From an optimization exercise on the open Yosys and OpenROAD flow, aimed at small area and a short achievable clock period; shortcuts taken in it are not production practice.
Only simulation tests tie the RTL to the original design; equivalence was not proved.
The series may have gaps, and a smaller design here may also do less where the tests do not look.
Power and IR drop assume default switching activity.

<file path="run.sh">
#!/bin/bash
# synth_recipe.tcl (not shown) runs the flow's synth.tcl, then flattens the netlist and writes it again
# the make line also repeats each setting of config.mk as NAME=value (left out here)
make -C /OpenROAD-flow-scripts/flow DESIGN_CONFIG=/design/flow/config.mk WORK_HOME=/design/flow/orfs CLKGATE_MAP_FILE= SYNTH_SCRIPT=/design/flow/synth_recipe.tcl finish
</file>
<file path="config.mk">
export PLATFORM = sky130hd
export DESIGN_NAME = pipeline_riscv
export DESIGN_NICKNAME = pipeline_riscv
export VERILOG_FILES = /design/flow/design.v
export SDC_FILE = /design/flow/constraint.sdc
export NUM_CORES = 4
export LEC_CHECK = 0
export CAP_MARGIN = 20
export CORE_MARGIN = 2
export CORE_UTILIZATION = 40
export SLEW_MARGIN = 20
</file>
<file path="constraint.sdc">
create_clock -name core_clock -period 16.0 [get_ports {clk}]
set_input_delay 3.2000 -clock core_clock [delete_from_list [all_inputs] [get_ports {clk}]]
set_output_delay 3.2000 -clock core_clock [all_outputs]
set_load 0.01 [all_outputs]
</file>
<file path="design.v">
module alu(
    input [31:0] input_a,
    input [31:0] input_b,
    input [4:0] instruction,
    output reg [31:0] result
);
    reg [32:0] temp;       
    wire overflow;       
    wire zero;       
    wire lt_unsigned;       
    wire lt;       
    always @(input_a or input_b or instruction)
        begin
            case (instruction)
                5'b00000: temp <= {1'b0, input_a} + {1'b0, input_b};
                5'b00110: temp <= {1'b0, input_a} & {1'b0, input_b};
                5'b00100:  temp <= {1'b0, input_a} | {1'b0, input_b};
                5'b00101: temp <= {1'b0, input_a} ^ {1'b0, input_b};
                5'b00111: temp <= {1'b0, input_b};
                default:temp <= {1'b0, input_a} - {1'b0, input_b};  
            endcase
        end
    assign overflow = (input_a[31:31] & (~input_b[31:31]) & (~temp[31:31])) | (~input_a[31:31] & input_b[31:31] & temp[31:31]);
    assign zero = temp == 0;
    assign lt_unsigned = temp[32:32] == 0;
    assign lt = temp[31:31] ^ overflow;
    always @(temp or zero or lt_unsigned or lt or instruction)
        begin
            case (instruction)
                5'b01010:result <= lt ? 1:0;
                5'b01100: result <= lt_unsigned ? 1:0;
                5'b01011: result <= lt ? 0:1;
                5'b01101: result <= lt_unsigned ? 0:1;
                5'b01000: result <= zero ? 1:0;
                5'b01001: result <= zero ? 0:1;
                default:result <= temp[31:0];
            endcase
        end
endmodule
module shift(
    input [4:0] instruction,
    input [31:0] input_a,
    input [4:0] input_b,
    output [31:0] result
);
    reg [31:0] tmp;
    always @(instruction or input_a or input_b or tmp)
        begin
            tmp = input_a;
            if (input_b[0]) tmp = (instruction == 5'b10001) ? tmp << 1:(instruction == 5'b10011) ? tmp >> 1:tmp >>> 1;
            if (input_b[1]) tmp = (instruction == 5'b10001) ? tmp << 2:(instruction == 5'b10011) ? tmp >> 2:tmp >>> 2;
            if (input_b[2]) tmp = (instruction == 5'b10001) ? tmp << 4:(instruction == 5'b10011) ? tmp >> 4:tmp >>> 4;
            if (input_b[3]) tmp = (instruction == 5'b10001) ? tmp << 8:(instruction == 5'b10011) ? tmp >> 8:tmp >>> 8;
            if (input_b[4]) tmp = (instruction == 5'b10001) ? tmp << 16:(instruction == 5'b10011) ? tmp >> 16:tmp >>> 16;
        end
    assign result = tmp;
endmodule
module forward(
    input [4:0] execute_destination_register_number,
    input [31:0] execute_result_forward,
    input execute_forward_enable,
    input [4:0] memory_access_destination_register_number,
    input [31:0] memory_access_result_forward,
    input memory_access_forward_enable,
    input [4:0] write_back_destination_register_number,
    input [31:0] write_back_result_forward,
    input [4:0] register_number_a,
    input [31:0] register_value_a,
    output reg [31:0] result_a,
    input [4:0] register_number_b,
    input [31:0] register_value_b,
    output reg [31:0] result_b
);
    always @(*) begin
        result_a = (
                execute_destination_register_number == register_number_a &&
                execute_forward_enable
            ) ? execute_result_forward : ((
                memory_access_destination_register_number == register_number_a &&
                memory_access_forward_enable
            ) ? memory_access_result_forward : ((
                write_back_destination_register_number == register_number_a &&
                write_back_destination_register_number != 0
            ) ? write_back_result_forward : register_value_a));
        result_b = (
                execute_destination_register_number == register_number_b &&
                execute_forward_enable
            ) ? execute_result_forward : ((
                memory_access_destination_register_number == register_number_b &&
                memory_access_forward_enable
            ) ? memory_access_result_forward : ((
                write_back_destination_register_number == register_number_b &&
                write_back_destination_register_number != 0
            ) ? write_back_result_forward : register_value_b));
    end
endmodule
module rf(
    input clk,
    input [4:0] register_number_a,
    input [4:0] register_number_b,
    output [31:0] data_a,
    output [31:0] data_b,
    input [4:0] destination_register_numer,
    input [31:0] write_data
);
    reg [31:0] register_file [1:31];
    always @(posedge clk)
        begin
            if (destination_register_numer != 5'b00000)
                register_file[destination_register_numer] <= write_data;
        end
    assign data_a = (register_number_a != 0) ? register_file[register_number_a]:32'h0000_0000;
    assign data_b = (register_number_b != 0) ? register_file[register_number_b]:32'h0000_0000;
endmodule  
module instruction_decoder(
    input wire [31:0] IR,
    output reg [4:0] alu_instruction,
    output reg [31:0] immediate_value,
    output reg [2:0] instruction_format_type,
    output reg [1:0] write_back_type,
    output reg [1:0] read_status,
    output reg [1:0] write_status,
    output reg [4:0] destination_register_number,
    output reg load_signed,
    output reg pc_for_input_a,
    output reg change_branch_instruction
);
    always @(IR)
        begin
            instruction_format_type <= 3'b000;
            alu_instruction <= 5'b00000;   
            write_back_type <= 2'b00;
            write_status <= 2'b00;   
            read_status <= 2'b00;
            load_signed <= 0;    
            pc_for_input_a <= 0;    
            change_branch_instruction <= 0;   
            case (IR[6:0])
                7'b0110111:
                begin
                    instruction_format_type <= 3'b100;
                    alu_instruction <= 5'b00111;
                end
                7'b0010111:
                begin
                    instruction_format_type <= 3'b100;
                    pc_for_input_a <= 1;
                end
                7'b1101111:
                begin
                    instruction_format_type <= 3'b101;
                    pc_for_input_a <= 1;
                    change_branch_instruction <= 1;
                    write_back_type <= 2'b10;
                end
                7'b1100111:
                begin
                    instruction_format_type <= 3'b010;
                    change_branch_instruction <= 1;
                    write_back_type <= 2'b10;
                end
                7'b1100011:
                begin
                    instruction_format_type <= 3'b110;
                    change_branch_instruction <= 1'b1;
                    case (IR[14:12] )
                        3'b000: begin alu_instruction <= 5'b01000; end  
                        3'b001: begin alu_instruction <= 5'b01001; end  
                        3'b100: begin alu_instruction <= 5'b01010; end  
                        3'b101: begin alu_instruction <= 5'b01011; end  
                        3'b110: begin alu_instruction <= 5'b01100; end  
                        3'b111: begin alu_instruction <= 5'b01101; end  
                    endcase  
                end
                7'b0000011:
                begin
                    instruction_format_type <= 3'b010;
                    write_back_type <= 2'b01;
                    case (IR[14:12] )
                        3'b000: begin
                            read_status <= 2'b01;
                            load_signed <= 1;
                        end  
                        3'b001: begin
                            read_status <= 2'b10;
                            load_signed <= 1;
                        end  
                        3'b010: begin
                            read_status <= 2'b11;
                            load_signed <= 1;
                        end  
                        3'b100: begin read_status <= 2'b01; end  
                        3'b101: begin read_status <= 2'b10; end  
                        3'b110: begin read_status <= 2'b11; end  
                    endcase  
                end
                7'b0100011:
                begin
                    instruction_format_type <= 3'b011;
                    case (IR[14:12])
                        3'b000: begin write_status <= 2'b01; end  
                        3'b001: begin write_status <= 2'b10; end  
                        3'b010: begin write_status <= 2'b11; end  
                    endcase  
                end
                7'b0010011:  
                begin
                    instruction_format_type <= 3'b010;
                    case (IR[14:12])
                        3'b000: begin alu_instruction <= 5'b00000; end  
                        3'b001:
                            begin
                            if (IR[31:25] == 7'b0000000) alu_instruction <= 5'b10001;       
                            end
                        3'b010: begin alu_instruction <= 5'b01010; end  
                        3'b011: begin alu_instruction <= 5'b01100; end  
                        3'b100: begin alu_instruction <= 5'b00101; end  
                        3'b101:
                            begin
                            if (IR[31:25] == 7'b0000000) alu_instruction <= 5'b10011; else  
                            if (IR[31:25] == 7'b0100000) alu_instruction <= 5'b10010;       
                            end
                        3'b110: begin alu_instruction <= 5'b00100; end  
                        3'b111: begin alu_instruction <= 5'b00110; end  
                    endcase  
                end
                7'b0110011:  
                begin
                    instruction_format_type <= 3'b001;
                    case (IR[14:12])
                        3'b000:
                            begin
                            if (IR[31:25] == 7'b0000000) alu_instruction <= 5'b00000; else  
                            if (IR[31:25] == 7'b0100000) alu_instruction <= 5'b00001;       
                            end
                        3'b001:
                            begin
                            if (IR[31:25] == 7'b0000000) alu_instruction <= 5'b10001;       
                            end
                        3'b010:
                            begin
                            if (IR[31:25] == 7'b0000000) alu_instruction <= 5'b01010;        
                            end
                        3'b011:
                            begin
                            if (IR[31:25] == 7'b0000000) alu_instruction <= 5'b01100;       
                            end
                        3'b100:
                            begin
                            if (IR[31:25] == 7'b0000000) alu_instruction <= 5'b00101;       
                            end
                        3'b101:
                            begin
                            if (IR[31:25] == 7'b0000000) alu_instruction <= 5'b10011; else  
                            if (IR[31:25] == 7'b0100000) alu_instruction <= 5'b10010;       
                            end
                        3'b110:
                            begin
                            if (IR[31:25] == 7'b0000000) alu_instruction <= 5'b00100;        
                            end
                        3'b111:
                            begin
                            if (IR[31:25] == 7'b0000000) alu_instruction <= 5'b00110;       
                            end
                    endcase  
                end
                7'b0001111:  
                begin
                end
                7'b1110011:  
                begin
                end
            endcase  
        end
    always @(*)
        begin
            destination_register_number <= 5'b0000;  
            case (instruction_format_type)
                3'b001, 3'b010, 3'b100, 3'b101 :destination_register_number <= IR[11: 7];
            endcase  
        end
    always @(*)
        begin
            immediate_value <= {{20{IR[31]}}, IR[31:20]};                                               
            case (instruction_format_type)
                3'b011:immediate_value <= {{20{IR[31]}}, IR[31:25], IR[11: 7] };            
                3'b110:immediate_value <= {{20{IR[31]}}, IR[7], IR[30:25], IR[11:8], 1'b0};            
                3'b100:immediate_value <= {IR[31:12], 12'h000};            
                3'b101:immediate_value <= {{11{IR[31]}}, IR[31], IR[19:12], IR[20], IR[30:21], 1'b0};  
            endcase  
        end
endmodule
module daligner#(
    parameter DMEM_BASE=32'h0010_0000
)   (
        input clk,
        input [31:0] alu_result,
        input [31:0] input_data,
        output reg [31:0] read_output,
        input [1:0] write_status,  
        input [1:0] read_status,  
        input load_signed,  
        output [14:0] mem_addr,
        input [31:0] mem_rdata,
        output mem_we,
        output [3:0] mem_wstrb,
        output [31:0] mem_wdata
    );
    wire [31:2] memory_address;
    wire enable_data_memory;
    wire [31:0] data_memory_output;
    reg [3:0] write_flag;
    reg [31:0] write_data;
    assign memory_address = alu_result[31:2];
    always @(*)
        begin
            case (write_status)
                2'b01: 
                    case (alu_result[1:0])  
                        2'b00:
                            begin
                                write_data <= {input_data[7:0], 24'h00_0000};
                                write_flag <= 4'b1000;
                            end
                        2'b01:
                            begin
                                write_data <= {8'h00, input_data[7:0], 16'h0000};
                                write_flag <= 4'b0100;
                            end
                        2'b10:
                            begin
                                write_data <= {16'h0000, input_data[7:0], 8'h00};
                                write_flag <= 4'b0010;
                            end
                        2'b11:
                            begin
                                write_data <= {24'h0000_00, input_data[7:0]};
                                write_flag <= 4'b0001;
                            end
                    endcase
                2'b10: 
                    case (alu_result[1])  
                        1'b0:
                            begin
                                write_data <= {input_data[7:0], input_data[15:8], 16'h0000};
                                write_flag <= 4'b1100;
                            end
                        1'b1:
                            begin
                                write_data <= {16'h0000, input_data[7:0], input_data[15:8]};
                                write_flag <= 4'b0011;
                            end
                    endcase
                2'b11:         
                    begin
                        write_data <= {input_data[7:0], input_data[15:8], input_data[23:16], input_data[31:24]};
                        write_flag <= 4'b1111;
                    end
                default:     
                    begin
                        write_data <= 32'h0000_0000;
                        write_flag <= 4'b0000;
                    end
            endcase
        end
    always @(*)
        begin
            case (read_status)
                2'b01:
                    case (alu_result[1:0])     
                        2'b00: read_output <= {{24{(load_signed) ? data_memory_output[31]:1'b0}}, data_memory_output[31:24]};
                        2'b01: read_output <= {{24{(load_signed) ? data_memory_output[23]:1'b0}}, data_memory_output[23:16]};
                        2'b10: read_output <= {{24{(load_signed) ? data_memory_output[15]:1'b0}}, data_memory_output[15:8]};
                        2'b11: read_output <= {{24{(load_signed) ? data_memory_output[7]:1'b0}}, data_memory_output[7:0]};
                    endcase
                2'b10:
                    case (alu_result[1])     
                        1'b0: read_output <= {{16{(load_signed) ? data_memory_output[23]:1'b0}}, data_memory_output[23:16], data_memory_output[31:24]};
                        1'b1: read_output <= {{16{(load_signed) ? data_memory_output[7]:1'b0}}, data_memory_output[7:0], data_memory_output[15:8]};
                    endcase
                2'b11:   
                    read_output <= {data_memory_output[7:0], data_memory_output[15:8], data_memory_output[23:16], data_memory_output[31:24]};
                default:
                    read_output <= 32'h0000_0000;
            endcase  
        end
    assign enable_data_memory = ((write_status != 2'b00) && (memory_address[31:20] == DMEM_BASE[31:20]));
    assign data_memory_output = mem_rdata;
    assign mem_addr = memory_address[16:2];
    assign mem_we = enable_data_memory && (| write_flag);
    assign mem_wstrb = write_flag;
    assign mem_wdata = write_data;
endmodule
module fetch_decode(
    input clk,
    input reset,
    input [31: 0] predict_pc,
    input jalr,
    input ret,
    input [31: 0] stage_r_pc,
    input mispredict,
    input [31: 0] stage_e_pc,
    output [31:0] imem_addr,
    input [31:0] imem_data,
    output reg [4:0] execute_instruction,
    output reg [31:0] immediate_value,
    output reg [2:0] instruction_format_type,
    output reg [1:0] write_back_type,
    output reg [1:0] read_status,
    output reg [1:0] write_status,
    output reg [4:0] destination_register_number,
    output reg [4:0] register_number_a,
    output reg [4:0] register_number_b,
    output reg load_signed,
    output reg pc_for_input_a,
    output reg immediate_value_for_b,
    output reg change_branch_instruction,
    output reg jalr_output,
    output reg condition_branch,
    output reg taken,
    output reg [31: 0] predict_pc_output,
    output reg reset_ra_and_ex,
    output reg [31:0] pc
);
    reg[31:0] pc_internal;
    wire[31:0] be_instruction;
    wire[31:0] instruction;
    reg prev_hiccup;
    reg prev_jalr;
    wire need_hiccup;
    reg prev_load;
    reg [4:0] prev_destination_register_number;
    wire [4:0] register_number_a_wire;
    wire [4:0] register_number_b_wire;
    always @(posedge clk or posedge reset)
        begin
            if(reset) begin
                pc_internal <= 32'h0000_0000;
                reset_ra_and_ex <= 0;
            end else begin
                if (jalr == 1) begin  
                    pc_internal <= stage_r_pc;
                    reset_ra_and_ex <= 0;
                end else if (mispredict == 1) begin  
                    pc_internal <= stage_e_pc;
                    reset_ra_and_ex <= 1;
                end else if (!prev_hiccup) begin  
                    pc_internal <= predict_pc;
                    reset_ra_and_ex <= 0;
                end
            end
        end
    assign imem_addr = pc_internal;
    assign be_instruction = imem_data;
    assign instruction = {be_instruction[7:0], be_instruction[15:8], be_instruction[23:16], be_instruction[31:24]};
    assign register_number_a_wire = instruction[19:15];
    assign register_number_b_wire = instruction[24:20];
    assign need_hiccup = (
        !prev_hiccup && ((
            prev_load == 1 && (
                prev_destination_register_number == register_number_a_wire ||
                prev_destination_register_number == register_number_b_wire
            )
        ) ||(prev_jalr))) || ret;
    wire [4:0] execute_instruction_wire;
    wire [31:0] immediate_value_wire;
    wire [2:0] instruction_format_type_wire;
    wire [1:0] write_back_type_wire;
    wire [1:0] read_status_wire;
    wire [1:0] write_status_wire;
    wire [4:0] destination_register_number_wire;
    wire load_signed_wire;
    wire pc_for_input_a_wire;
    wire change_branch_instruction_wire;
    instruction_decoder decoder(
        .IR(instruction),
        .alu_instruction(execute_instruction_wire),
        .immediate_value(immediate_value_wire),
        .instruction_format_type(instruction_format_type_wire),
        .write_back_type(write_back_type_wire),
        .read_status(read_status_wire),
        .write_status(write_status_wire),
        .load_signed(load_signed_wire),
        .destination_register_number(destination_register_number_wire),
        .pc_for_input_a(pc_for_input_a_wire),
        .change_branch_instruction(change_branch_instruction_wire)
    );
    always @(negedge clk) begin
        execute_instruction <= execute_instruction_wire;
        immediate_value <= immediate_value_wire;
        instruction_format_type <= instruction_format_type_wire;
        read_status <= read_status_wire;
        write_status <= write_status_wire;
        load_signed <= load_signed_wire;
        destination_register_number <= destination_register_number_wire;
        pc_for_input_a <= pc_for_input_a_wire;
        immediate_value_for_b <= (instruction_format_type_wire != 3'b001 && instruction_format_type_wire != 3'b110);
        change_branch_instruction <= change_branch_instruction_wire;
        register_number_a <= register_number_a_wire;
        register_number_b <= register_number_b_wire;
        pc <= pc_internal;
        condition_branch <= instruction_format_type_wire == 3'b110;
        jalr_output <= (write_back_type_wire == 2'b10 && instruction_format_type_wire == 3'b010);
        taken <= instruction_format_type_wire != 3'b110;
        if(change_branch_instruction_wire && instruction_format_type_wire == 3'b101) begin
            predict_pc_output <= pc_internal + immediate_value_wire;
        end else begin  
            predict_pc_output <= pc_internal + 4;
        end
        prev_jalr <= (write_back_type_wire == 2'b10 && instruction_format_type_wire == 3'b010);
    end
    always @(negedge clk or posedge reset) begin
        if (reset) begin
            write_back_type <= 2'b11;
            prev_load <= 0;
            prev_destination_register_number <= 5'b00000;
            prev_hiccup <= 0;
        end else begin
            write_back_type <= need_hiccup ? 2'b11 : write_back_type_wire;
            prev_load <= write_back_type_wire == 2'b01;
            prev_destination_register_number <= destination_register_number_wire;
            prev_hiccup <= prev_hiccup ? 0 : need_hiccup;
        end
    end
endmodule
module register_access(
    input clk,
    input reset,
    input core_reset,
    input [4:0] register_number_a,
    input [4:0] register_number_b,
    input pc_for_a,
    input immediate_value_for_b,
    input [31:0] pc,
    input [31:0] immediate_value,
    input [4:0] execute_instruction_input,
    input condition_branch_input,
    input taken_input,
    input [1:0] read_status_input,
    input [1:0] write_status_input,
    input load_signed_input,
    input [4:0] destination_register_number_input,
    input [1:0] write_back_type_input,
    output reg [31:0] data_a,
    output reg [31:0] data_b,
    output reg [31: 0] rs2_value,
    output reg [4:0] execute_instruction_output,
    output reg condition_branch_output,
    output reg taken_output,
    output reg [31:0] immediate_value_output,
    output reg [31:0] pc_output,
    output reg [1:0] read_status_output,
    output reg [1:0] write_status_output,
    output reg load_signed_output,
    output reg [4:0] destination_register_number_output,
    output reg [1:0] write_back_type_output,
    input [4:0] destination_register_number,
    input [31:0] write_back_data,
    input jalr_input,
    output reg jalr_output,
    output reg [31:0] new_pc,
    output reg ret,
    input [4:0] execute_destination_register_number,
    input [31:0] execute_result_forward,
    input execute_forward_enable,
    input [4:0] memory_access_destination_register_number,
    input [31:0] memory_access_result_forward,
    input memory_access_forward_enable
);
    wire [31:0] register_data_a_internal;
    wire [31:0] register_data_b_internal;
    wire [31:0] result_a_internal;
    wire [31:0] result_b_internal;
    rf rf(
        .clk(clk),
        .register_number_a(register_number_a),
        .data_a(register_data_a_internal),
        .register_number_b(register_number_b),
        .data_b(register_data_b_internal),
        .destination_register_numer(destination_register_number),
        .write_data(write_back_data)
    );
    reg jalr_internal;
    reg pc_for_a_internal;
    reg immediate_value_for_b_internal;
    reg [31:0] pc_internal;
    reg [31:0] immediate_value_internal;
    reg condition_branch_internal;
    reg taken_internal;
    reg [1:0] read_status_internal;
    reg [1:0] write_status_internal;
    reg load_signed_internal;
    reg [4:0] destination_register_number_internal;
    reg [1:0] write_back_type_internal;
    reg [4:0] execute_instruction_internal;
    always @(posedge clk) begin
        pc_internal <= pc;
        destination_register_number_internal <= destination_register_number_input;
        write_back_type_internal <= write_back_type_input;
        pc_for_a_internal <= pc_for_a;
        immediate_value_for_b_internal <= immediate_value_for_b;
        immediate_value_internal <= immediate_value;
        execute_instruction_internal <= execute_instruction_input;
        condition_branch_internal <= condition_branch_input;
        taken_internal <= taken_input;
        read_status_internal <= read_status_input;
        write_status_internal <= write_status_input;
        load_signed_internal <= load_signed_input;
        jalr_internal <= jalr_input;
    end
    forward fd (
        .execute_destination_register_number(execute_destination_register_number),
        .execute_result_forward(execute_result_forward),
        .execute_forward_enable(execute_forward_enable),
        .memory_access_destination_register_number(memory_access_destination_register_number),
        .memory_access_result_forward(memory_access_result_forward),
        .memory_access_forward_enable(memory_access_forward_enable),
        .write_back_destination_register_number(destination_register_number),
        .write_back_result_forward(write_back_data),
        .register_number_a(register_number_a),
        .register_value_a(register_data_a_internal),
        .result_a(result_a_internal),
        .register_number_b(register_number_b),
        .register_value_b(register_data_b_internal),
        .result_b(result_b_internal)
    );
    always @(negedge clk or posedge core_reset) begin
        if (core_reset)
            ret <= 0;
        else if (jalr_internal)
            ret <= write_back_type_internal !=2'b11 && destination_register_number_internal == 5'b00000;
    end
    always@(negedge clk) begin
        jalr_output <= jalr_internal && write_back_type_internal !=2'b11;
        if(jalr_internal) begin
            new_pc <= (pc_for_a_internal ? pc_internal : result_a_internal) + immediate_value_internal;
        end
        data_a <= pc_for_a_internal ? pc_internal : result_a_internal;
        data_b <= immediate_value_for_b_internal ? immediate_value_internal : result_b_internal;
        rs2_value <= result_b_internal;
        execute_instruction_output <= execute_instruction_internal;
        condition_branch_output <= condition_branch_internal;
        taken_output <= taken_internal;
        immediate_value_output <= immediate_value_internal;
        pc_output <= pc_internal;
        read_status_output <= read_status_internal;
        write_status_output <= reset ? 2'b00 : write_status_internal;
        load_signed_output <= load_signed_internal;
        destination_register_number_output <= destination_register_number_internal;
        write_back_type_output <= reset ? 2'b11 : write_back_type_internal;
    end
endmodule
module execute(
    input clk,
    input reset,
    input [31:0] data_a,
    input [31:0] data_b,
    input [31:0] rs2_value_input,
    input [31:0] immediate_value,
    input [4:0] instruction,
    input [31:0] pc,
    input condition_branch,
    input taken,
    input [1:0] read_status_input,
    input [1:0] write_status_input,
    input load_signed_input,
    input [4:0] destination_register_number_input,
    input [1:0] write_back_type_input,
    output reg [31:0] pc_output,
    output reg [31:0] result,
    output reg mispredict,
    output reg [31:0] new_pc,
    output reg [31:0] rs2_value_output,
    output reg [1:0] read_status_output,
    output reg [1:0] write_status_output,
    output reg load_signed_output,
    output reg [4:0] destination_register_number_output,
    output reg [1:0] write_back_type_output,
    output [31:0] value_forward,
    output [4:0] register_forward,
    output forward_enable
);
    wire [31:0] alu_output;
    wire [31:0] shift_output;
    alu alu(
        .input_a(data_a),
        .input_b(data_b),
        .instruction(instruction),
        .result(alu_output)
    );
    shift shift(
        .input_a(data_a),
        .input_b(data_b[4:0]),
        .instruction(instruction),
        .result(shift_output)
    );
    reg [31:0] result_internal;
    reg mispredict_internal;
    reg [31:0] new_pc_internal;
    reg [31:0] rs2_value_internal;
    reg [1:0] read_status_internal;
    reg [1:0] write_status_internal;
    reg load_signed_internal;
    reg [31:0] pc_internal;
    reg [4:0] destination_register_number_internal;
    reg [1:0] write_back_type_internal;
    reg condition_branch_internal;
    reg taken_internal;
    reg [31:0] immediate_value_internal;
    assign value_forward = (instruction[4:2] == 3'b100) ? shift_output : alu_output;
    assign forward_enable = (write_back_type_input == 2'b00) && (write_back_type_input != 2'b11) && destination_register_number_input != 0;
    assign register_forward = destination_register_number_input;
    always @(posedge clk) begin
        pc_internal <= pc;
        result_internal <= (instruction[4:2] == 3'b100) ? shift_output : alu_output;
        rs2_value_internal <= rs2_value_input;
        read_status_internal <= read_status_input;
        write_status_internal <= write_status_input;
        load_signed_internal <= load_signed_input;
        destination_register_number_internal <= destination_register_number_input;
        write_back_type_internal <= write_back_type_input;
        condition_branch_internal <= condition_branch;
        taken_internal <= taken;
        immediate_value_internal <= immediate_value;
    end
    always @(negedge clk) begin
        result <= result_internal;
        if (write_back_type_internal != 2'b11 && condition_branch_internal && result_internal[0] && !taken_internal) begin
            mispredict <= 1;
            new_pc <= pc_internal + immediate_value_internal;
        end else begin
            mispredict <= 0;
        end
        rs2_value_output <= rs2_value_internal;
        read_status_output <= read_status_internal;
        write_status_output <= reset ? 2'b00 : write_status_internal;
        load_signed_output <= load_signed_internal;
        pc_output <= pc_internal;
        destination_register_number_output <=  destination_register_number_internal;
        write_back_type_output <= reset ? 2'b11 : write_back_type_internal;
    end
endmodule
module memory_access#(
    parameter DMEM_BASE=32'h0010_0000
) (
    input clk,
    input [31:0] execute_result,
    input [31:0] write_input,
    input [1:0] read_status,
    input [1:0] write_status,
    input load_signed,
    input [31:0] pc_input,
    input [4:0] destination_register_number_input,
    input [1:0] write_back_type_input,
    output reg [31:0] read_output,
    output reg [31:0] execute_result_output,
    output reg [31:0] pc_output,
    output reg [4:0] destination_register_number_output,
    output reg [1:0] write_back_type_output,
    output [31:0] value_forward,
    output [4:0] register_forward,
    output forward_enable,
    output [14:0] mem_addr,
    input [31:0] mem_rdata,
    output mem_we,
    output [3:0] mem_wstrb,
    output [31:0] mem_wdata
);
    wire [31:0] da_output;  
    reg [31:0] pc_internal; 
    reg [4:0] destination_register_number_internal;
    reg [1:0] write_back_type_internal;
    reg [31:0] write_input_internal;
    reg [31:0] read_output_internal;
    reg [1:0] write_status_internal;
    reg [31:0] execute_result_internal;
    reg load_signed_internal;
    reg hiccup_internal;
    wire hiccup;
    wire [1:0] write_status_for_da;
    assign hiccup = (write_back_type_input == 2'b11);
    assign write_status_for_da = hiccup ? 2'b00 : write_status;
    daligner #(
        .DMEM_BASE(DMEM_BASE)
    ) da (
        .clk(clk),
        .alu_result(execute_result),
        .input_data(write_input_internal),
        .read_output(da_output),
        .read_status(read_status),
        .write_status(write_status_internal),
        .load_signed(load_signed),
        .mem_addr(mem_addr),
        .mem_rdata(mem_rdata),
        .mem_we(mem_we),
        .mem_wstrb(mem_wstrb),
        .mem_wdata(mem_wdata)
    );
    assign forward_enable = (write_back_type_input == 2'b01 || write_back_type_input == 2'b00) && destination_register_number_input != 0;
    assign value_forward = write_back_type_input == 2'b01 ? da_output : execute_result;
    assign register_forward = destination_register_number_input;
    always @(posedge clk) begin
        pc_internal <= pc_input;
        destination_register_number_internal <= destination_register_number_input;
        write_back_type_internal <= write_back_type_input;
        write_input_internal <= write_input;
        write_status_internal <= write_status_for_da;
        load_signed_internal <= load_signed;
        execute_result_internal <= execute_result;
        hiccup_internal <= hiccup;
        read_output_internal <= da_output;
    end
    always @(negedge clk) begin
        pc_output <= pc_internal;
        read_output <= read_output_internal;
        execute_result_output <= execute_result_internal;
        destination_register_number_output <= destination_register_number_internal;
        write_back_type_output <= write_back_type_internal;
    end
endmodule
module write_back(
    input clk,
    input [1:0] write_back_type,
    input [31:0] pc,
    input [31:0] memory_read_output,
    input [31:0] execute_result,
    input [4:0] write_back_register_input,
    output [31:0] write_back_value,
    output [4:0] write_back_register
);
    reg [31:0] write_back_value_internal;
    reg [4:0] write_back_register_internal;
    assign write_back_value = (write_back_type == 2'b01) ? 
        memory_read_output : (
            (write_back_type == 2'b10) ? pc + 4 : (
                (write_back_type == 2'b00) ? execute_result : 0
            )
        );
    assign write_back_register = write_back_type == 2'b11 ? 5'b00000 : write_back_register_input;
endmodule
module pipeline_riscv#(
    parameter DMEM_BASE=32'h0010_0000
)(
    input clk,   
    input reset_n,  
    output [31:0] imem_addr,
    input [31:0] imem_data,
    output [14:0] dmem_addr,
    input [31:0] dmem_rdata,
    output dmem_we,
    output [3:0] dmem_wstrb,
    output [31:0] dmem_wdata,
    output [31:0] write_back_value,
    output [4:0] write_back_register
);
    wire reset;
    assign reset = ~reset_n;
    wire [31: 0] predict_pc;
    wire ra_jalr_output;
    wire ra_jalr_input;
    wire [31: 0] stage_e_pc;
    wire mispredict;
    wire [31: 0] stage_r_pc;
    wire jalr;
    wire ret;
    wire [4:0] execute_instruction_input_ra;
    wire [31:0] immediate_value_ra_input;
    wire [2:0] instruction_format_type;
    wire [1:0] write_back_type_ra_input;
    wire [1:0] read_status_ra_input;
    wire [1:0] write_status_ra_input;
    wire [4:0] destination_register_number_ra_input;
    wire [4:0] register_number_a;
    wire [4:0] register_number_b;
    wire load_signed_ra_input;
    wire pc_for_input_a;
    wire immediate_value_for_b;
    wire change_branch_instruction;
    wire [31:0] pc_ra_input;
    wire condition_branch_input_ra;
    wire taken_input_ra;
    wire reset_ra_and_ex;
    wire [31:0] data_a;
    wire [31:0] data_b;
    wire [4:0] execute_instruction;
    wire condition_branch;
    wire taken;
    wire [31:0] pc_ex_input;
    wire [31:0]immediate_value_ex_input;
    wire [31:0] rs2_value_ex_input;
    wire [1:0] read_status_ex_input;
    wire [1:0] write_status_ex_input;
    wire load_signed_ex_input;
    wire [4:0] destination_register_number_ex_input;
    wire [1:0] write_back_type_ex_input;
    wire [31:0] ex_result_ma_input;
    wire [31:0] rs2_value;
    wire [1:0] read_status;
    wire [1:0] write_status;
    wire load_signed;
    wire [31:0] pc_ma_input;
    wire [4:0] destination_register_number_ma_input;
    wire [1:0] write_back_type_ma_input;
    wire [31:0] ex_value_forward;
    wire [4:0] ex_register_forward;
    wire ex_forward_enable;
    wire [31:0] read_ouput;
    wire [31:0] ex_result;
    wire [31:0] pc;
    wire [4:0] destination_register_number_wb_input;
    wire [1:0] write_back_type;
    wire [31:0] ma_value_forward;
    wire [4:0] ma_register_forward;
    wire ma_forward_enable;
    wire [4:0] destination_register_number;
    fetch_decode fd (
        .clk(clk),
        .reset(reset),
        .predict_pc(predict_pc),
        .jalr(ra_jalr_output),
        .ret(ret),
        .stage_r_pc(stage_r_pc),
        .mispredict(mispredict),
        .stage_e_pc(stage_e_pc),
        .imem_addr(imem_addr),
        .imem_data(imem_data),
        .execute_instruction(execute_instruction_input_ra),
        .immediate_value(immediate_value_ra_input),
        .instruction_format_type(instruction_format_type),
        .write_back_type(write_back_type_ra_input),
        .read_status(read_status_ra_input),
        .write_status(write_status_ra_input),
        .destination_register_number(destination_register_number_ra_input),
        .register_number_a(register_number_a),
        .register_number_b(register_number_b),
        .load_signed(load_signed_ra_input),
        .pc_for_input_a(pc_for_input_a),
        .immediate_value_for_b(immediate_value_for_b),
        .change_branch_instruction(change_branch_instruction),
        .jalr_output(jalr),
        .predict_pc_output(predict_pc),
        .pc(pc_ra_input),
        .condition_branch(condition_branch_input_ra),
        .taken(taken_input_ra),
        .reset_ra_and_ex(reset_ra_and_ex)
    );
    register_access ra(
        .clk(clk),
        .reset(reset_ra_and_ex),
        .core_reset(reset),
        .register_number_a(register_number_a),
        .register_number_b(register_number_b),
        .pc_for_a(pc_for_input_a),
        .immediate_value_for_b(immediate_value_for_b),
        .immediate_value(immediate_value_ra_input),
        .pc(pc_ra_input),
        .execute_instruction_input(execute_instruction_input_ra),
        .condition_branch_input(condition_branch_input_ra),
        .taken_input(taken_input_ra),
        .read_status_input(read_status_ra_input),
        .write_status_input(write_status_ra_input),
        .load_signed_input(load_signed_ra_input),
        .destination_register_number_input(destination_register_number_ra_input),
        .write_back_type_input(write_back_type_ra_input),
        .data_a(data_a),
        .data_b(data_b),
        .execute_instruction_output(execute_instruction),
        .condition_branch_output(condition_branch),
        .taken_output(taken),
        .read_status_output(read_status_ex_input),
        .write_status_output(write_status_ex_input),
        .load_signed_output(load_signed_ex_input),
        .destination_register_number_output(destination_register_number_ex_input),
        .write_back_type_output(write_back_type_ex_input),
        .destination_register_number(destination_register_number),
        .write_back_data(write_back_value),
        .jalr_input(jalr),
        .jalr_output(ra_jalr_output),
        .new_pc(stage_r_pc),
        .ret(ret),
        .pc_output(pc_ex_input),
        .immediate_value_output(immediate_value_ex_input),
        .rs2_value(rs2_value_ex_input),
        .execute_destination_register_number(ex_register_forward),
        .execute_result_forward(ex_value_forward),
        .execute_forward_enable(ex_forward_enable),
        .memory_access_destination_register_number(ma_register_forward),
        .memory_access_result_forward(ma_value_forward),
        .memory_access_forward_enable(ma_forward_enable)
    );
    execute ex(
        .clk(clk),
        .reset(reset_ra_and_ex),
        .data_a(data_a),
        .data_b(data_b),
        .rs2_value_input(rs2_value_ex_input),
        .immediate_value(immediate_value_ex_input),
        .instruction(execute_instruction),
        .pc(pc_ex_input),
        .condition_branch(condition_branch),
        .taken(taken),
        .read_status_input(read_status_ex_input),
        .write_status_input(write_status_ex_input),
        .load_signed_input(load_signed_ex_input),
        .destination_register_number_input(destination_register_number_ex_input),
        .write_back_type_input(write_back_type_ex_input),
        .pc_output(pc_ma_input),
        .result(ex_result_ma_input),
        .mispredict(mispredict),
        .new_pc(stage_e_pc),
        .rs2_value_output(rs2_value),
        .read_status_output(read_status),
        .write_status_output(write_status),
        .load_signed_output(load_signed),
        .destination_register_number_output(destination_register_number_ma_input),
        .write_back_type_output(write_back_type_ma_input),
        .value_forward(ex_value_forward),
        .register_forward(ex_register_forward),
        .forward_enable(ex_forward_enable)
    );
    memory_access #(
        .DMEM_BASE(DMEM_BASE)
    ) ma (
        .clk(clk),
        .pc_input(pc_ma_input),
        .execute_result(ex_result_ma_input),
        .write_input(rs2_value),
        .read_status(read_status),
        .write_status(write_status),
        .load_signed(load_signed),
        .destination_register_number_input(destination_register_number_ma_input),
        .write_back_type_input(write_back_type_ma_input),
        .read_output(read_ouput),
        .execute_result_output(ex_result),
        .pc_output(pc),
        .destination_register_number_output(destination_register_number_wb_input),
        .write_back_type_output(write_back_type),
        .value_forward(ma_value_forward),
        .register_forward(ma_register_forward),
        .forward_enable(ma_forward_enable),
        .mem_addr(dmem_addr),
        .mem_rdata(dmem_rdata),
        .mem_we(dmem_we),
        .mem_wstrb(dmem_wstrb),
        .mem_wdata(dmem_wdata)
    );
    assign write_back_register = destination_register_number;
    write_back wb(
        .clk(clk),
        .write_back_type(write_back_type),
        .pc(pc),
        .memory_read_output(read_ouput),
        .execute_result(ex_result),
        .write_back_register_input(destination_register_number_wb_input),
        .write_back_value(write_back_value),
        .write_back_register(destination_register_number)
    );
endmodule
</file>
Figure 1. Register map, names as in the netlist (run 1).
Scale: 1 px per um. Other sequential cells in the stronger grey, the rest of the logic in the fainter grey.
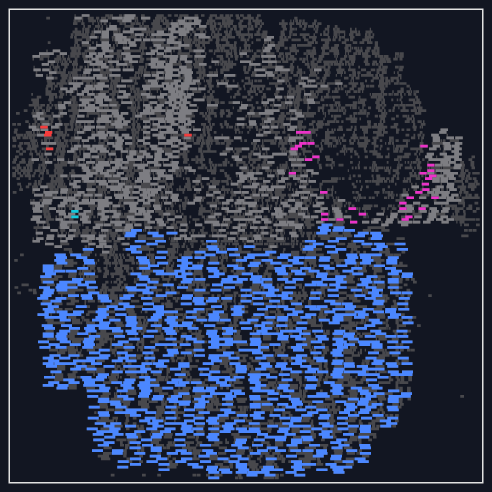
- magenta: `ra.rs2_value` (flops 32)
- blue: `ra.rf.register_file` (flops 992)
- red: `ra.execute_instruction_internal` (flops 5; where top left)
- cyan: `ra.write_back_type_output` (flops 2)

Figure 2. Routing congestion map (run 1).
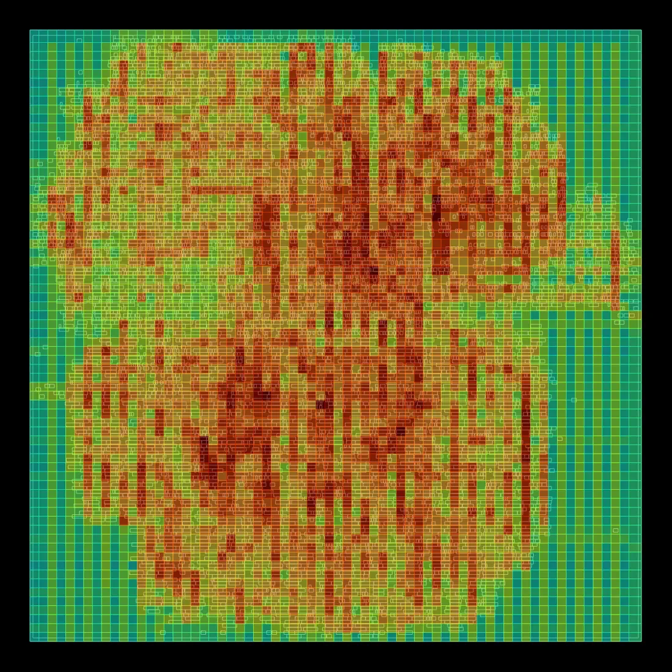
met2 Use GR: 0.416
busiest layer in global routing: met2
Final Util: 0.477
met3 global-route usage: 0.0610
Total GRT Usage: 0.278

Figure 3. The metal 1 layer (run 1).
Scale: 1 px per um.
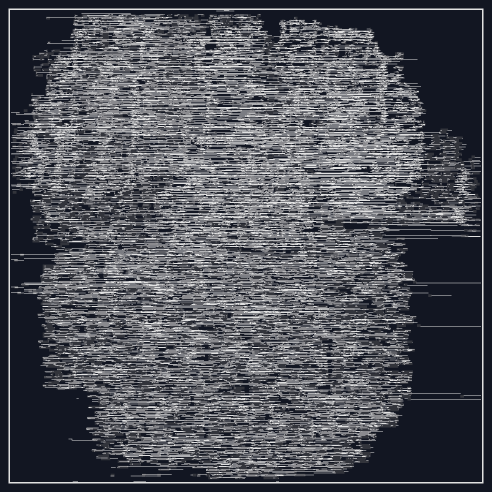
- nets with wire on the layer: 7602
- main direction: horizontal

==> impl_metrics.yaml, run 1 <==
run_status:
  status: "timing/DRC/antenna clean"
power_and_ir_drop:
  power_switching_mw: 4.60
  powerDensity_nw_per_um2: 141
  switching_share: 0.315
  p_clk_frac: 0.368
  power.share.combinational: 0.183
  seqPwrFrac: 0.449
  power.internal_mw: 10.0
  p_leak_nw: 40.8
  ir_drop_v: 0.000123
min_path:
  hold_depth: 1
  whs_endpoint: "fd.prev_hiccup"
  min_from: "fd.prev_hiccup"
  hp-class: "reg2reg"
timing:
  layout_setup_ws_ns: 0.225
  setup_tns_ns: 0
  tightest_slew_ns: 1.24
  clock_skew_ns: 0.107
  relSlewSlack: 0.167
  drv_slew: 0
  setup_viol_count_final: 0
  whs_ns: 0.453
  finalHoldViolCount: 0
layout:
  final_cell_mix: "1056 x edfxtp_1, 864 x dfxtp_1, 780 x inv_1, 483 x nor2_1, 429 x a21oi_1"
  final_layout_size_suffix_gt1_frac: 0.169
  largest_reg_flops: 992
  mostFrequentLayoutCell: "edfxtp_1"
  largest-register: "ra.rf.register_file"
  syn_to_final_growth_pct: 18.3
  nNetsFinal: 7943
  final_area_sq_um: 104000
global_route:
  grt_pass1_wl_um: 445000
  grt_overflow: 0
  grt_max_degree: 112
  grt_pass1_vias: 61200
  antenna_found_initial: 28
floorplanning:
  die-area_sq_um: 223000
  die_y_um: 472
  top_level_ports: 187
  die_width_um: 472
  initial_utilization: 0.403
  row_count: 171
  core_region_area_sq_um: 217000
drt:
  postRouteAntennaNets: 0
  finalWirelength_um: 318000
  vias_per_cell: 5.98
  via_count: 64100
  route.detailed.drc: 0
  detail_route.wl_per_cell_um: 29.7
  drt-initial-drc-count: 7991
  first_pass_iters: 6
critical_path:
  startpoint: "dmem_rdata[9]"
  regToRegSetupSlack_ns: 1.25
  cp-start-kind: "primary input"
  cp-end-kind: "flop"
  cp.arrival_ns: 8.35
  r2r_end: "ex.result_internal[0]"
  r2r_cells: 19
  r2r-start: "ra.execute_instruction_output[4]"
  crit_end: "ra.new_pc[23]"
  cp_max_fo: 3
  crit_type: "in2reg"
  crit_required_ns: 8.58
placed_design:
  pre_cts_ws_ns: -1.19
  post_dp_cell_area_sq_um: 94500
  hpwlAfterDp_um: 212000
  gp_congestion: 0.986
  io_buffer_count: 186
cts:
  clockBufferDepth: 3
  cts_made_buffers: 198
  clock_sinks: 1982
  insertion_delay_ns: 0.87
  cts_tree: "built"
  htreeDepth: 4
  root_buffer: "clkbuf_16"
  clk_pin_slew_worst_paths_ns: 0.05
synthesis:
  synth_flop_cell: "edfxtp_1"
  ys_top_cells_by_area: "edfxtp_1 36%, dfxtp_1 20%, mux4_2 11%, mux2i_1 4.7%, ha_1 2.8%"
  seq_area_frac_synth: 0.576
  ys_warn_count: 10
  ys_types: 99
  syn_area_per_cell_sq_um: 13.0
  ys_ff_latch: 1982
  synth.most_common_cell: "edfxtp_1"
  syn_inst: 6759
  synth_top_area_share: 0.362
  synth_top_cell_by_area: "edfxtp_1"
  synthArstFlopShare: 0.0217
  syn_area_sq_um: 87600
  yosys-top-cells-count: "1056 x edfxtp_1, 883 x dfxtp_1, 516 x nor2_1, 435 x a21oi_1, 423 x mux4_2"
  synth_edf_count: 1056
run:
  maxCapViolations: 0
==> run 1: what timing repair did <==
item / CTS / global route
setup buffers: 1 / 4
pin swaps: 1 / 7
hold buffers: 0 / 0
endpoints found under the setup margin: 9 / 10
resized for setup: 4 / 19
==> run 1: metal layers <==
metal / global-route usage / routed length [um]
met1: 0.385 / 130000
met2: 0.416 / 139000
met3: 0.0610 / 31700
met4: 0.130 / 16600
met5: 0 / 204
==> run 1: power groups by stage <==
stage	logic [mW]	clock network [mW]	registers, mW
floorplan	1.57	0.220	6.31
global placement	2.57	0.220	6.62
detailed placement	2.59	0.220	6.62
CTS	2.61	5.43	6.54
global route	2.85	5.75	6.58
finish	2.67	5.38	6.55
==> run 1: metrics by stage <==
step | total power, mW | instances | util
after detailed placement | 9.43 | 9746 | 0.435
final | 14.6 | 10700 | 0.477
after global routing | 15.2 | 10700 | 0.477
after global placement | 9.41 | 9746 | 0.435
after CTS | 14.6 | 10700 | 0.476
after floorplan | 8.10 | 6759 | -
==> run 1: area by class of cell <==
class	instances	area (sq um)
fill	19200	114000
sequential	1982	50500
multi-input combinational	4145	35000
clock buffer	246	5330
timing repair buffer	565	4790
clock inverter	707	3610
tap	2854	3570
inverter	203	767
antenna	11	27.5
==> run 1: worst max-delay path, stage by stage <==
cell	delay (ns)
clkdlybuf4s50_1	0.44
mux4_2	0.46
nand2_1	0.08
nand2_1	0.09
nand2_1	0.11
o21ai_4	0.11
mux2_4	0.30
mux2_2	0.27
nor2_1	0.09
a21oi_1	0.05
mux2_4	0.32
buf_4	0.14
ha_1	0.28
a21o_1	0.20
nand4_1	0.11
nand4_1	0.15
a31oi_2	0.29
a21boi_2	0.09
a21bo_1	0.21
o41ai_2	0.29
buf_4	0.17
buf_4	0.11
nor2b_1	0.04
o21ai_1	0.14
nand2b_1	0.12
nor2b_1	0.16
a211oi_2	0.25
xnor2_1	0.09
==> run 1: cell families (layout without fill, tap and decap cells) <==
| kind of cell | Yosys count | after routing | synth area share |
|---|---|---|---|
| flip-flops | 1982 | 1982 | 0.576 |
| AO/OA/AOI/OAI | 1465 | 1465 | 0.108 |
| AND/OR/NAND/NOR | 1336 | 1336 | 0.0686 |
| multiplexers | 921 | 921 | 0.167 |
| buffers and inverters | 632 | 1721 | 0.0293 |
| XOR/XNOR | 225 | 225 | 0.0225 |
| adder cells (fa/ha/maj) | 198 | 198 | 0.0286 |
| other | 0 | 11 | 0 |
Figure 4. Layout detail (run 1).
Window x 103 to 133, y 103 to 133 um. Cells in grey, sequential cells in the stronger grey; small squares are vias.
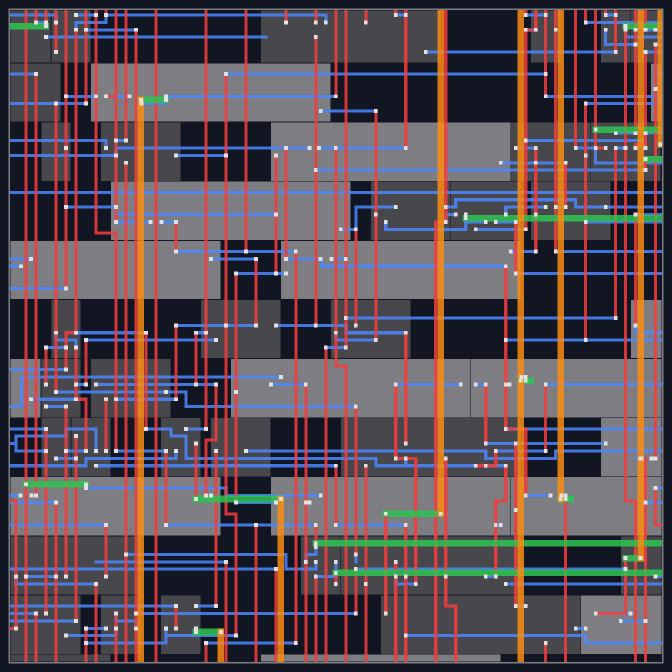

--- run 2 (changed files replaced; the others as in run 1) ---
==> design.v <==
module pipeline_riscv(
    input clk,
    input reset_n,
    output [31:0] imem_addr,
    input [31:0] imem_data,
    output [14:0] dmem_addr,
    input [31:0] dmem_rdata,
    output dmem_we,
    output [3:0] dmem_wstrb,
    output [31:0] dmem_wdata,
    output [31:0] write_back_value,
    output [4:0] write_back_register
);
    localparam [1:0] WB_NORMAL = 2'b00, WB_LOAD = 2'b01, WB_JAL = 2'b10, WB_HICCUP = 2'b11;
    localparam [1:0] DM_NONE = 2'b00, DM_BYTE = 2'b01, DM_HWORD = 2'b10, DM_WORD = 2'b11;
    reg [31:0] f_ir;       
    reg [31:0] f_pc;       
    reg [1:0]  f_wbt;      
    reg        f_pload;    
    reg        f_phic;     
    reg        f_rst;      
    reg [31:0] r_a;        
    reg [31:0] r_b;        
    reg [31:0] r_x;        
    reg [4:0]  r_op;       
    reg        r_cb;       
    reg [1:0]  r_ws;       
    reg [1:0]  r_rs;       
    reg        r_ls;       
    reg [4:0]  r_rd;
    reg [1:0]  r_wbt;
    reg        r_jalr;     
    reg        r_ret;      
    reg [31:0] e_res;      
    reg [31:0] e_wd;       
    reg        e_mis;      
    reg        e_we;       
    reg [1:0]  e_ws;
    reg [1:0]  e_rs;
    reg        e_ls;
    reg [4:0]  e_rd;
    reg [1:0]  e_wbt;
    reg        fl_prev;    
    reg [31:0] rf [1:31];
    wire [31:0] alu_sum;
    wire f_isjal  = f_ir[6:0] == 7'b1101111;
    wire f_isjalr = f_ir[6:0] == 7'b1100111;
    wire [31:0] f_immj = {{11{f_ir[31]}}, f_ir[31], f_ir[19:12], f_ir[20], f_ir[30:21], 1'b0};
    wire [31:0] f_next = f_pc + (f_isjal ? f_immj : 32'd4);
    wire [31:0] pc_cur = r_jalr ? alu_sum :
                         e_mis ? e_res :
                         (f_phic | f_rst) ? f_pc : f_next;
    assign imem_addr = pc_cur;
    wire [31:0] ins = {imem_data[7:0], imem_data[15:8], imem_data[23:16], imem_data[31:24]};
    wire in_load = ins[6:0] == 7'b0000011;
    wire in_jal  = ins[6:0] == 7'b1101111 || ins[6:0] == 7'b1100111;
    wire need_hiccup = (!f_phic && ((f_pload && (f_ir[11:7] == ins[19:15] || f_ir[11:7] == ins[24:20])) || f_isjalr)) || r_ret;
    always @(posedge clk or negedge reset_n) begin
        if (!reset_n) begin
            f_pc <= 32'd0;
            f_wbt <= WB_HICCUP;
            f_pload <= 1'b0;
            f_phic <= 1'b0;
            f_rst <= 1'b1;
        end else begin
            f_pc <= pc_cur;
            f_wbt <= need_hiccup ? WB_HICCUP : (in_jal ? WB_JAL : in_load ? WB_LOAD : WB_NORMAL);
            f_pload <= in_load;
            f_phic <= f_phic ? 1'b0 : need_hiccup;
            f_rst <= 1'b0;
        end
    end
    always @(posedge clk)
        f_ir <= ins;
    wire [6:0] op = f_ir[6:0];
    wire [2:0] f3 = f_ir[14:12];
    wire [6:0] f7 = f_ir[31:25];
    wire d_lui = op == 7'b0110111, d_auipc = op == 7'b0010111, d_jal = op == 7'b1101111, d_jalr = op == 7'b1100111;
    wire d_br = op == 7'b1100011, d_load = op == 7'b0000011, d_store = op == 7'b0100011;
    wire d_f1 = op == 7'b0010011, d_f2 = op == 7'b0110011;
    wire ft_u = d_lui | d_auipc;
    wire ft_i = d_jalr | d_load | d_f1;
    wire has_rd = ft_u | ft_i | d_jal | d_f2;
    wire [4:0] d_rd = has_rd ? f_ir[11:7] : 5'd0;
    wire [31:0] d_imm = d_store ? {{20{f_ir[31]}}, f7, f_ir[11:7]} :
                        d_br ? {{20{f_ir[31]}}, f_ir[7], f_ir[30:25], f_ir[11:8], 1'b0} :
                        ft_u ? {f_ir[31:12], 12'h000} :
                        d_jal ? f_immj :
                        {{20{f_ir[31]}}, f_ir[31:20]};
    wire d_pfa = d_auipc | d_jal;
    wire d_ifb = !(d_f2 | d_br);
    reg [4:0] d_op;
    always @(*) begin
        d_op = 5'b00000;
        if (d_lui) d_op = 5'b00111;
        else if (d_br) begin
            case (f3)
                3'b000: d_op = 5'b01000;
                3'b001: d_op = 5'b01001;
                3'b100: d_op = 5'b01010;
                3'b101: d_op = 5'b01011;
                3'b110: d_op = 5'b01100;
                3'b111: d_op = 5'b01101;
                default: d_op = 5'b00000;
            endcase
        end else if (d_f1 || d_f2) begin
            case (f3)
                3'b000: d_op = (d_f2 && f7 == 7'b0100000) ? 5'b00001 : 5'b00000;
                3'b001: d_op = (f7 == 7'b0000000) ? 5'b10001 : 5'b00000;
                3'b010: d_op = (d_f1 || f7 == 7'b0000000) ? 5'b01010 : 5'b00000;
                3'b011: d_op = (d_f1 || f7 == 7'b0000000) ? 5'b01100 : 5'b00000;
                3'b100: d_op = (d_f1 || f7 == 7'b0000000) ? 5'b00101 : 5'b00000;
                3'b101: d_op = (f7 == 7'b0000000) ? 5'b10011 : (f7 == 7'b0100000) ? 5'b10010 : 5'b00000;
                3'b110: d_op = (d_f1 || f7 == 7'b0000000) ? 5'b00100 : 5'b00000;
                default: d_op = (d_f1 || f7 == 7'b0000000) ? 5'b00110 : 5'b00000;
            endcase
        end
    end
    wire [1:0] d_ws = (d_store && f3 == 3'b000) ? DM_BYTE :
                      (d_store && f3 == 3'b001) ? DM_HWORD :
                      (d_store && f3 == 3'b010) ? DM_WORD : DM_NONE;
    wire d_ldok = d_load && f3[1:0] != 2'b11;
    wire [1:0] d_rs = d_ldok ? (f3[1:0] == 2'b00 ? DM_BYTE : f3[1:0] == 2'b01 ? DM_HWORD : DM_WORD) : DM_NONE;
    wire d_ls = d_ldok && !f3[2];
    wire [31:0] alu_out;
    wire [31:0] wbv;
    wire [4:0] ra = f_ir[19:15];
    wire [4:0] rb = f_ir[24:20];
    wire [31:0] rf_a = (ra != 5'd0) ? rf[ra] : 32'd0;
    wire [31:0] rf_b = (rb != 5'd0) ? rf[rb] : 32'd0;
    wire r_fwd = r_wbt == WB_NORMAL && r_rd != 5'd0;
    wire e_fwd = (e_wbt == WB_LOAD || e_wbt == WB_NORMAL) && e_rd != 5'd0;
    wire [31:0] fwd_a = (r_fwd && r_rd == ra) ? alu_out : (e_fwd && e_rd == ra) ? wbv : rf_a;
    wire [31:0] fwd_b = (r_fwd && r_rd == rb) ? alu_out : (e_fwd && e_rd == rb) ? wbv : rf_b;
    wire fl = r_jalr ? 1'b0 : e_mis ? 1'b1 : !f_phic ? 1'b0 : fl_prev;
    always @(posedge clk) begin
        r_a <= d_pfa ? f_pc : fwd_a;
        r_b <= d_ifb ? d_imm : fwd_b;
        r_x <= d_store ? fwd_b : f_pc + (d_br ? d_imm : 32'd4);
        r_op <= d_op;
        r_cb <= d_br;
        r_ws <= d_ws;
        r_rs <= d_rs;
        r_ls <= d_ls;
        r_rd <= d_rd;
        r_wbt <= fl ? WB_HICCUP : f_wbt;
        fl_prev <= fl;
    end
    always @(posedge clk or negedge reset_n) begin
        if (!reset_n) begin
            r_jalr <= 1'b0;
            r_ret <= 1'b0;
        end else begin
            r_jalr <= d_jalr && f_wbt != WB_HICCUP;
            if (d_jalr) r_ret <= f_wbt != WB_HICCUP && f_ir[11:7] == 5'd0;
        end
    end
    wire sub = r_op != 5'b00000;
    wire [32:0] sum = {1'b0, r_a} + {1'b0, r_b ^ {32{sub}}} + {32'd0, sub};
    assign alu_sum = sum[31:0];
    wire eq = r_a == r_b;
    wire lt = (r_a[31] ^ r_b[31]) ? r_a[31] : sum[31];
    wire geu = sum[32];
    wire cmp = (r_op[2:1] == 2'b00 ? eq : r_op[2:1] == 2'b01 ? lt : geu) ^ r_op[0];
    wire shl = r_op[1] == 1'b0;
    reg [31:0] sh_in, sh_rev;
    integer k;
    always @(*) for (k = 0; k < 32; k = k + 1) sh_in[k] = shl ? r_a[31 - k] : r_a[k];
    wire [31:0] sh_o = sh_in >> r_b[4:0];
    always @(*) for (k = 0; k < 32; k = k + 1) sh_rev[k] = shl ? sh_o[31 - k] : sh_o[k];
    reg [31:0] alu_r;
    always @(*) begin
        case (r_op[4:3])
            2'b10, 2'b11: alu_r = sh_rev;
            2'b01: alu_r = {31'd0, cmp};
            default:
                case (r_op[2:0])
                    3'b100: alu_r = r_a | r_b;
                    3'b101: alu_r = r_a ^ r_b;
                    3'b110: alu_r = r_a & r_b;
                    3'b111: alu_r = r_b;
                    default: alu_r = sum[31:0];
                endcase
        endcase
    end
    assign alu_out = alu_r;
    wire [31:0] st_fmt = r_ws == DM_BYTE ? {4{r_x[7:0]}} :
                         r_ws == DM_HWORD ? {2{r_x[7:0], r_x[15:8]}} :
                         {r_x[7:0], r_x[15:8], r_x[23:16], r_x[31:24]};
    always @(posedge clk) begin
        e_res <= (r_wbt == WB_JAL || r_cb) ? r_x : alu_out;
        e_wd <= st_fmt;
        e_we <= !fl && r_wbt != WB_HICCUP && r_ws != DM_NONE && alu_out[31:20] == 12'h001;
        e_ws <= r_ws;
        e_rs <= r_rs;
        e_ls <= r_ls;
        e_rd <= r_rd;
        e_wbt <= fl ? WB_HICCUP : r_wbt;
    end
    always @(posedge clk or negedge reset_n) begin
        if (!reset_n) e_mis <= 1'b0;
        else e_mis <= r_wbt != WB_HICCUP && r_cb && alu_out[0];
    end
    assign dmem_addr = e_res[16:2];
    assign dmem_we = e_we;
    assign dmem_wdata = e_wd;
    assign dmem_wstrb = e_ws == DM_BYTE ? (4'b1000 >> e_res[1:0]) :
                        e_ws == DM_HWORD ? (e_res[1] ? 4'b0011 : 4'b1100) :
                        e_ws == DM_WORD ? 4'b1111 : 4'b0000;
    wire [31:0] d = dmem_rdata;
    reg [31:0] ldata;
    reg [7:0] lb;
    always @(*) begin
        case (e_res[1:0])
            2'b00: lb = d[31:24];
            2'b01: lb = d[23:16];
            2'b10: lb = d[15:8];
            default: lb = d[7:0];
        endcase
        case (e_rs)
            DM_BYTE: ldata = {{24{e_ls & lb[7]}}, lb};
            DM_HWORD: ldata = e_res[1] ? {{16{e_ls & d[7]}}, d[7:0], d[15:8]} : {{16{e_ls & d[23]}}, d[23:16], d[31:24]};
            DM_WORD: ldata = {d[7:0], d[15:8], d[23:16], d[31:24]};
            default: ldata = 32'd0;
        endcase
    end
    assign wbv = (e_wbt == WB_LOAD) ? ldata : e_res;
    wire [4:0] wbr = (e_wbt == WB_HICCUP) ? 5'd0 : e_rd;
    assign write_back_value = wbv;
    assign write_back_register = wbr;
    always @(posedge clk)
        if (wbr != 5'd0) rf[wbr] <= wbv;
endmodule
Figure 5. Layout detail (run 2).
Window x 89 to 119, y 89 to 119 um. Cells in grey, sequential cells in the stronger grey; small squares are vias.
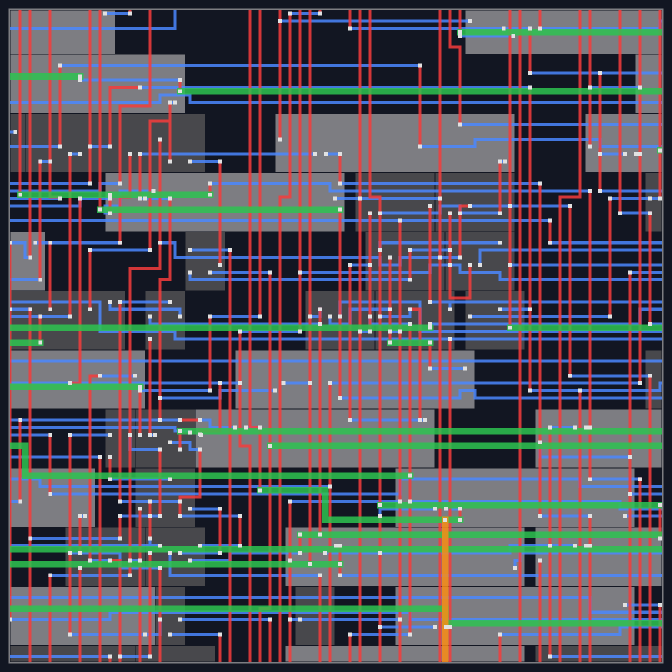
- blue: met1
- orange: met4
- green: met3
- red: met2
- netlist names of flops here include: `rf` (13)
- cells with their middle in the window: 32
- most frequent: edfxtp_1 (13), mux2i_1 (5)
- sequential cells in the window: 13

Figure 6. Signal wires by layer (run 2).
Scale: 1.5 px per um. Only two layers are drawn.
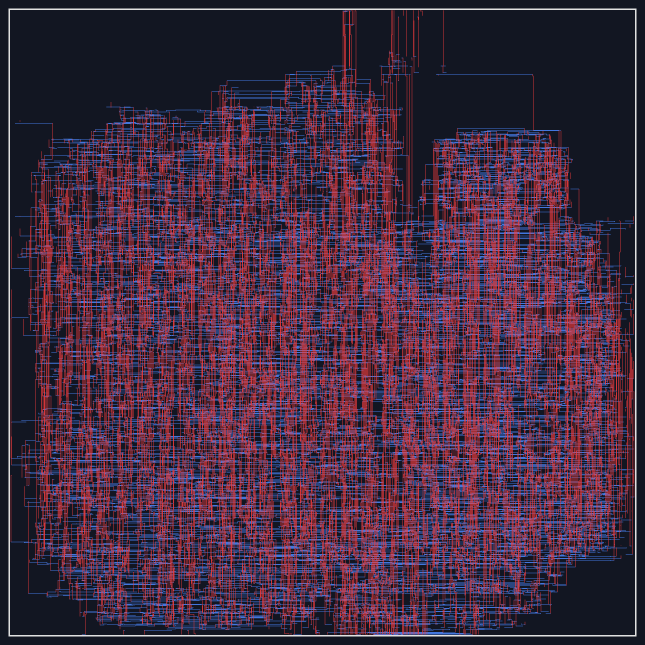
- red: met2 (wire length 123 mm)
- blue: met1 (wire length 101 mm)

==> run 2 against run 1 <==
Highest routed layer unchanged. Cell count fell by 30%. Synthesized area fell by 22%. Still clean on timing, DRC and antenna. Synthesized cell count is 25% lower.
==> impl_metrics.yaml, run 2 <==
floorplanning:
  row_count: 151
  top_level_ports: 187
  initial_utilization: 0.402
  die_y_um: 417
  die-area_sq_um: 174000
  core_region_area_sq_um: 169000
  die_width_um: 417
drt:
  first_pass_iters: 6
  vias_per_cell: 6.59
  finalWirelength_um: 270000
  drt-initial-drc-count: 7052
  route.detailed.drc: 0
  detail_route.wl_per_cell_um: 35.8
  via_count: 49600
  postRouteAntennaNets: 0
timing:
  relSlewSlack: 0.135
  setup_viol_count_final: 0
  whs_ns: 0.345
  setup_tns_ns: 0
  finalHoldViolCount: 0
  drv_slew: 0
  post-route-period-util: 0.627
  max_freq_ghz: 0.0996
  tightest_slew_ns: 1.30
  rsz0062_at_grt: "false"
  fin_crit_ns: 10.04
  clock_skew_ns: 0.0437
placed_design:
  hpwlAfterDp_um: 173000
  io_buffer_count: 186
  dp_cells: 7269
  post_dp_cell_area_sq_um: 72900
  gp_congestion: 1.01
cts:
  ctsResizeCount: 0
  cts_setup_buffers: 0
  cts_hold_buf: 0
  cts_tree: "built"
  insertion_delay_ns: 0.83
  clk_pin_slew_worst_paths_ns: 0.06
  root_buffer: "clkbuf_16"
  cts_made_buffers: 140
  clock_sinks: 1256
  clockBufferDepth: 3
  htreeDepth: 4
layout:
  final_layout_size_suffix_gt1_frac: 0.214
  utilization: 0.458
  fillCellCount: 15000
  final_cell_mix: "992 x edfxtp_1, 569 x mux4_2, 377 x a21oi_1, 363 x nand2_1, 332 x nor2_1"
  syn_to_final_growth_pct: 13.8
  largest-register: "rf"
  largest_reg_flops: 992
  final_area_sq_um: 77500
  mostFrequentLayoutCell: "edfxtp_1"
  nNetsFinal: 5418
  stdcell_count: 7527
global_route:
  grt_usage: 0.305
  use_met1: 0.390
  grt_overflow: 0
  antenna_found_initial: 16
  grt_max_degree: 105
  grt_pass1_vias: 47500
  grt_pass1_wl_um: 372000
  gr-usage-met2: 0.474
  grt_use_met3: 0.0783
  top_usage_layer: "met2"
synthesis:
  synth.most_common_cell: "edfxtp_1"
  synth_top_area_share: 0.437
  yosys-top-cells-count: "992 x edfxtp_1, 569 x mux4_2, 379 x a21oi_1, 368 x nor2_1, 363 x nand2_1"
  syn_area_sq_um: 68100
  ys_ff_latch: 1256
  synthArstFlopShare: 0.0318
  synth_flop_cell: "edfxtp_1"
  seq_area_frac_synth: 0.518
  ys_types: 85
  syn_inst: 5078
  ys_top_cells_by_area: "edfxtp_1 44%, mux4_2 19%, dfxtp_1 6.6%, mux2i_1 3.5%, ha_1 2.9%"
  synth_edf_count: 992
  ys_warn_count: 1
  syn_area_per_cell_sq_um: 13.4
  synth_top_cell_by_area: "edfxtp_1"
critical_path:
  cp-start-kind: "flop"
  cp-end-kind: "primary output"
  cp.arrival_ns: 6.84
  r2r-start: "r_op[4]"
  startpoint: "r_op[4]"
  crit_type: "reg2out"
  crit_required_ns: 12.80
  cp_max_fo: 32
min_path:
  min_from: "r_rs[0]"
  hp-class: "reg2reg"
run:
  maxCapViolations: 0
power_and_ir_drop:
  p_leak_nw: 26.9
  ir_drop_v: 0.000127
  powerDensity_nw_per_um2: 128
run_status:
  status: "timing/DRC/antenna clean"
## run 2: layer usage
| metal | part of all wire | up-vias |
|---|---|---|
| met2 | 0.45 | 3076 |
| li1 | - | 20300 |
| met5 | 0.00030 | - |
| met4 | 0.067 | 12 |
| met3 | 0.10 | 685 |
| met1 | 0.37 | 25500 |
## run 2: kinds of logic after synthesis
logic type / after synthesis / share of synthesized area
AOI/OAI and AO/OA: 1106 / 0.101
and+or+nand+nor: 1017 / 0.0660
DFF: 1256 / 0.518
muxes: 887 / 0.236
other: 1 / 0.0000551
buffers and inverters: 517 / 0.0313
adders and majority gates: 159 / 0.0295
xor gates and xnor gates: 135 / 0.0174
## run 2: layout make-up
class	count	area, sq um	area share
sequential	1256	35300	0.456
clock inverter	87	1010	0.0130
timing repair buffer	344	3100	0.0399
tap	2218	2780	0.0358
multi-input combinational	3306	31100	0.401
clock buffer	167	3670	0.0473
antenna	4	10.0	0.000129
inverter	145	549	0.00708
## run 2: final timing paths
| check | endpoint | slack (ns) | depth (start not counted) |
|---|---|---|---|
| min | e_rs[0] | 0.34 | 0 |
| max | imem_addr[26] | 5.96 | 18 |
| max reg2reg | e_we | 9.56 | 16 |
| min in group asynchronous | f_pc[9] | 2.47 | 2 |
| min reg2reg | e_rs[0] | 0.34 | 0 |
| max in group asynchronous | f_pc[20] | 13.06 | 2 |
## run 2: critical path, cell delays in order, from the launching register on
cell and delay, ns:
dfxtp_1 0.31, buf_4 0.32, or2_1 0.59, or2_2 0.22, buf_4 0.47, xnor2_1 0.13, ha_1 0.37, nand2_1 0.15
o211a_1 0.28, nor4_1 0.66, o21a_1 0.40, o21ai_1 0.19, o21bai_1 0.35, a21oi_1 0.19, xor2_1 0.18, a21oi_1 0.23
o21ai_0 0.12, a21oi_1 0.25, clkdlybuf4s50_1 0.59
## run 2: stage by stage
| step | setup WS (ns) | power [mW] |
|---|---|---|
| floorplan | 6.85 | 5.46 |
| global placement | 5.93 | 6.62 |
| detailed placement | 6.36 | 6.63 |
| CTS | 6.05 | 9.90 |
| global route | 5.66 | 10.2 |
| finish | 5.96 | 9.93 |
## run 2: where the power goes
part | total (mW) | switching [mW] | internal [mW]
sequential | 4.37 | 0.371 | 4.00
combinational | 2.27 | 1.44 | 0.828
clock | 3.30 | 1.45 | 1.85
Figure 7. The metal 1 layer (run 2).
Scale: 1.5 px per um.
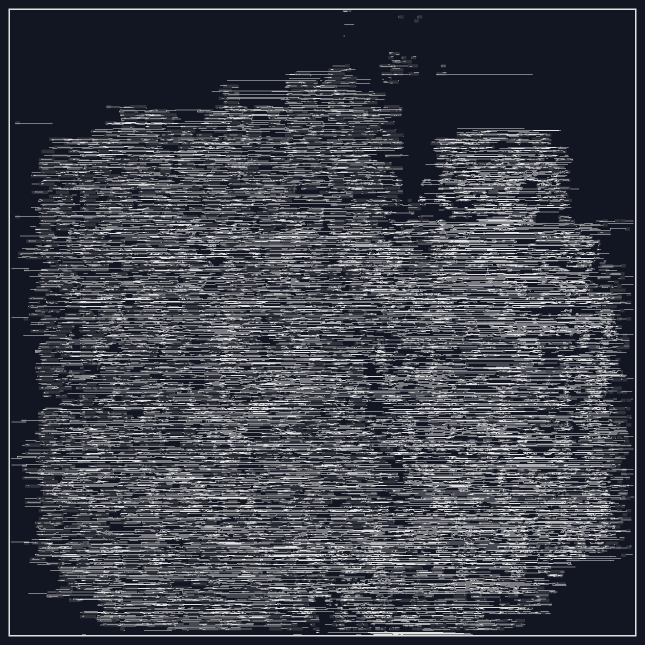

## Run 3: files that changed since run 2, shown whole
==> design.v <==
module pipeline_riscv(
    input clk,
    input reset_n,
    output [31:0] imem_addr,
    input [31:0] imem_data,
    output [14:0] dmem_addr,
    input [31:0] dmem_rdata,
    output dmem_we,
    output [3:0] dmem_wstrb,
    output [31:0] dmem_wdata,
    output [31:0] write_back_value,
    output [4:0] write_back_register
);
    localparam [1:0] WB_NORMAL = 2'b00, WB_LOAD = 2'b01, WB_JAL = 2'b10, WB_HICCUP = 2'b11;
    localparam [1:0] DM_NONE = 2'b00, DM_BYTE = 2'b01, DM_HWORD = 2'b10, DM_WORD = 2'b11;
    reg [31:0] pc;         
    reg [31:0] f_ir;       
    reg [31:0] f_pc;       
    reg [1:0]  f_wbt;      
    reg        f_pload;    
    reg        f_phic;     
    reg [31:0] r_a;        
    reg [31:0] r_b;        
    reg [31:0] r_x;        
    reg [4:0]  r_op;       
    reg        r_sub;      
    reg        r_cb;       
    reg [1:0]  r_ws;       
    reg [1:0]  r_rs;       
    reg        r_ls;       
    reg [4:0]  r_rd;
    reg [1:0]  r_wbt;
    reg        r_jalr;     
    reg        r_ret;      
    reg [31:0] e_res;      
    reg [31:0] e_wd;       
    reg        e_mis;      
    reg        e_we;       
    reg [1:0]  e_ws;       
    reg [4:0]  e_wbr;      
    reg        e_jal;      
    reg        e_nl;       
    reg        e_l0_31, e_l0_23, e_l0_15, e_l0_7;    
    reg        e_l1_23, e_l1_7;                      
    reg        e_bs31, e_bs23, e_bs15, e_bs7;        
    reg        e_w;                                  
    reg        e_hs31, e_hs23, e_hs15, e_hs7;        
    reg        fl_prev;    
    reg [31:0] rf [1:31];
    assign imem_addr = pc;
    wire [31:0] ins = {imem_data[7:0], imem_data[15:8], imem_data[23:16], imem_data[31:24]};
    wire in_load = ins[6:0] == 7'b0000011;
    wire in_jal  = ins[6:0] == 7'b1101111;
    wire in_jl   = in_jal || ins[6:0] == 7'b1100111;
    wire [31:0] in_immj = {{11{ins[31]}}, ins[31], ins[19:12], ins[20], ins[30:21], 1'b0};
    wire f_isjalr = f_ir[6:0] == 7'b1100111;
    wire need_hiccup = (!f_phic && ((f_pload && (f_ir[11:7] == ins[19:15] || f_ir[11:7] == ins[24:20])) || f_isjalr)) || r_ret;
    wire phic_n = f_phic ? 1'b0 : need_hiccup;
    wire [31:0] ppc = pc + (in_jal ? in_immj : 32'd4);
    always @(posedge clk or negedge reset_n) begin
        if (!reset_n) begin
            f_wbt <= WB_HICCUP;
            f_pload <= 1'b0;
            f_phic <= 1'b0;
        end else begin
            f_wbt <= need_hiccup ? WB_HICCUP : (in_jl ? WB_JAL : in_load ? WB_LOAD : WB_NORMAL);
            f_pload <= in_load;
            f_phic <= phic_n;
        end
    end
    always @(posedge clk) begin
        f_ir <= ins;
        f_pc <= pc;
    end
    wire [6:0] op = f_ir[6:0];
    wire [2:0] f3 = f_ir[14:12];
    wire [6:0] f7 = f_ir[31:25];
    wire d_lui = op == 7'b0110111, d_auipc = op == 7'b0010111, d_jal = op == 7'b1101111, d_jalr = op == 7'b1100111;
    wire d_br = op == 7'b1100011, d_load = op == 7'b0000011, d_store = op == 7'b0100011;
    wire d_f1 = op == 7'b0010011, d_f2 = op == 7'b0110011;
    wire ft_u = d_lui | d_auipc;
    wire ft_i = d_jalr | d_load | d_f1;
    wire has_rd = ft_u | ft_i | d_jal | d_f2;
    wire [4:0] d_rd = has_rd ? f_ir[11:7] : 5'd0;
    wire [31:0] d_imm = d_store ? {{20{f_ir[31]}}, f7, f_ir[11:7]} :
                        d_br ? {{20{f_ir[31]}}, f_ir[7], f_ir[30:25], f_ir[11:8], 1'b0} :
                        ft_u ? {f_ir[31:12], 12'h000} :
                        d_jal ? {{11{f_ir[31]}}, f_ir[31], f_ir[19:12], f_ir[20], f_ir[30:21], 1'b0} :
                        {{20{f_ir[31]}}, f_ir[31:20]};
    wire d_pfa = d_auipc | d_jal;
    wire d_ifb = !(d_f2 | d_br);
    reg [4:0] d_op;
    always @(*) begin
        d_op = 5'b00000;
        if (d_lui) d_op = 5'b00111;
        else if (d_br) begin
            case (f3)
                3'b000: d_op = 5'b01000;
                3'b001: d_op = 5'b01001;
                3'b100: d_op = 5'b01010;
                3'b101: d_op = 5'b01011;
                3'b110: d_op = 5'b01100;
                3'b111: d_op = 5'b01101;
                default: d_op = 5'b00000;
            endcase
        end else if (d_f1 || d_f2) begin
            case (f3)
                3'b000: d_op = (d_f2 && f7 == 7'b0100000) ? 5'b00001 : 5'b00000;
                3'b001: d_op = (f7 == 7'b0000000) ? 5'b10001 : 5'b00000;
                3'b010: d_op = (d_f1 || f7 == 7'b0000000) ? 5'b01010 : 5'b00000;
                3'b011: d_op = (d_f1 || f7 == 7'b0000000) ? 5'b01100 : 5'b00000;
                3'b100: d_op = (d_f1 || f7 == 7'b0000000) ? 5'b00101 : 5'b00000;
                3'b101: d_op = (f7 == 7'b0000000) ? 5'b10011 : (f7 == 7'b0100000) ? 5'b10010 : 5'b00000;
                3'b110: d_op = (d_f1 || f7 == 7'b0000000) ? 5'b00100 : 5'b00000;
                default: d_op = (d_f1 || f7 == 7'b0000000) ? 5'b00110 : 5'b00000;
            endcase
        end
    end
    wire [1:0] d_ws = (d_store && f3 == 3'b000) ? DM_BYTE :
                      (d_store && f3 == 3'b001) ? DM_HWORD :
                      (d_store && f3 == 3'b010) ? DM_WORD : DM_NONE;
    wire d_ldok = d_load && f3[1:0] != 2'b11;
    wire [1:0] d_rs = d_ldok ? (f3[1:0] == 2'b00 ? DM_BYTE : f3[1:0] == 2'b01 ? DM_HWORD : DM_WORD) : DM_NONE;
    wire d_ls = d_ldok && !f3[2];
    wire [31:0] alu_out;
    wire [31:0] wbv;
    wire [4:0] ra = f_ir[19:15];
    wire [4:0] rb = f_ir[24:20];
    reg [31:0] rf_a, rf_b;
    integer i;
    always @(*) begin
        rf_a = 32'd0;
        rf_b = 32'd0;
        for (i = 1; i < 32; i = i + 1) begin
            rf_a = rf_a | ({32{ra == i}} & rf[i]);
            rf_b = rf_b | ({32{rb == i}} & rf[i]);
        end
    end
    wire r_fwd = r_wbt == WB_NORMAL && r_rd != 5'd0;
    wire e_fwd = !e_jal && e_wbr != 5'd0;
    wire [31:0] fwd_a = (r_fwd && r_rd == ra) ? alu_out : (e_fwd && e_wbr == ra) ? wbv : rf_a;
    wire [31:0] fwd_b = (r_fwd && r_rd == rb) ? alu_out : (e_fwd && e_wbr == rb) ? wbv : rf_b;
    wire fl = r_jalr ? 1'b0 : e_mis ? 1'b1 : !f_phic ? 1'b0 : fl_prev;
    wire jalr_n = d_jalr && f_wbt != WB_HICCUP;
    wire [31:0] x_n = d_store ? fwd_b : f_pc + (d_br ? d_imm : 32'd4);
    always @(posedge clk) begin
        r_a <= d_pfa ? f_pc : fwd_a;
        r_b <= d_ifb ? d_imm : fwd_b;
        r_x <= x_n;
        r_op <= d_op;
        r_sub <= d_op != 5'b00000;
        r_cb <= d_br;
        r_ws <= d_ws;
        r_rs <= d_rs;
        r_ls <= d_ls;
        r_rd <= d_rd;
        r_wbt <= fl ? WB_HICCUP : f_wbt;
        r_jalr <= jalr_n;
        fl_prev <= fl;
    end
    always @(posedge clk or negedge reset_n) begin
        if (!reset_n) r_ret <= 1'b0;
        else if (d_jalr) r_ret <= f_wbt != WB_HICCUP && f_ir[11:7] == 5'd0;
    end
    wire [32:0] sum = {1'b0, r_a} + {1'b0, r_b ^ {32{r_sub}}} + {32'd0, r_sub};
    wire eq = r_a == r_b;
    wire lt = (r_a[31] ^ r_b[31]) ? r_a[31] : sum[31];
    wire geu = sum[32];
    wire cmp = (r_op[2:1] == 2'b00 ? eq : r_op[2:1] == 2'b01 ? lt : geu) ^ r_op[0];
    wire shl = r_op[1] == 1'b0;
    reg [31:0] sh_in, sh_rev;
    integer k;
    always @(*) for (k = 0; k < 32; k = k + 1) sh_in[k] = shl ? r_a[31 - k] : r_a[k];
    wire [31:0] sh_o = sh_in >> r_b[4:0];
    always @(*) for (k = 0; k < 32; k = k + 1) sh_rev[k] = shl ? sh_o[31 - k] : sh_o[k];
    reg [31:0] alu_r;
    always @(*) begin
        case (r_op[4:3])
            2'b10, 2'b11: alu_r = sh_rev;
            2'b01: alu_r = {31'd0, cmp};
            default:
                case (r_op[2:0])
                    3'b100: alu_r = r_a | r_b;
                    3'b101: alu_r = r_a ^ r_b;
                    3'b110: alu_r = r_a & r_b;
                    3'b111: alu_r = r_b;
                    default: alu_r = sum[31:0];
                endcase
        endcase
    end
    assign alu_out = alu_r;
    wire mis_n = r_wbt != WB_HICCUP && r_cb && alu_out[0];
    wire [31:0] st_fmt = r_ws == DM_BYTE ? {4{r_x[7:0]}} :
                         r_ws == DM_HWORD ? {2{r_x[7:0], r_x[15:8]}} :
                         {r_x[7:0], r_x[15:8], r_x[23:16], r_x[31:24]};
    wire [1:0] off = alu_out[1:0];
    wire lw = r_rs == DM_WORD;
    wire lh0 = r_rs == DM_HWORD && !off[1];
    wire lh1 = r_rs == DM_HWORD && off[1];
    wire lb0 = r_rs == DM_BYTE && off == 2'd0;
    wire lb1 = r_rs == DM_BYTE && off == 2'd1;
    wire lb2 = r_rs == DM_BYTE && off == 2'd2;
    wire lb3 = r_rs == DM_BYTE && off == 2'd3;
    always @(posedge clk) begin
        e_res <= (r_wbt == WB_JAL || r_cb) ? r_x : alu_out;
        e_wd <= st_fmt;
        e_mis <= mis_n;
        e_we <= !fl && r_wbt != WB_HICCUP && r_ws != DM_NONE && alu_out[31:20] == 12'h001;
        e_ws <= r_ws;
        e_wbr <= (fl || r_wbt == WB_HICCUP) ? 5'd0 : r_rd;
        e_jal <= r_wbt == WB_JAL;
        e_nl <= r_wbt != WB_LOAD;
        e_l0_31 <= lw | lh0 | lb0;
        e_l0_23 <= lb1;
        e_l0_15 <= lh1 | lb2;
        e_l0_7 <= lb3;
        e_l1_23 <= lw | lh0;
        e_l1_7 <= lh1;
        e_bs31 <= r_ls & lb0;
        e_bs23 <= r_ls & lb1;
        e_bs15 <= r_ls & lb2;
        e_bs7 <= r_ls & lb3;
        e_w <= lw;
        e_hs31 <= r_ls & lb0;
        e_hs23 <= r_ls & (lb1 | lh0);
        e_hs15 <= r_ls & lb2;
        e_hs7 <= r_ls & (lb3 | lh1);
    end
    wire [31:0] jt_n = fwd_a + d_imm;
    wire [31:0] pc_n = jalr_n ? jt_n : mis_n ? r_x : phic_n ? pc : ppc;
    always @(posedge clk or negedge reset_n) begin
        if (!reset_n) pc <= 32'd0;
        else pc <= pc_n;
    end
    assign dmem_addr = e_res[16:2];
    assign dmem_we = e_we;
    assign dmem_wdata = e_wd;
    assign dmem_wstrb = e_ws == DM_BYTE ? (4'b1000 >> e_res[1:0]) :
                        e_ws == DM_HWORD ? (e_res[1] ? 4'b0011 : 4'b1100) :
                        e_ws == DM_WORD ? 4'b1111 : 4'b0000;
    wire [31:0] d = dmem_rdata;
    wire bsign = e_bs31 & d[31] | e_bs23 & d[23] | e_bs15 & d[15] | e_bs7 & d[7];
    wire hsign = e_hs31 & d[31] | e_hs23 & d[23] | e_hs15 & d[15] | e_hs7 & d[7];
    wire [7:0] lane0 = {8{e_l0_31}} & d[31:24] | {8{e_l0_23}} & d[23:16] | {8{e_l0_15}} & d[15:8] | {8{e_l0_7}} & d[7:0];
    wire [7:0] lane1 = {8{e_l1_23}} & d[23:16] | {8{e_l1_7}} & d[7:0] | {8{bsign}};
    wire [15:0] lane23 = {16{e_w}} & {d[7:0], d[15:8]} | {16{hsign}};
    assign wbv = {lane23, lane1, lane0} | ({32{e_nl}} & e_res);
    assign write_back_value = wbv;
    assign write_back_register = e_wbr;
    always @(posedge clk)
        if (e_wbr != 5'd0) rf[e_wbr] <= wbv;
endmodule
Figure 8. The metal 1 layer (run 3).
Scale: 1.5 px per um.
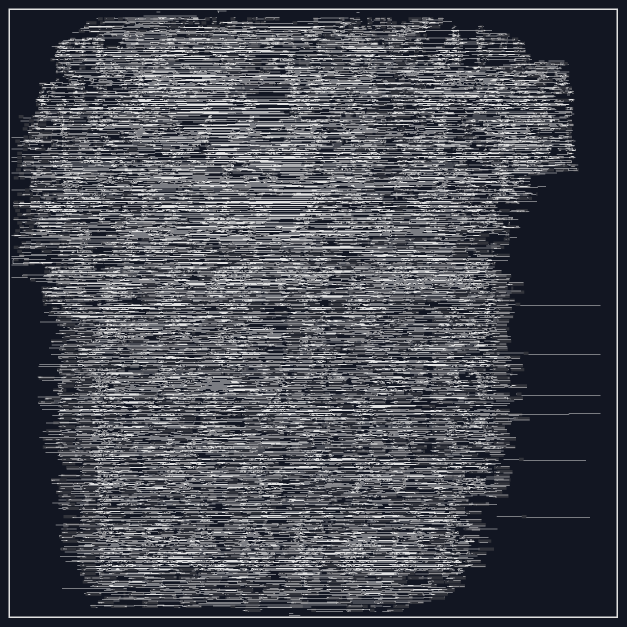
- nets with wire on the layer: 5437
- wire length on this layer: 118 mm

==> run 3 against run 2 <==
First-iteration DRC count rose by 97%. Clock power decreased by 1%. Wire length is 21% higher. Global-route usage grew 8.2 points. Sequential power rose by 6.6%. Power up 5.9%. Maximum frequency up 12%. Critical path type is now in2out. Critical endpoint is now write_back_value[8]. Largest power group unchanged. Highest routed layer unchanged.
==> impl_metrics.yaml, run 3 <==
timing:
  setup_tns_ns: 0
  post-route-period-util: 0.561
  whs_ns: 0.421
  fin_crit_ns: 8.97
  max_freq_ghz: 0.111
  drv_slew: 0
  tightest_slew_ns: 1.31
  rsz0062_at_grt: "false"
  setup_viol_count_final: 0
synthesis:
  ys_warn_count: 1
  synthArstFlopShare: 0.0285
  synth_flop_cell: "edfxtp_1"
  syn_inst: 5321
  ys_ff_latch: 1298
  synth_top_area_share: 0.465
  synth.most_common_cell: "edfxtp_1"
  synth_edf_count: 992
  seq_area_frac_synth: 0.563
  synth_top_cell_by_area: "edfxtp_1"
drt:
  detail_route.wl_per_cell_um: 42.6
  via_count: 57300
  drt-initial-drc-count: 13900
  finalWirelength_um: 327000
run_status:
  status: "timing/DRC/antenna clean"
critical_path:
  crit_required_ns: 12.80
  regToRegSetupSlack_ns: 7.37
  r2r_end: "pc[28]"
  crit_type: "in2out"
  cp-end-kind: "primary output"
  crit_end: "write_back_value[8]"
  cp.arrival_ns: 5.77
min_path:
  hp-class: "reg2reg"
cts:
  clock_sinks: 1298
  ctsResizeCount: 0
  cts_hold_buf: 0
  clockBufferDepth: 3
  cts_tree: "built"
  htreeDepth: 4
  cts_setup_buffers: 0
  cts_made_buffers: 136
  clk_pin_slew_worst_paths_ns: 0.06
floorplanning:
  core_region_area_sq_um: 159000
  row_count: 146
  initial_utilization: 0.404
  die_width_um: 404
  top_level_ports: 187
layout:
  final_cell_mix: "992 x edfxtp_1, 443 x a22oi_1, 316 x nand2_1, 265 x dfxtp_1, 253 x a22o_1"
  syn_to_final_growth_pct: 15.1
  mostFrequentLayoutCell: "edfxtp_1"
  final_layout_size_suffix_gt1_frac: 0.130
  largest-register: "rf"
  largest_reg_flops: 992
  nNetsFinal: 5732
power_and_ir_drop:
  power.total_mw: 10.5
  ir_drop_v: 0.000121
  p_leak_nw: 25.9
global_route:
  grt_pass1_vias: 52300
  antenna_found_initial: 18
  grt_max_degree: 67
  grt_pass1_wl_um: 435000
  grt_overflow: 0
placed_design:
  pre_cts_ws_ns: 6.67
  io_buffer_count: 186
  gp_congestion: 1.01
Figure 9. Signal wires by layer (run 3).
Scale: 1.5 px per um. Only two layers are drawn.
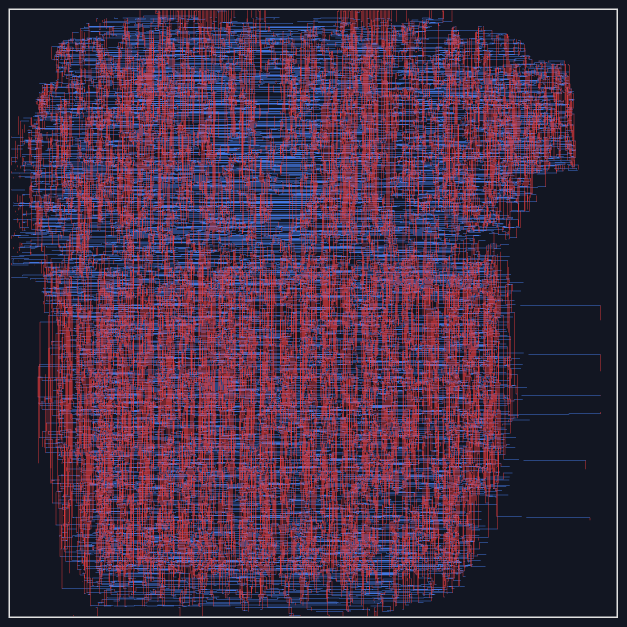
- blue: met1 (wire length 118 mm)
- red: met2 (wire length 124 mm)

## run 3: report_power, final
group | switching (mW) | internal, mW
clock | 1.44 | 1.81
sequential | 0.438 | 4.22
combinational | 1.70 | 0.905
total | 3.58 | 6.94
## run 3: critical path, cell delays in order
cell and delay, ns:
clkdlybuf4s50_1 0.72, a222oi_1 0.81, nand2_1 0.13, buf_4 0.27, clkdlybuf4s50_1 0.63
## run 3: cells by family (layout without fill, tap and decap cells)
| group | count (synthesis) | in the layout | share of synthesized area |
|---|---|---|---|
| AND/OR/NAND/NOR | 1152 | 1152 | 0.0859 |
| adder cells (fa/ha/maj) | 191 | 191 | 0.0377 |
| AO/OA/AOI/OAI | 1772 | 1772 | 0.207 |
| other | 1 | 9 | 0.0000585 |
| flip-flops | 1298 | 1298 | 0.563 |
| multiplexers | 229 | 229 | 0.0508 |
| XOR/XNOR | 160 | 160 | 0.0219 |
| buffers and inverters | 518 | 778 | 0.0332 |
## run 3: worst min path at each step
stage | start | endpoint | slack (ns) | cells past startpoint
finish | pc[0] | f_pc[0] | 0.42 | 0
global route | r_x[0] | e_wd[24] | 0.43 | 0
CTS | pc[0] | f_pc[0] | 0.42 | 0
detailed placement | pc[0] | f_pc[0] | 0.40 | 0
global placement | pc[0] | f_pc[0] | 0.40 | 0
floorplan | r_x[0] | e_wd[24] | 0.37 | 0
## run 3: per-stage QoR
stage,util,cell area (sq um),cells
2_1_floorplan,-,64100,5321
3_3_place_gp,0.436,69200,7403
3_5_place_dp,0.436,69200,7403
4_1_cts,0.464,73700,7647
5_1_grt,0.465,73800,7653
6_report,0.465,73800,7661
## run 3: area by class of cell
class,count,area (sq um)
well taps,2072,2590
inverters,147,557
clock buffers,171,3640
clock inverters,73,835
repair buffers,387,3400
multi-input cells,3505,26600
fillers,14100,84900
diodes,8,20.0
flip-flops and latches,1298,36100
## run 3: layer usage
metal  vias to the layer above  GRT usage  routed length [um]
li1                      21700          -                   -
met1                     27800      0.520              118000
met2                      6297      0.511              124000
met3                      1504      0.171               59200
met4                        10      0.226               25400
met5                         -          0                  98
Figure 10. Register map, names as in the netlist (run 3).
Scale: 1 px per um. Other sequential cells in the stronger grey, the rest of the logic in the fainter grey.
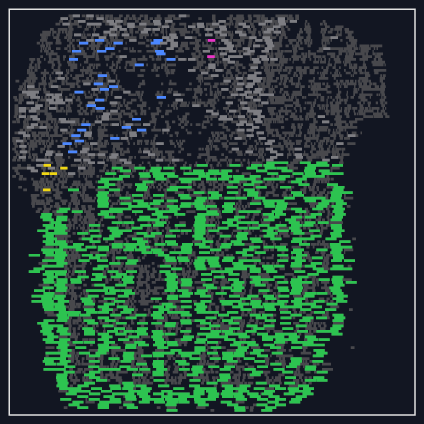

==> run 4: changes to the inputs <==
--- a/design.v
+++ b/design.v
@@ -15,2 +15,22 @@
     localparam [1:0] DM_NONE = 2'b00, DM_BYTE = 2'b01, DM_HWORD = 2'b10, DM_WORD = 2'b11;
+    function [32:0] add32;
+        input [31:0] a;
+        input [31:0] b;
+        input ci;
+        reg [31:0] g, p, p0;
+        integer i, k;
+        begin
+            p0 = a ^ b;
+            g = a & b;
+            p = p0;
+            g[0] = g[0] | (p0[0] & ci);
+            for (k = 1; k < 32; k = k * 2)
+                for (i = 31; i >= 0; i = i - 1)
+                    if (i & k) begin
+                        g[i] = g[i] | (p[i] & g[(i & ~(k - 1)) - 1]);
+                        p[i] = p[i] & p[(i & ~(k - 1)) - 1];
+                    end
+            add32 = {g[31], p0 ^ {g[30:0], ci}};
+        end
+    endfunction
     reg [31:0] pc;         
@@ -47,5 +67,9 @@
     reg        e_hs31, e_hs23, e_hs15, e_hs7;        
+    reg [1:0]  e_rs;       
+    reg        e_ls;       
     reg        fl_prev;    
     reg [31:0] rf [1:31];
-    assign imem_addr = pc;
+    wire [32:0] sum;
+    wire [31:0] cur_pc = r_jalr ? sum[31:0] : pc;
+    assign imem_addr = cur_pc;
     wire [31:0] ins = {imem_data[7:0], imem_data[15:8], imem_data[23:16], imem_data[31:24]};
@@ -58,3 +82,4 @@
     wire phic_n = f_phic ? 1'b0 : need_hiccup;
-    wire [31:0] ppc = pc + (in_jal ? in_immj : 32'd4);
+    wire [32:0] ppc_s = add32(cur_pc, in_jal ? in_immj : 32'd4, 1'b0);
+    wire [31:0] ppc = ppc_s[31:0];
     always @(posedge clk or negedge reset_n) begin
@@ -72,3 +97,3 @@
         f_ir <= ins;
-        f_pc <= pc;
+        f_pc <= cur_pc;
     end
@@ -144,3 +169,4 @@
     wire jalr_n = d_jalr && f_wbt != WB_HICCUP;
-    wire [31:0] x_n = d_store ? fwd_b : f_pc + (d_br ? d_imm : 32'd4);
+    wire [32:0] x_s = add32(f_pc, d_br ? d_imm : 32'd4, 1'b0);
+    wire [31:0] x_n = d_store ? fwd_b : x_s[31:0];
     always @(posedge clk) begin
@@ -164,3 +190,3 @@
     end
-    wire [32:0] sum = {1'b0, r_a} + {1'b0, r_b ^ {32{r_sub}}} + {32'd0, r_sub};
+    assign sum = add32(r_a, r_b ^ {32{r_sub}}, r_sub);
     wire eq = r_a == r_b;
@@ -227,5 +253,6 @@
         e_hs7 <= r_ls & (lb3 | lh1);
-    end
-    wire [31:0] jt_n = fwd_a + d_imm;
-    wire [31:0] pc_n = jalr_n ? jt_n : mis_n ? r_x : phic_n ? pc : ppc;
+        e_rs <= r_rs;
+        e_ls <= r_ls;
+    end
+    wire [31:0] pc_n = mis_n ? r_x : phic_n ? cur_pc : ppc;
     always @(posedge clk or negedge reset_n) begin
@@ -246,4 +273,20 @@
     wire [15:0] lane23 = {16{e_w}} & {d[7:0], d[15:8]} | {16{hsign}};
-    assign wbv = {lane23, lane1, lane0} | ({32{e_nl}} & e_res);
-    assign write_back_value = wbv;
+    reg [31:0] ldata;
+    reg [7:0] lb;
+    always @(*) begin
+        case (e_res[1:0])
+            2'b00: lb = d[31:24];
+            2'b01: lb = d[23:16];
+            2'b10: lb = d[15:8];
+            default: lb = d[7:0];
+        endcase
+        case (e_rs)
+            DM_BYTE: ldata = {{24{e_ls & lb[7]}}, lb};
+            DM_HWORD: ldata = e_res[1] ? {{16{e_ls & d[7]}}, d[7:0], d[15:8]} : {{16{e_ls & d[23]}}, d[23:16], d[31:24]};
+            DM_WORD: ldata = {d[7:0], d[15:8], d[23:16], d[31:24]};
+            default: ldata = 32'd0;
+        endcase
+    end
+    assign wbv = e_nl ? e_res : ldata;
+    assign write_back_value = {lane23, lane1, lane0} | ({32{e_nl}} & e_res);
     assign write_back_register = e_wbr;
==> flow/run.sh (new file) <==
#!/bin/bash
set -euo pipefail
bash standard.sh CORE_UTILIZATION=55 CTS_BUF_LIST=sky130_fd_sc_hd__clkbuf_8 SETUP_SLACK_MARGIN=8.5 "BUFFER_PORTS_ARGS=-buffer_cell sky130_fd_sc_hd__buf_2" finish > standard_flow.log 2>&1
==> standard.sh (new file) <==
#!/bin/bash
# synth_recipe.tcl (not shown) runs the flow's synth.tcl, then flattens the netlist and writes it again
# the make line also repeats each setting of config.mk as NAME=value (left out here)
make -C /OpenROAD-flow-scripts/flow DESIGN_CONFIG=/design/flow/config.mk WORK_HOME=/design/flow/orfs CLKGATE_MAP_FILE= SYNTH_SCRIPT=/design/flow/synth_recipe.tcl "${@:-finish}"
removed: run.sh
Figure 11. Register map, names as in the netlist (run 4).
Scale: 1.5 px per um. Other sequential cells in the stronger grey, the rest of the logic in the fainter grey.
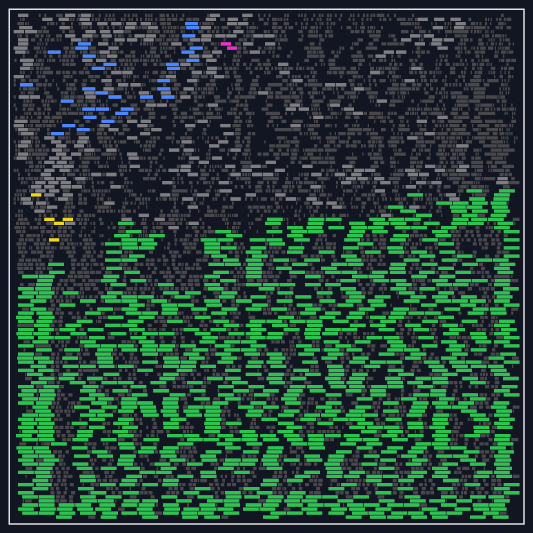
- magenta: `r_rs` (flops 2)
- green: `rf` (flops 992)
- yellow: `e_wbr` (flops 5; where left middle)
- blue: `pc` (flops 32; where top left)

==> run 4 against run 3 <==
Die area decreased by 28%. Synthesized area decreased by 1.9%. Synthesized cell count decreased by 2.9%. Critical path depth unchanged. Global-route usage increased by 13 points. Largest cell class unchanged. Largest power group unchanged. Highest routed layer unchanged. Sequential cell count increased by 3.
==> impl_metrics.yaml, run 4 <==
run_status:
  status: "timing/DRC/antenna clean"
floorplanning:
  row_count: 124
  core_region_area_sq_um: 114000
  die_y_um: 342
  die-area_sq_um: 117000
  initial_utilization: 0.553
  top_level_ports: 187
  die_width_um: 342
placed_design:
  gp_congestion: 1.06
  post_dp_cell_area_sq_um: 66400
  io_buffer_count: 186
  hpwlAfterDp_um: 186000
cts:
  htreeDepth: 4
  root_buffer: "clkbuf_8"
  cts_made_buffers: 208
  clockBufferDepth: 3
  clk_pin_slew_worst_paths_ns: 0.05
  insertion_delay_ns: 0.98
  cts_hold_buf: 0
  clock_sinks: 1301
  cts_tree: "built"
critical_path:
  crit_type: "in2out"
  cp.arrival_ns: 4.50
  cp_slowest_cell: "a221o_4"
  cp_slowest_stage_delay_ns: 0.48
  cp-start-kind: "primary input"
  crit_required_ns: 12.80
  crit_chain: "buf_12 > a22o_4 > a221o_4 > a221o_1 > buf_2"
  cp_max_fo: 8
  cp-end-kind: "primary output"
drt:
  drt-initial-drc-count: 13100
  finalWirelength_um: 311000
  vias_per_cell: 7.91
  postRouteAntennaNets: 0
  via_count: 55900
  first_pass_iters: 13
  detail_route.wl_per_cell_um: 43.9
  route.detailed.drc: 0
global_route:
  antenna_found_initial: 24
  grt_overflow: 0
  grt_pass1_wl_um: 416000
  grt_pass1_vias: 52000
  grt_max_degree: 68
  grt_usage: 0.519
synthesis:
  synth.most_common_cell: "edfxtp_1"
  yosys-top-cells-count: "992 x edfxtp_1, 428 x a22oi_1, 341 x nor2_1, 303 x clkbuf_1, 280 x nand2_1"
  synth_top_area_share: 0.473
  synthArstFlopShare: 0.0284
  syn_area_per_cell_sq_um: 12.2
  syn_area_sq_um: 62900
  ys_top_cells_by_area: "edfxtp_1 47%, dfxtp_1 8.7%, a22oi_1 5.1%, a221oi_1 3.6%, a22o_1 3.5%"
  ys_ff_latch: 1301
  syn_inst: 5167
  synth_flop_cell: "edfxtp_1"
  ys_types: 93
  synth_edf_count: 992
  seq_area_frac_synth: 0.575
  synth_top_cell_by_area: "edfxtp_1"
  ys_warn_count: 1
timing:
  whs_ns: 0.395
  setup_viol_count_final: 0
  clock_skew_ns: 0.0749
  tightest_slew_ns: 1.30
  relSlewSlack: 0.124
  fin_crit_ns: 7.70
  drv_slew: 0
  finalHoldViolCount: 0
  setup_tns_ns: 0
  max_freq_ghz: 0.130
  post-route-period-util: 0.481
  rsz0062_at_grt: "true"
min_path:
  hp-class: "reg2reg"
layout:
  utilization: 0.627
  seqCellArea_sq_um: 36200
  fillCellCount: 8977
  largest_reg_flops: 992
  mostFrequentLayoutCell: "edfxtp_1"
  syn_to_final_growth_pct: 13.5
  nNetsFinal: 5619
  largest-register: "rf"
  final_area_sq_um: 71400
  multi_input_area_sq_um: 26000
  final_layout_size_suffix_gt1_frac: 0.192
  final_cell_mix: "992 x edfxtp_1, 428 x a22oi_1, 279 x nand2_1, 266 x dfxtp_1, 256 x a221oi_1"
power_and_ir_drop:
  p_leak_nw: 25.9
  ir_drop_v: 0.000110
  power.total_mw: 10.1
  powerDensity_nw_per_um2: 141
run:
  maxCapViolations: 0
Figure 12. Routing congestion map (run 4).
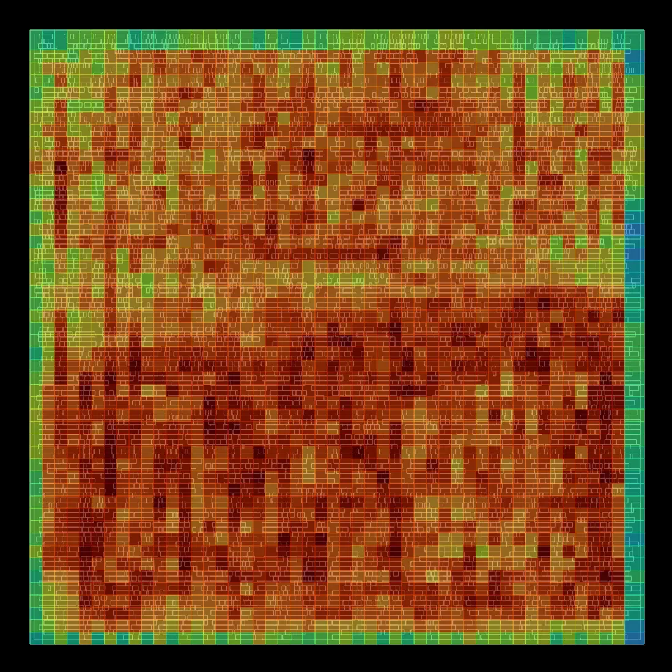
met1 Track Usage GR: 0.684
met2 Use GR: 0.672

==> run 4: per-layer routing <==
metal,vias up,GRT usage,wire (um)
li1,21100,-,-
met1,27000,0.684,106000
met2,6263,0.672,118000
met3,1607,0.278,62500
met4,41,0.301,23700
met5,-,0.00368,668
==> run 4: worst max-delay path: cells and delay by family <==
kind / cells / cell delay [ns]
buf+inv: 2 / 0.25
compound gates: 3 / 1.04
==> run 4: stage by stage <==
step	setup WS [ns]	std cells
floorplan	8.53	5167
global placement	8.03	6656
detailed placement	8.01	6656
CTS	8.32	7060
global route	8.28	7072
finish	8.30	7074
==> run 4: kinds of logic after synthesis <==
family | after synthesis | share of synthesized area
flops | 1301 | 0.575
fa+ha+maj | 168 | 0.0351
compound gates | 1632 | 0.194
xor+xnor | 131 | 0.0182
buf+inv | 539 | 0.0341
other cells | 1 | 0.0000596
simple gates | 1137 | 0.0858
mux | 258 | 0.0576
==> run 4: path summary, 6_finish.rpt <==
kind                                             end  cells past startpoint           start  slack (ns)
worst max-delay path            write_back_value[18]                      5  dmem_rdata[15]        8.30
worst min-delay path                            e_ls                      0            r_ls        0.39
worst max register to register                pc[30]                     21           r_sub        9.79
worst min register to register                  e_ls                      0            r_ls        0.39
max in group asynchronous                     pc[15]                      1         reset_n       12.98
min in group asynchronous                     pc[12]                      1         reset_n        2.41
==> run 4: power breakdown <==
| group | internal [mW] | switching [mW] |
|---|---|---|
| clock | 1.49 | 1.44 |
| combinational | 0.808 | 1.71 |
| sequential | 4.24 | 0.389 |
==> run 4: what timing repair did <==
action,4_1_cts,5_1_grt
endpoints found under the setup margin,53,46
resized for setup,65,44
setup buffers,18,9
cloned,3,0
pin swaps,18,24
==> run 4: area by class of cell <==
class / count / share of cell area
diodes: 4 / 0.000140
clock buffers: 223 / 0.0430
clock inverters: 160 / 0.0153
inverters: 155 / 0.00818
multi-input cells: 3328 / 0.364
flip-flops and latches: 1301 / 0.507
well taps: 1512 / 0.0265
repair buffers: 391 / 0.0365
Figure 13. Layout detail (run 4).
Window x 71 to 101, y 71 to 101 um. Cells in grey, sequential cells in the stronger grey; small squares are vias.
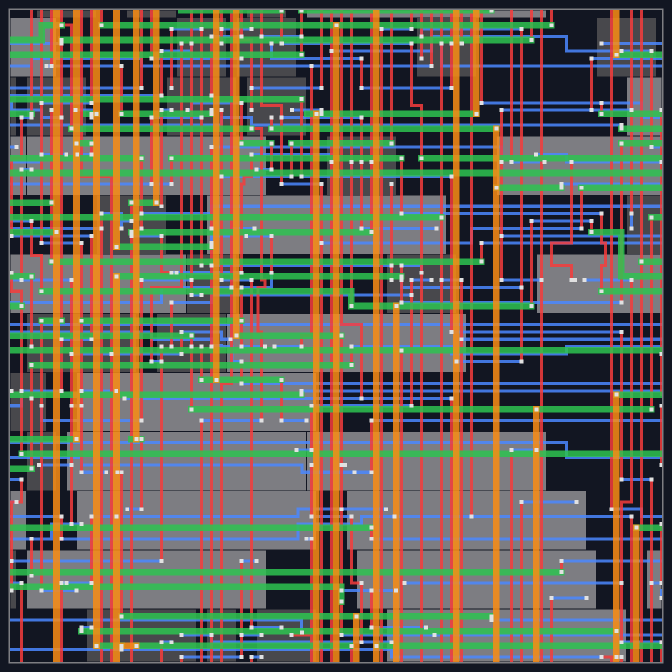

==> run 5: changes to the inputs <==
==> flow/run.sh (replaced) <==
#!/bin/bash
set -euo pipefail
bash standard.sh CORE_UTILIZATION=55 CTS_BUF_LIST=sky130_fd_sc_hd__clkbuf_8 SLEW_MARGIN=10 CAP_MARGIN=10 SETUP_SLACK_MARGIN=8.5 "BUFFER_PORTS_ARGS=-buffer_cell sky130_fd_sc_hd__buf_2" finish > standard_flow.log 2>&1
Figure 14. Layout detail (run 5).
Window x 71 to 101, y 71 to 101 um. Cells in grey, sequential cells in the stronger grey; small squares are vias.
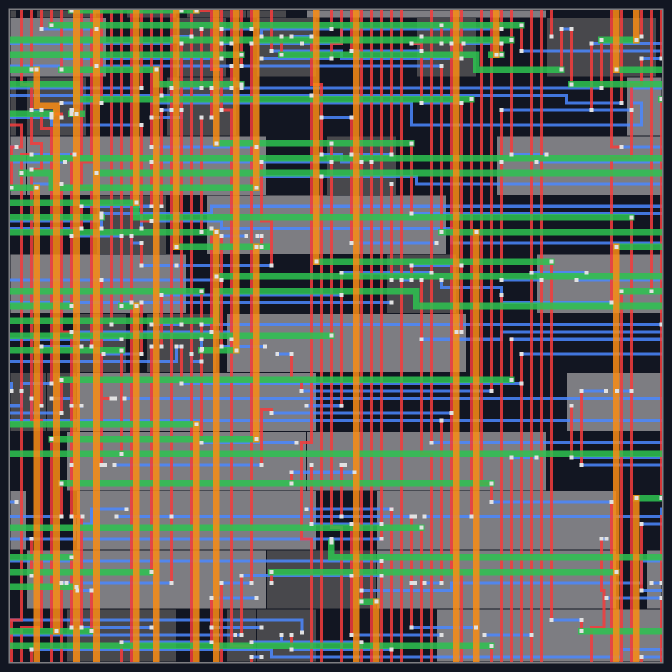
- orange: met4
- red: met2
- blue: met1
- green: met3
- netlist names of flops here include: `rf` (14)
- sequential cells in the window: 14
- cells with their middle in the window: 31
- most frequent: edfxtp_1 (14), a221oi_1 (4), a22oi_1 (4)

==> run 5 against run 4 <==
Highest routed layer unchanged. Clock power barely moved. Wire length grew 0.27%. Synthesized cell count unchanged. Hold slack lost 0.0077 ns. First-iteration DRC count decreased by 1.7%.
==> impl_metrics.yaml, run 5 <==
run_status:
  status: "timing/DRC/antenna clean"
synthesis:
  synth_edf_count: 992
  ys_top_cells_by_area: "edfxtp_1 47%, dfxtp_1 8.7%, a22oi_1 5.1%, a221oi_1 3.6%, a22o_1 3.5%"
  ys_ff_latch: 1301
  synthArstFlopShare: 0.0284
  seq_area_frac_synth: 0.575
  syn_area_sq_um: 62900
  synth_top_area_share: 0.473
  syn_inst: 5167
  syn_area_per_cell_sq_um: 12.2
  yosys-top-cells-count: "992 x edfxtp_1, 428 x a22oi_1, 341 x nor2_1, 303 x clkbuf_1, 280 x nand2_1"
  ys_types: 93
  ys_warn_count: 1
  synth_top_cell_by_area: "edfxtp_1"
critical_path:
  r2r-start: "r_sub"
  cp-end-kind: "primary output"
  cp_slowest_cell: "a221o_4"
  cp_max_fo: 8
  path_buf_inv: 2
  crit_type: "in2out"
  path_delay_family: "compound AO/OA/AOI/OAI gates"
  regToRegSetupSlack_ns: 9.71
power_and_ir_drop:
  power_switching_mw: 3.55
  power.total_mw: 10.1
  powerSeq_mw: 4.63
  seqPwrFrac: 0.457
  powerComb_mw: 2.54
  powerDensity_nw_per_um2: 142
  p_clk_frac: 0.292
  clock_power_mw: 2.96
  p_leak_nw: 26.0
floorplanning:
  top_level_ports: 187
  core_region_area_sq_um: 114000
  die_y_um: 342
  die-area_sq_um: 117000
  row_count: 124
placed_design:
  dp_cells: 6656
  hpwlAfterDp_um: 186000
min_path:
  hp-class: "reg2reg"
  min_from: "r_ls"
layout:
  nNetsFinal: 5648
  final_layout_size_suffix_gt1_frac: 0.194
  mostFrequentLayoutCell: "edfxtp_1"
  utilization: 0.629
  syn_to_final_growth_pct: 13.8
  largest_reg_flops: 992
  fillCellCount: 9004
  stdcell_count: 7114
timing:
  max_freq_ghz: 0.130
  post-route-period-util: 0.482
  setup_tns_ns: 0
  clock_skew_ns: 0.0556
  finalHoldViolCount: 0
  setup_viol_count_final: 0
drt:
  finalWirelength_um: 312000
cts:
  clockBufferDepth: 3
  htreeDepth: 4
  clock_sinks: 1301
  cts_made_buffers: 211
  insertion_delay_ns: 1.01
global_route:
  grt_max_degree: 68
  grt_pass1_wl_um: 417000
  antenna_found_initial: 19
  grt_usage: 0.521
  grt_overflow: 0
Figure 15. Signal wires by layer (run 5).
Scale: 1.5 px per um. Only two layers are drawn.
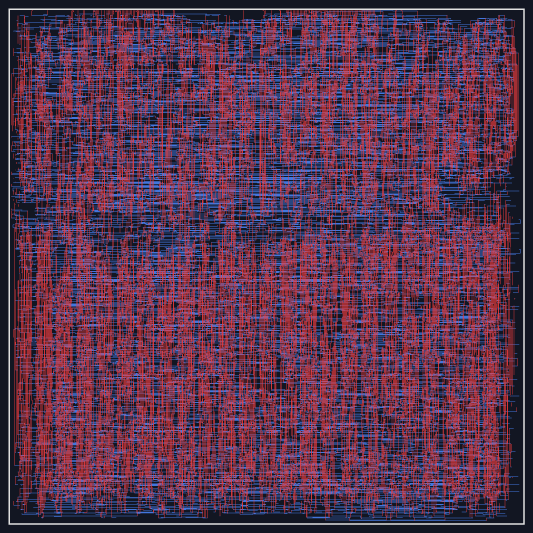
- red: met2 (wire length 119 mm)
- blue: met1 (wire length 108 mm)

==> run 5: cell count changes in the layout (fill, tap and decap cells not counted), moves of 3 or more <==
cell	previous run	this run
buf_4	198	223
clkbuf_8	223	226
clkinv_1	39	42
clkinv_2	34	25
diode_2	4	17
inv_1	204	207
==> run 5: area by class of cell <==
class	count	area [sq um]	area share
diodes	17	42.5	0.000594
clock buffers	226	3110	0.0434
well taps	1512	1890	0.0264
clock inverters	158	1110	0.0154
repair buffers	417	2830	0.0394
multi-input cells	3328	25900	0.361
flip-flops and latches	1301	36200	0.505
inverters	155	582	0.00812
==> run 5: cells by family (layout without fill, tap and decap cells) <==
logic type	after synthesis	in the layout	synth area share
fa+ha+maj	168	168	0.0351
other cells	1	18	0.0000596
simple gates	1137	1137	0.0858
buf+inv	539	956	0.0341
flops	1301	1301	0.575
mux	258	258	0.0576
xor+xnor	131	131	0.0182
compound gates	1632	1633	0.194
==> run 5: worst paths after layout <==
| kind | cells past startpoint | to |
|---|---|---|
| min | 0 | e_ls |
| min in group asynchronous | 1 | pc[22] |
| max reg2reg | 21 | pc[30] |
| max in group asynchronous | 1 | pc[4] |
| max | 5 | write_back_value[26] |
| min reg2reg | 0 | e_ls |
==> run 5: stage by stage <==
step / area (sq um) / hold slack (ns) / setup slack (ns)
global route: 71600 / 0.402 / 8.29
global placement: 66300 / 0.358 / 8.03
floorplan: 62900 / 0.351 / 8.53
finish: 71600 / 0.387 / 8.29
CTS: 71300 / 0.384 / 8.32
detailed placement: 66300 / 0.372 / 8.01
==> run 5: worst reg2reg max path, delay by kind of cell, from the launching register on <==
family | cells | cell delay [ns]
compound gates | 8 | 1.84
xor+xnor | 2 | 1.21
fa+ha+maj | 3 | 1.09
buf+inv | 3 | 0.58
flops | 1 | 0.37
mux | 2 | 0.60
simple gates | 3 | 0.51
==> run 5: repair_timing <==
item,4_1_cts,5_1_grt
resized for setup,74,28
gates cloned,4,0
buffers inserted,29,24
setup endpoints to repair,53,48
pin swaps,18,34
==> run 5: layer usage <==
| layer | share of wire | global-route usage | up-vias |
|---|---|---|---|
| li1 | - | - | 21200 |
| met1 | 0.35 | 0.693 | 27400 |
| met2 | 0.38 | 0.672 | 6539 |
| met3 | 0.20 | 0.270 | 1580 |
| met4 | 0.076 | 0.300 | 20 |
| met5 | 0.0016 | 0.0102 | - |
Figure 16. Routing congestion map (run 5).
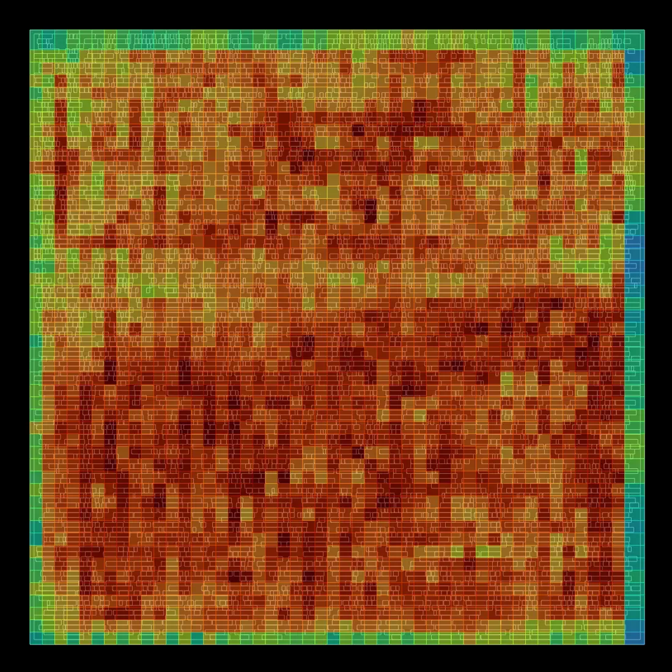

==> run 6: changes to the inputs <==
--- a/design.v
+++ b/design.v
@@ -1 +1,15 @@
+module wb_ao6(
+    input [5:0] s,
+    input [5:0] v,
+    output y
+);
+    assign y = |(s & v);
+endmodule
+module wb_ao7(
+    input [6:0] s,
+    input [6:0] v,
+    output y
+);
+    assign y = |(s & v);
+endmodule
 module pipeline_riscv(
@@ -143,2 +157,3 @@
     end
+    wire d_sub = d_op == 5'b00001 || d_op[4:3] == 2'b01;
     wire [1:0] d_ws = (d_store && f3 == 3'b000) ? DM_BYTE :
@@ -173,6 +188,6 @@
         r_a <= d_pfa ? f_pc : fwd_a;
-        r_b <= d_ifb ? d_imm : fwd_b;
+        r_b <= (d_ifb ? d_imm : fwd_b) ^ {32{d_sub}};
         r_x <= x_n;
         r_op <= d_op;
-        r_sub <= d_op != 5'b00000;
+        r_sub <= d_sub;
         r_cb <= d_br;
@@ -190,5 +205,5 @@
     end
-    assign sum = add32(r_a, r_b ^ {32{r_sub}}, r_sub);
-    wire eq = r_a == r_b;
-    wire lt = (r_a[31] ^ r_b[31]) ? r_a[31] : sum[31];
+    assign sum = add32(r_a, r_b, r_sub);
+    wire eq = sum[31:0] == 32'd0;
+    wire lt = (r_a[31] ^ ~r_b[31]) ? r_a[31] : sum[31];
     wire geu = sum[32];
@@ -268,7 +283,3 @@
     wire [31:0] d = dmem_rdata;
-    wire bsign = e_bs31 & d[31] | e_bs23 & d[23] | e_bs15 & d[15] | e_bs7 & d[7];
-    wire hsign = e_hs31 & d[31] | e_hs23 & d[23] | e_hs15 & d[15] | e_hs7 & d[7];
     wire [7:0] lane0 = {8{e_l0_31}} & d[31:24] | {8{e_l0_23}} & d[23:16] | {8{e_l0_15}} & d[15:8] | {8{e_l0_7}} & d[7:0];
-    wire [7:0] lane1 = {8{e_l1_23}} & d[23:16] | {8{e_l1_7}} & d[7:0] | {8{bsign}};
-    wire [15:0] lane23 = {16{e_w}} & {d[7:0], d[15:8]} | {16{hsign}};
     reg [31:0] ldata;
@@ -290,3 +301,19 @@
     assign wbv = e_nl ? e_res : ldata;
-    assign write_back_value = {lane23, lane1, lane0} | ({32{e_nl}} & e_res);
+    wire [31:0] wd_sw = {d[7:0], d[15:8], d[23:16], d[31:24]};
+    wire [31:0] wbo;
+    assign wbo[7:0] = lane0 | ({8{e_nl}} & e_res[7:0]);
+    genvar gk;
+    generate
+        for (gk = 8; gk < 16; gk = gk + 1) begin : wbl1
+            wb_ao7 u(.s({e_l1_23, e_l1_7, e_nl, e_bs31, e_bs23, e_bs15, e_bs7}),
+                     .v({d[gk + 8], d[gk - 8], e_res[gk], d[31], d[23], d[15], d[7]}),
+                     .y(wbo[gk]));
+        end
+        for (gk = 16; gk < 32; gk = gk + 1) begin : wbl2
+            wb_ao6 u(.s({e_w, e_nl, e_hs31, e_hs23, e_hs15, e_hs7}),
+                     .v({wd_sw[gk], e_res[gk], d[31], d[23], d[15], d[7]}),
+                     .y(wbo[gk]));
+        end
+    endgenerate
+    assign write_back_value = wbo;
     assign write_back_register = e_wbr;
==> flow/run.sh (replaced) <==
#!/bin/bash
set -euo pipefail
bash standard.sh SYNTH_HIERARCHICAL=1 SYNTH_MINIMUM_KEEP_SIZE=0 CORE_UTILIZATION=55 CTS_BUF_LIST=sky130_fd_sc_hd__clkbuf_8 SETUP_SLACK_MARGIN=8.5 "BUFFER_PORTS_ARGS=-buffer_cell sky130_fd_sc_hd__buf_2" finish > standard_flow.log 2>&1
--- a/config.mk
+++ b/config.mk
@@ -9,3 +9,5 @@
 export CORE_MARGIN = 2
-export CORE_UTILIZATION = 40
+export CORE_UTILIZATION = 55
 export SLEW_MARGIN = 20
+export SYNTH_HIERARCHICAL = 1
+export SYNTH_MINIMUM_KEEP_SIZE = 0
Figure 17. Routing congestion map (run 6).
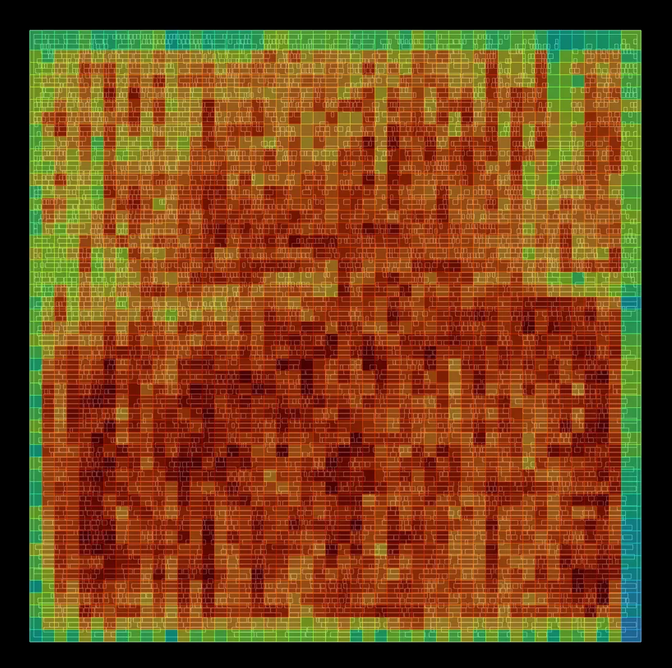
met3 global-route usage: 0.281
met2 Use GR: 0.679

==> run 6 against run 5 <==
Utilization fell by 0.22 points. Now fails the layout checks on capacitance limit, slew limit. Cell count grew 1.0%. Global-route usage shrank 0.27 points. Clock-buffer cell count decreased by 16. Critical path type unchanged. Sequential cell count unchanged. Wire length is essentially flat.
==> impl_metrics.yaml, run 6 <==
run_status:
  status: "complete, but fails checks"
  so_faults: "capacitance limit, slew limit"
placed_design:
  io_buffer_count: 186
  hpwlAfterDp_um: 186000
power_and_ir_drop:
  ir_drop_v: 0.0000915
  power.internal_mw: 6.47
  power.share.combinational: 0.243
  powerDensity_nw_per_um2: 140
  maxPowerGroup: "sequential cells"
  p_clk_frac: 0.291
  switching_share: 0.354
  p_leak_nw: 25.4
  clock_power_mw: 2.91
  power_switching_mw: 3.55
  powerSeq_mw: 4.67
timing:
  post-route-period-util: 0.467
  tightest_slew_ns: 1.56
  fin_crit_ns: 7.47
  max_freq_ghz: 0.134
  setup_viol_count_final: 0
  setup_tns_ns: 0
  drv_slew: 5
  relSlewSlack: -0.0443
  clock_skew_ns: 0.0888
  finalHoldViolCount: 0
cts:
  cts_made_buffers: 203
  clk_pin_slew_worst_paths_ns: 0.06
  clockBufferDepth: 3
  root_buffer: "clkbuf_8"
  cts_hold_buf: 0
  insertion_delay_ns: 0.95
  htreeDepth: 4
floorplanning:
  core_region_area_sq_um: 114000
  die_width_um: 342
  top_level_ports: 187
  initial_utilization: 0.552
  die_y_um: 342
  row_count: 124
  die-area_sq_um: 117000
drt:
  first_pass_iters: 13
  finalWirelength_um: 311000
  vias_per_cell: 7.96
  via_count: 57200
  postRouteAntennaNets: 0
  route.detailed.drc: 0
  detail_route.wl_per_cell_um: 43.3
  drt-initial-drc-count: 14000
critical_path:
  cp-end-kind: "primary output"
  cp.arrival_ns: 4.27
  crit_type: "in2out"
run:
  maxCapViolations: 1
synthesis:
  ys_top_cells_by_area: "edfxtp_1 47%, dfxtp_1 8.7%, a22oi_1 5.9%, a221oi_1 3.6%, a22o_1 3.5%"
  ys_warn_count: 7
  synthArstFlopShare: 0.0284
  yosys-top-cells-count: "992 x edfxtp_1, 491 x a22oi_1, 337 x nor2_1, 308 x clkbuf_1, 279 x nand2_1"
  synth_top_cell_by_area: "edfxtp_1"
  ys_ff_latch: 1301
  syn_inst: 5237
  seq_area_frac_synth: 0.575
  synth_edf_count: 992
  synth.most_common_cell: "edfxtp_1"
  syn_area_sq_um: 62900
layout:
  final_cell_mix: "992 x edfxtp_1, 491 x a22oi_1, 279 x nand2_1, 258 x a221oi_1, 252 x a22o_1"
  seqCellArea_sq_um: 36200
  largest_reg_flops: 992
  syn_to_final_growth_pct: 13.5
  final_layout_size_suffix_gt1_frac: 0.187
  mostFrequentLayoutCell: "edfxtp_1"
  multi_input_area_sq_um: 25600
global_route:
  grt_pass1_vias: 51800
  antenna_found_initial: 26
  grt_max_degree: 80
  grt_usage: 0.518
  grt_pass1_wl_um: 415000
min_path:
  hp-class: "reg2reg"
Figure 18. Layout detail (run 6).
Window x 71 to 101, y 71 to 101 um. Cells in grey, sequential cells in the stronger grey; small squares are vias.
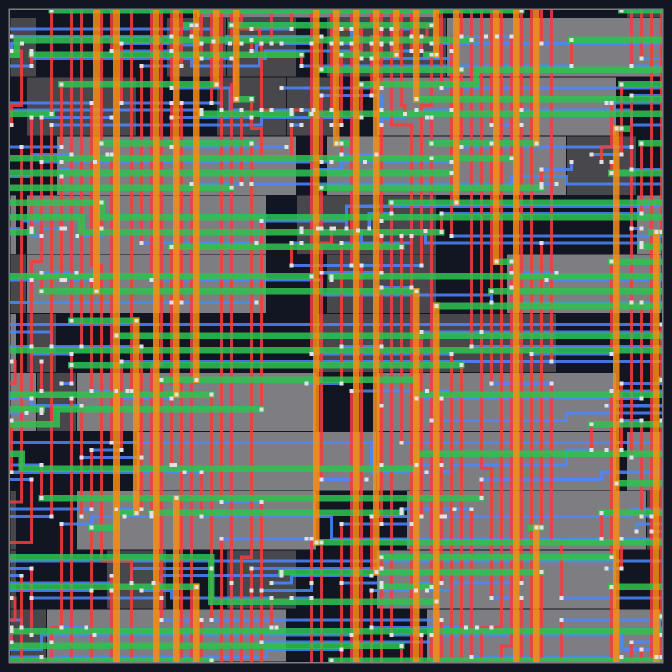
- green: met3
- blue: met1
- red: met2
- orange: met4
- cells with their middle in the window: 34
- most frequent: edfxtp_1 (16)
- netlist names of flops here include: `rf` (16)
- sequential cells in the window: 16

==> run 6: cell types whose count changed in the layout (fill, tap and decap cells not counted), moves of 23 or more <==
cell,delta
o21ai_0,+44
a21oi_1,+37
mux2_2,-32
o21ai_1,-23
dfxtp_1,-29
a22oi_1,+63
ha_1,-35
==> run 6: kinds of logic after synthesis <==
group,Yosys count,synth area share
AOI/OAI and AO/OA,1731,0.203
DFF,1301,0.575
and+or+nand+nor,1162,0.0883
buffers and inverters,549,0.0344
muxes,230,0.0522
adders and majority gates,140,0.0298
xor gates and xnor gates,123,0.0171
other,1,0.0000596
==> run 6: final timing paths <==
path	start	to	slack, ns	depth (start not counted)
setup / recovery	dmem_rdata[23]	write_back_value[7]	8.53	4
setup reg to reg	r_b[0]	pc[17]	9.38	24
max in group asynchronous	reset_n	f_pload	12.88	1
hold reg to reg	r_rs[0]	e_rs[0]	0.42	0
min in group asynchronous	reset_n	pc[30]	2.45	1
hold / removal	r_rs[0]	e_rs[0]	0.42	0
==> run 6: metrics by stage <==
step	hold slack [ns]	cells	setup slack, ns	cell area, sq um	power, mW
global route	0.433	7165	8.44	71300	10.2
detailed placement	0.406	6742	7.99	66500	6.93
floorplan	0.351	5237	9.12	62900	5.70
global placement	0.406	6742	8.13	66500	6.91
CTS	0.417	7142	8.51	71000	9.79
finish	0.422	7186	8.53	71400	10.0
==> run 6: final cells by class <==
cell class / count / share of cell area
diodes: 27 / 0.000947
clock buffers: 210 / 0.0405
clock inverters: 172 / 0.0172
inverters: 166 / 0.00894
multi-input cells: 3387 / 0.359
flip-flops and latches: 1301 / 0.508
well taps: 1512 / 0.0265
repair buffers: 410 / 0.0391
repair inverters: 1 / 0.0000701
==> run 6: per-module statistics from Yosys (local to each module, per instance) <==
module          copies in the design  cells inside  flops+latches
pipeline_riscv                     1          5141           1301
wb_ao6                            16             4              0
wb_ao7                             8             4              0
==> run 6: critical path, cell delays in order <==
cell and delay, ns:
buf_2 0.29, a222oi_1 0.45, nand2_1 0.15, buf_2 0.17
==> run 6: repair_timing <==
item,in CTS,in global routing
gates cloned,1,2
buffers inserted,17,14
pin swaps,12,14
gates resized for setup,54,38
endpoints found under the setup margin,49,13
==> run 6: routing by layer <==
layer  global-route usage  up-vias  wire [um]
met3                0.281     1705      60800
met5               0.0221        -        315
met2                0.679     6713     120000
li1                     -    21500          -
met1                0.665    27300     105000
met4                0.314       18      25200
Figure 19. Register map, names as in the netlist (run 6).
Scale: 1.5 px per um. Other sequential cells in the stronger grey, the rest of the logic in the fainter grey.
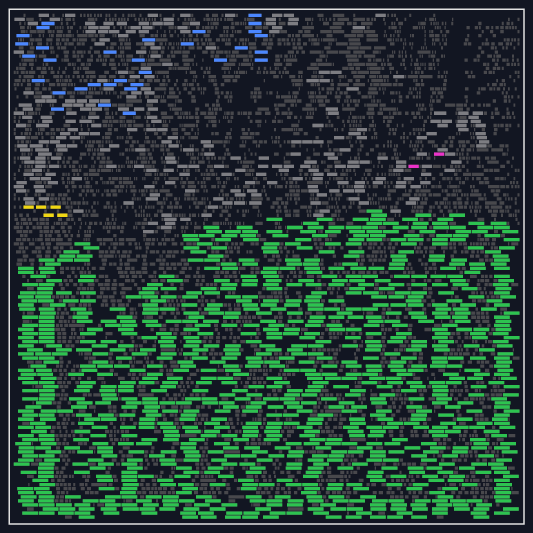

==> run 7: changes to the inputs <==
==> flow/run.sh (replaced) <==
#!/bin/bash
set -euo pipefail
bash standard.sh SYNTH_HIERARCHICAL=1 SYNTH_MINIMUM_KEEP_SIZE=0 CORE_UTILIZATION=55 CTS_BUF_LIST=sky130_fd_sc_hd__clkbuf_8 SETUP_SLACK_MARGIN=9.5 "BUFFER_PORTS_ARGS=-buffer_cell sky130_fd_sc_hd__buf_2" finish > standard_flow.log 2>&1
Figure 20. Register map, names as in the netlist (run 7).
Scale: 1.5 px per um. Other sequential cells in the stronger grey, the rest of the logic in the fainter grey.
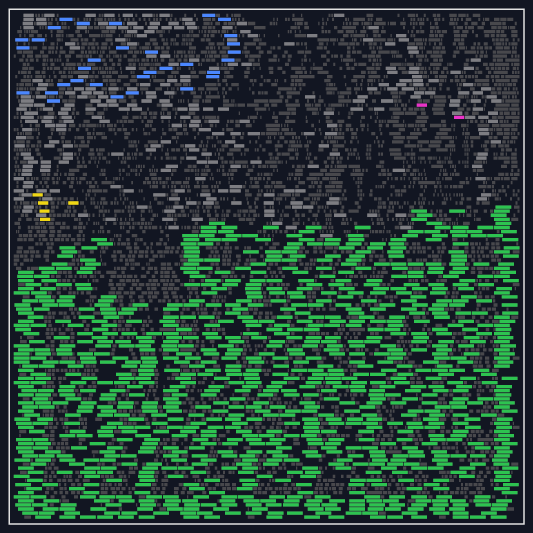
- blue: `pc` (flops 32; where top left)
- magenta: `r_rs` (flops 2)
- yellow: `e_wbr` (flops 5)
- green: `rf` (flops 992)
- not coloured: 270

Figure 21. Layout detail (run 7).
Window x 71 to 101, y 71 to 101 um. Cells in grey, sequential cells in the stronger grey; small squares are vias.
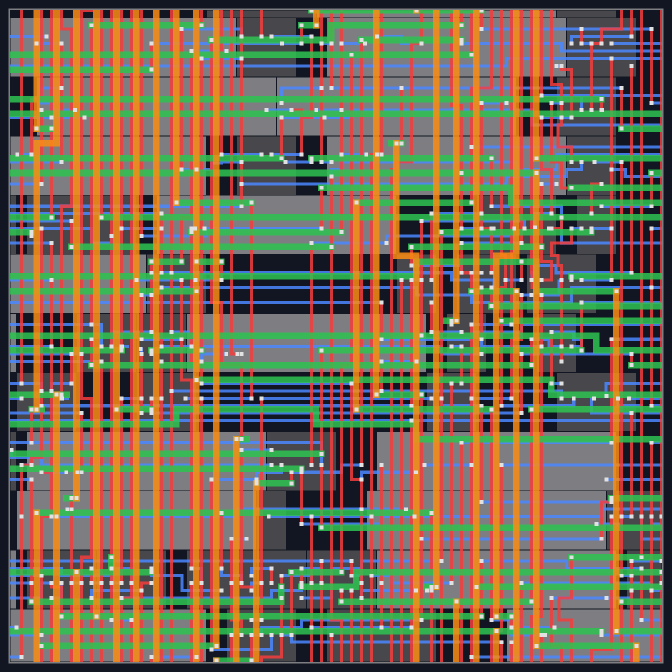
- green: met3
- red: met2
- blue: met1
- orange: met4
- most frequent: edfxtp_1 (16), a22oi_1 (9), a221oi_1 (7)
- sequential cells in the window: 16
- cells with their middle in the window: 47
- netlist names of flops here include: `rf` (16)

==> run 7 against run 6 <==
The layout still fails its checks (capacitance limit, slew limit). Design area grew 2.3%. Maximum frequency decreased by 0.50%. Clock power barely moved. Setup slack worse by 0.038 ns. Synthesized area is the same. Critical path type is now reg2out. Largest cell class unchanged. Highest routed layer unchanged.
==> impl_metrics.yaml, run 7 <==
floorplanning:
  die-area_sq_um: 117000
  die_y_um: 342
  core_region_area_sq_um: 114000
  die_width_um: 342
  initial_utilization: 0.552
  top_level_ports: 187
  row_count: 124
critical_path:
  cp_max_fo: 5
  crit_chain: "buf_12 > clkinvlp_4 > ha_4 > o211ai_1 > a21oi_2 > o21a_4 > a221o_1 > a21oi_2 > nor2b_1 > o21ai_1 > nand2b_1 > fa_2 > mux2i_4 > inv_2 > buf_6"
  crit_required_ns: 12.80
  cp_slowest_cell: "fa_2"
  cp_slowest_stage_delay_ns: 0.65
  cp.arrival_ns: 4.31
  crit_top_cell: "a21oi_2"
  cp-end-kind: "primary output"
  crit_type: "reg2out"
  cp-start-kind: "flop"
synthesis:
  syn_inst: 5237
  synth.most_common_cell: "edfxtp_1"
  synth_flop_cell: "edfxtp_1"
  synth_top_cell_by_area: "edfxtp_1"
  syn_area_sq_um: 62900
  ys_top_cells_by_area: "edfxtp_1 47%, dfxtp_1 8.7%, a22oi_1 5.9%, a221oi_1 3.6%, a22o_1 3.5%"
  synth_edf_count: 992
  syn_area_per_cell_sq_um: 12.0
  seq_area_frac_synth: 0.575
  synthArstFlopShare: 0.0284
  ys_types: 84
  ys_ff_latch: 1301
  yosys-top-cells-count: "992 x edfxtp_1, 491 x a22oi_1, 337 x nor2_1, 308 x clkbuf_1, 279 x nand2_1"
  ys_warn_count: 7
  synth_top_area_share: 0.474
layout:
  final_area_sq_um: 73000
  final_cell_mix: "992 x edfxtp_1, 449 x a22oi_1, 278 x nand2_1, 267 x buf_4, 255 x a221oi_1"
  final_layout_size_suffix_gt1_frac: 0.211
  fillCellCount: 8868
  multi_input_area_sq_um: 26300
  mostFrequentLayoutCell: "edfxtp_1"
  utilization: 0.641
  largest_reg_flops: 992
  stdcell_count: 7255
  seqCellArea_sq_um: 36300
  syn_to_final_growth_pct: 16.0
  nNetsFinal: 5748
  largest-register: "rf"
timing:
  finalHoldViolCount: 0
  setup_tns_ns: 0
  drv_slew: 5
  clock_skew_ns: 0.0793
  relSlewSlack: -0.0382
  rsz0062_at_grt: "true"
  tightest_slew_ns: 1.55
  setup_viol_count_final: 0
  post-route-period-util: 0.469
  max_freq_ghz: 0.133
  fin_crit_ns: 7.51
drt:
  via_count: 58300
  vias_per_cell: 8.04
  drt-initial-drc-count: 14100
  postRouteAntennaNets: 0
  route.detailed.drc: 0
  first_pass_iters: 15
  finalWirelength_um: 323000
  detail_route.wl_per_cell_um: 44.5
global_route:
  top_usage_layer: "met2"
  grt_pass1_wl_um: 429000
  grt_usage: 0.536
  grt_max_degree: 80
  gr-usage-met2: 0.706
  antenna_found_initial: 28
  grt_pass1_vias: 52600
  grt_overflow: 0
  use_met1: 0.694
  grt_use_met3: 0.286
run:
  maxCapViolations: 1
run_status:
  so_faults: "capacitance limit, slew limit"
  status: "complete, but fails checks"
cts:
  clock_sinks: 1301
  root_buffer: "clkbuf_8"
  cts_made_buffers: 210
  htreeDepth: 4
  cts_hold_buf: 0
  cts_tree: "built"
  insertion_delay_ns: 1.01
  clockBufferDepth: 3
  clk_pin_slew_worst_paths_ns: 0.07
power_and_ir_drop:
  powerDensity_nw_per_um2: 140
  p_leak_nw: 26.0
  ir_drop_v: 0.0000964
placed_design:
  post_dp_cell_area_sq_um: 66700
  hpwlAfterDp_um: 192000
  gp_congestion: 1.06
  io_buffer_count: 186
  dp_cells: 6751
min_path:
  hp-class: "reg2reg"
run 7: cell families after synthesis:
logic type	count (synthesis)	share of synthesized area
XOR/XNOR	123	0.0171
AND/OR/NAND/NOR	1162	0.0883
flip-flops	1301	0.575
AO/OA/AOI/OAI	1731	0.203
multiplexers	230	0.0522
buffers and inverters	549	0.0344
other	1	0.0000596
adder cells (fa/ha/maj)	140	0.0298
run 7: where the power goes:
| group | total [mW] | internal, mW | switching, mW | leakage [nW] |
|---|---|---|---|---|
| sequential | 4.60 | 4.24 | 0.365 | 11.6 |
| clock | 2.92 | 1.45 | 1.47 | 2.34 |
| combinational | 2.69 | 0.865 | 1.83 | 12.1 |
| total | 10.2 | 6.55 | 3.67 | 26.0 |
run 7: timing repair:
action | in CTS | in global routing
pin swaps | 62 | 48
buffers inserted | 46 | 32
gates cloned | 12 | 1
setup endpoints to repair | 110 | 89
resized for setup | 209 | 64
run 7: cell type report:
type / instances / area share
multi-input cells: 3389 / 0.360
well taps: 1512 / 0.0259
inverters: 166 / 0.00866
flip-flops and latches: 1301 / 0.497
diodes: 27 / 0.000926
clock inverters: 163 / 0.0146
repair buffers: 474 / 0.0508
clock buffers: 223 / 0.0421
run 7: critical path, delay by kind of cell, from the launching register on:
| kind | cells | cell delay (ns) |
|---|---|---|
| fa+ha+maj | 2 | 0.94 |
| flops | 1 | 0.39 |
| simple gates | 2 | 0.19 |
| buf+inv | 4 | 0.53 |
| mux | 1 | 0.10 |
| compound gates | 6 | 1.18 |
run 7: final timing paths:
| check | from | endpoint | slack, ns | cells past startpoint |
|---|---|---|---|---|
| max reg2reg | r_op[1] | e_bs23 | 9.66 | 13 |
| max in group asynchronous | reset_n | pc[7] | 12.98 | 1 |
| max | r_b[3] | imem_addr[16] | 8.49 | 15 |
| min reg2reg | r_ls | e_ls | 0.38 | 0 |
| min in group asynchronous | reset_n | pc[31] | 2.38 | 1 |
| min | r_ls | e_ls | 0.38 | 0 |
run 7: per-stage QoR:
stage	worst slack (ns)	hold slack [ns]	total power, mW
floorplan	9.16	0.351	5.70
global placement	8.18	0.378	6.95
detailed placement	8.12	0.381	6.96
CTS	8.55	0.381	9.93
global route	8.46	0.384	10.4
finish	8.49	0.381	10.2
run 7: routing by layer:
metal	part of all wire	vias to the layer above
li1	-	21600
met1	0.34	28100
met2	0.38	6849
met3	0.20	1763
met4	0.078	28
met5	0.00075	-

re-timing with driven ports:
No port has a modelled driver above. Below, the same layouts with a new extraction and two added sets of constraints.
Step 1: set_driving_cell puts a clkbuf_16 on clk and a buf_2 on each other input, an assumption about the parent block.
Step 2 moves the port delays by t, midway between the first and last clock arrival at a register: inputs arrive t later, outputs are due t later. That takes back most of the time a late clock gives input paths.
Slacks: ideal ports / drivers / drivers and shift; pairs: ideal ports / drivers.
run	t, ns	slack for setup (ns)	latest minus earliest clock arrival (ns)	slew at the worst register clock pin (ns)	pins driven straight from the clock port
run 2	0.885	5.963 / 5.881 / 6.287	0.048 / 0.048	0.07 / 0.07	1
run 3	0.891	7.025 / 7.005 / 6.473	0.044 / 0.044	0.07 / 0.07	1
run 4	1.020	8.296 / 8.239 / 8.239	0.078 / 0.079	0.07 / 0.07	1
run 5	1.050	8.295 / 8.233 / 8.233	0.061 / 0.061	0.07 / 0.07	1
run 6	0.981	8.527 / 8.457 / 8.465	0.092 / 0.092	0.08 / 0.08	1
run 7	1.044	8.489 / 8.412 / 8.533	0.079 / 0.079	0.08 / 0.08	1
The setup slack of run 3, which loses most, moves by -0.020 ns with the drivers and by -0.552 ns with both steps.
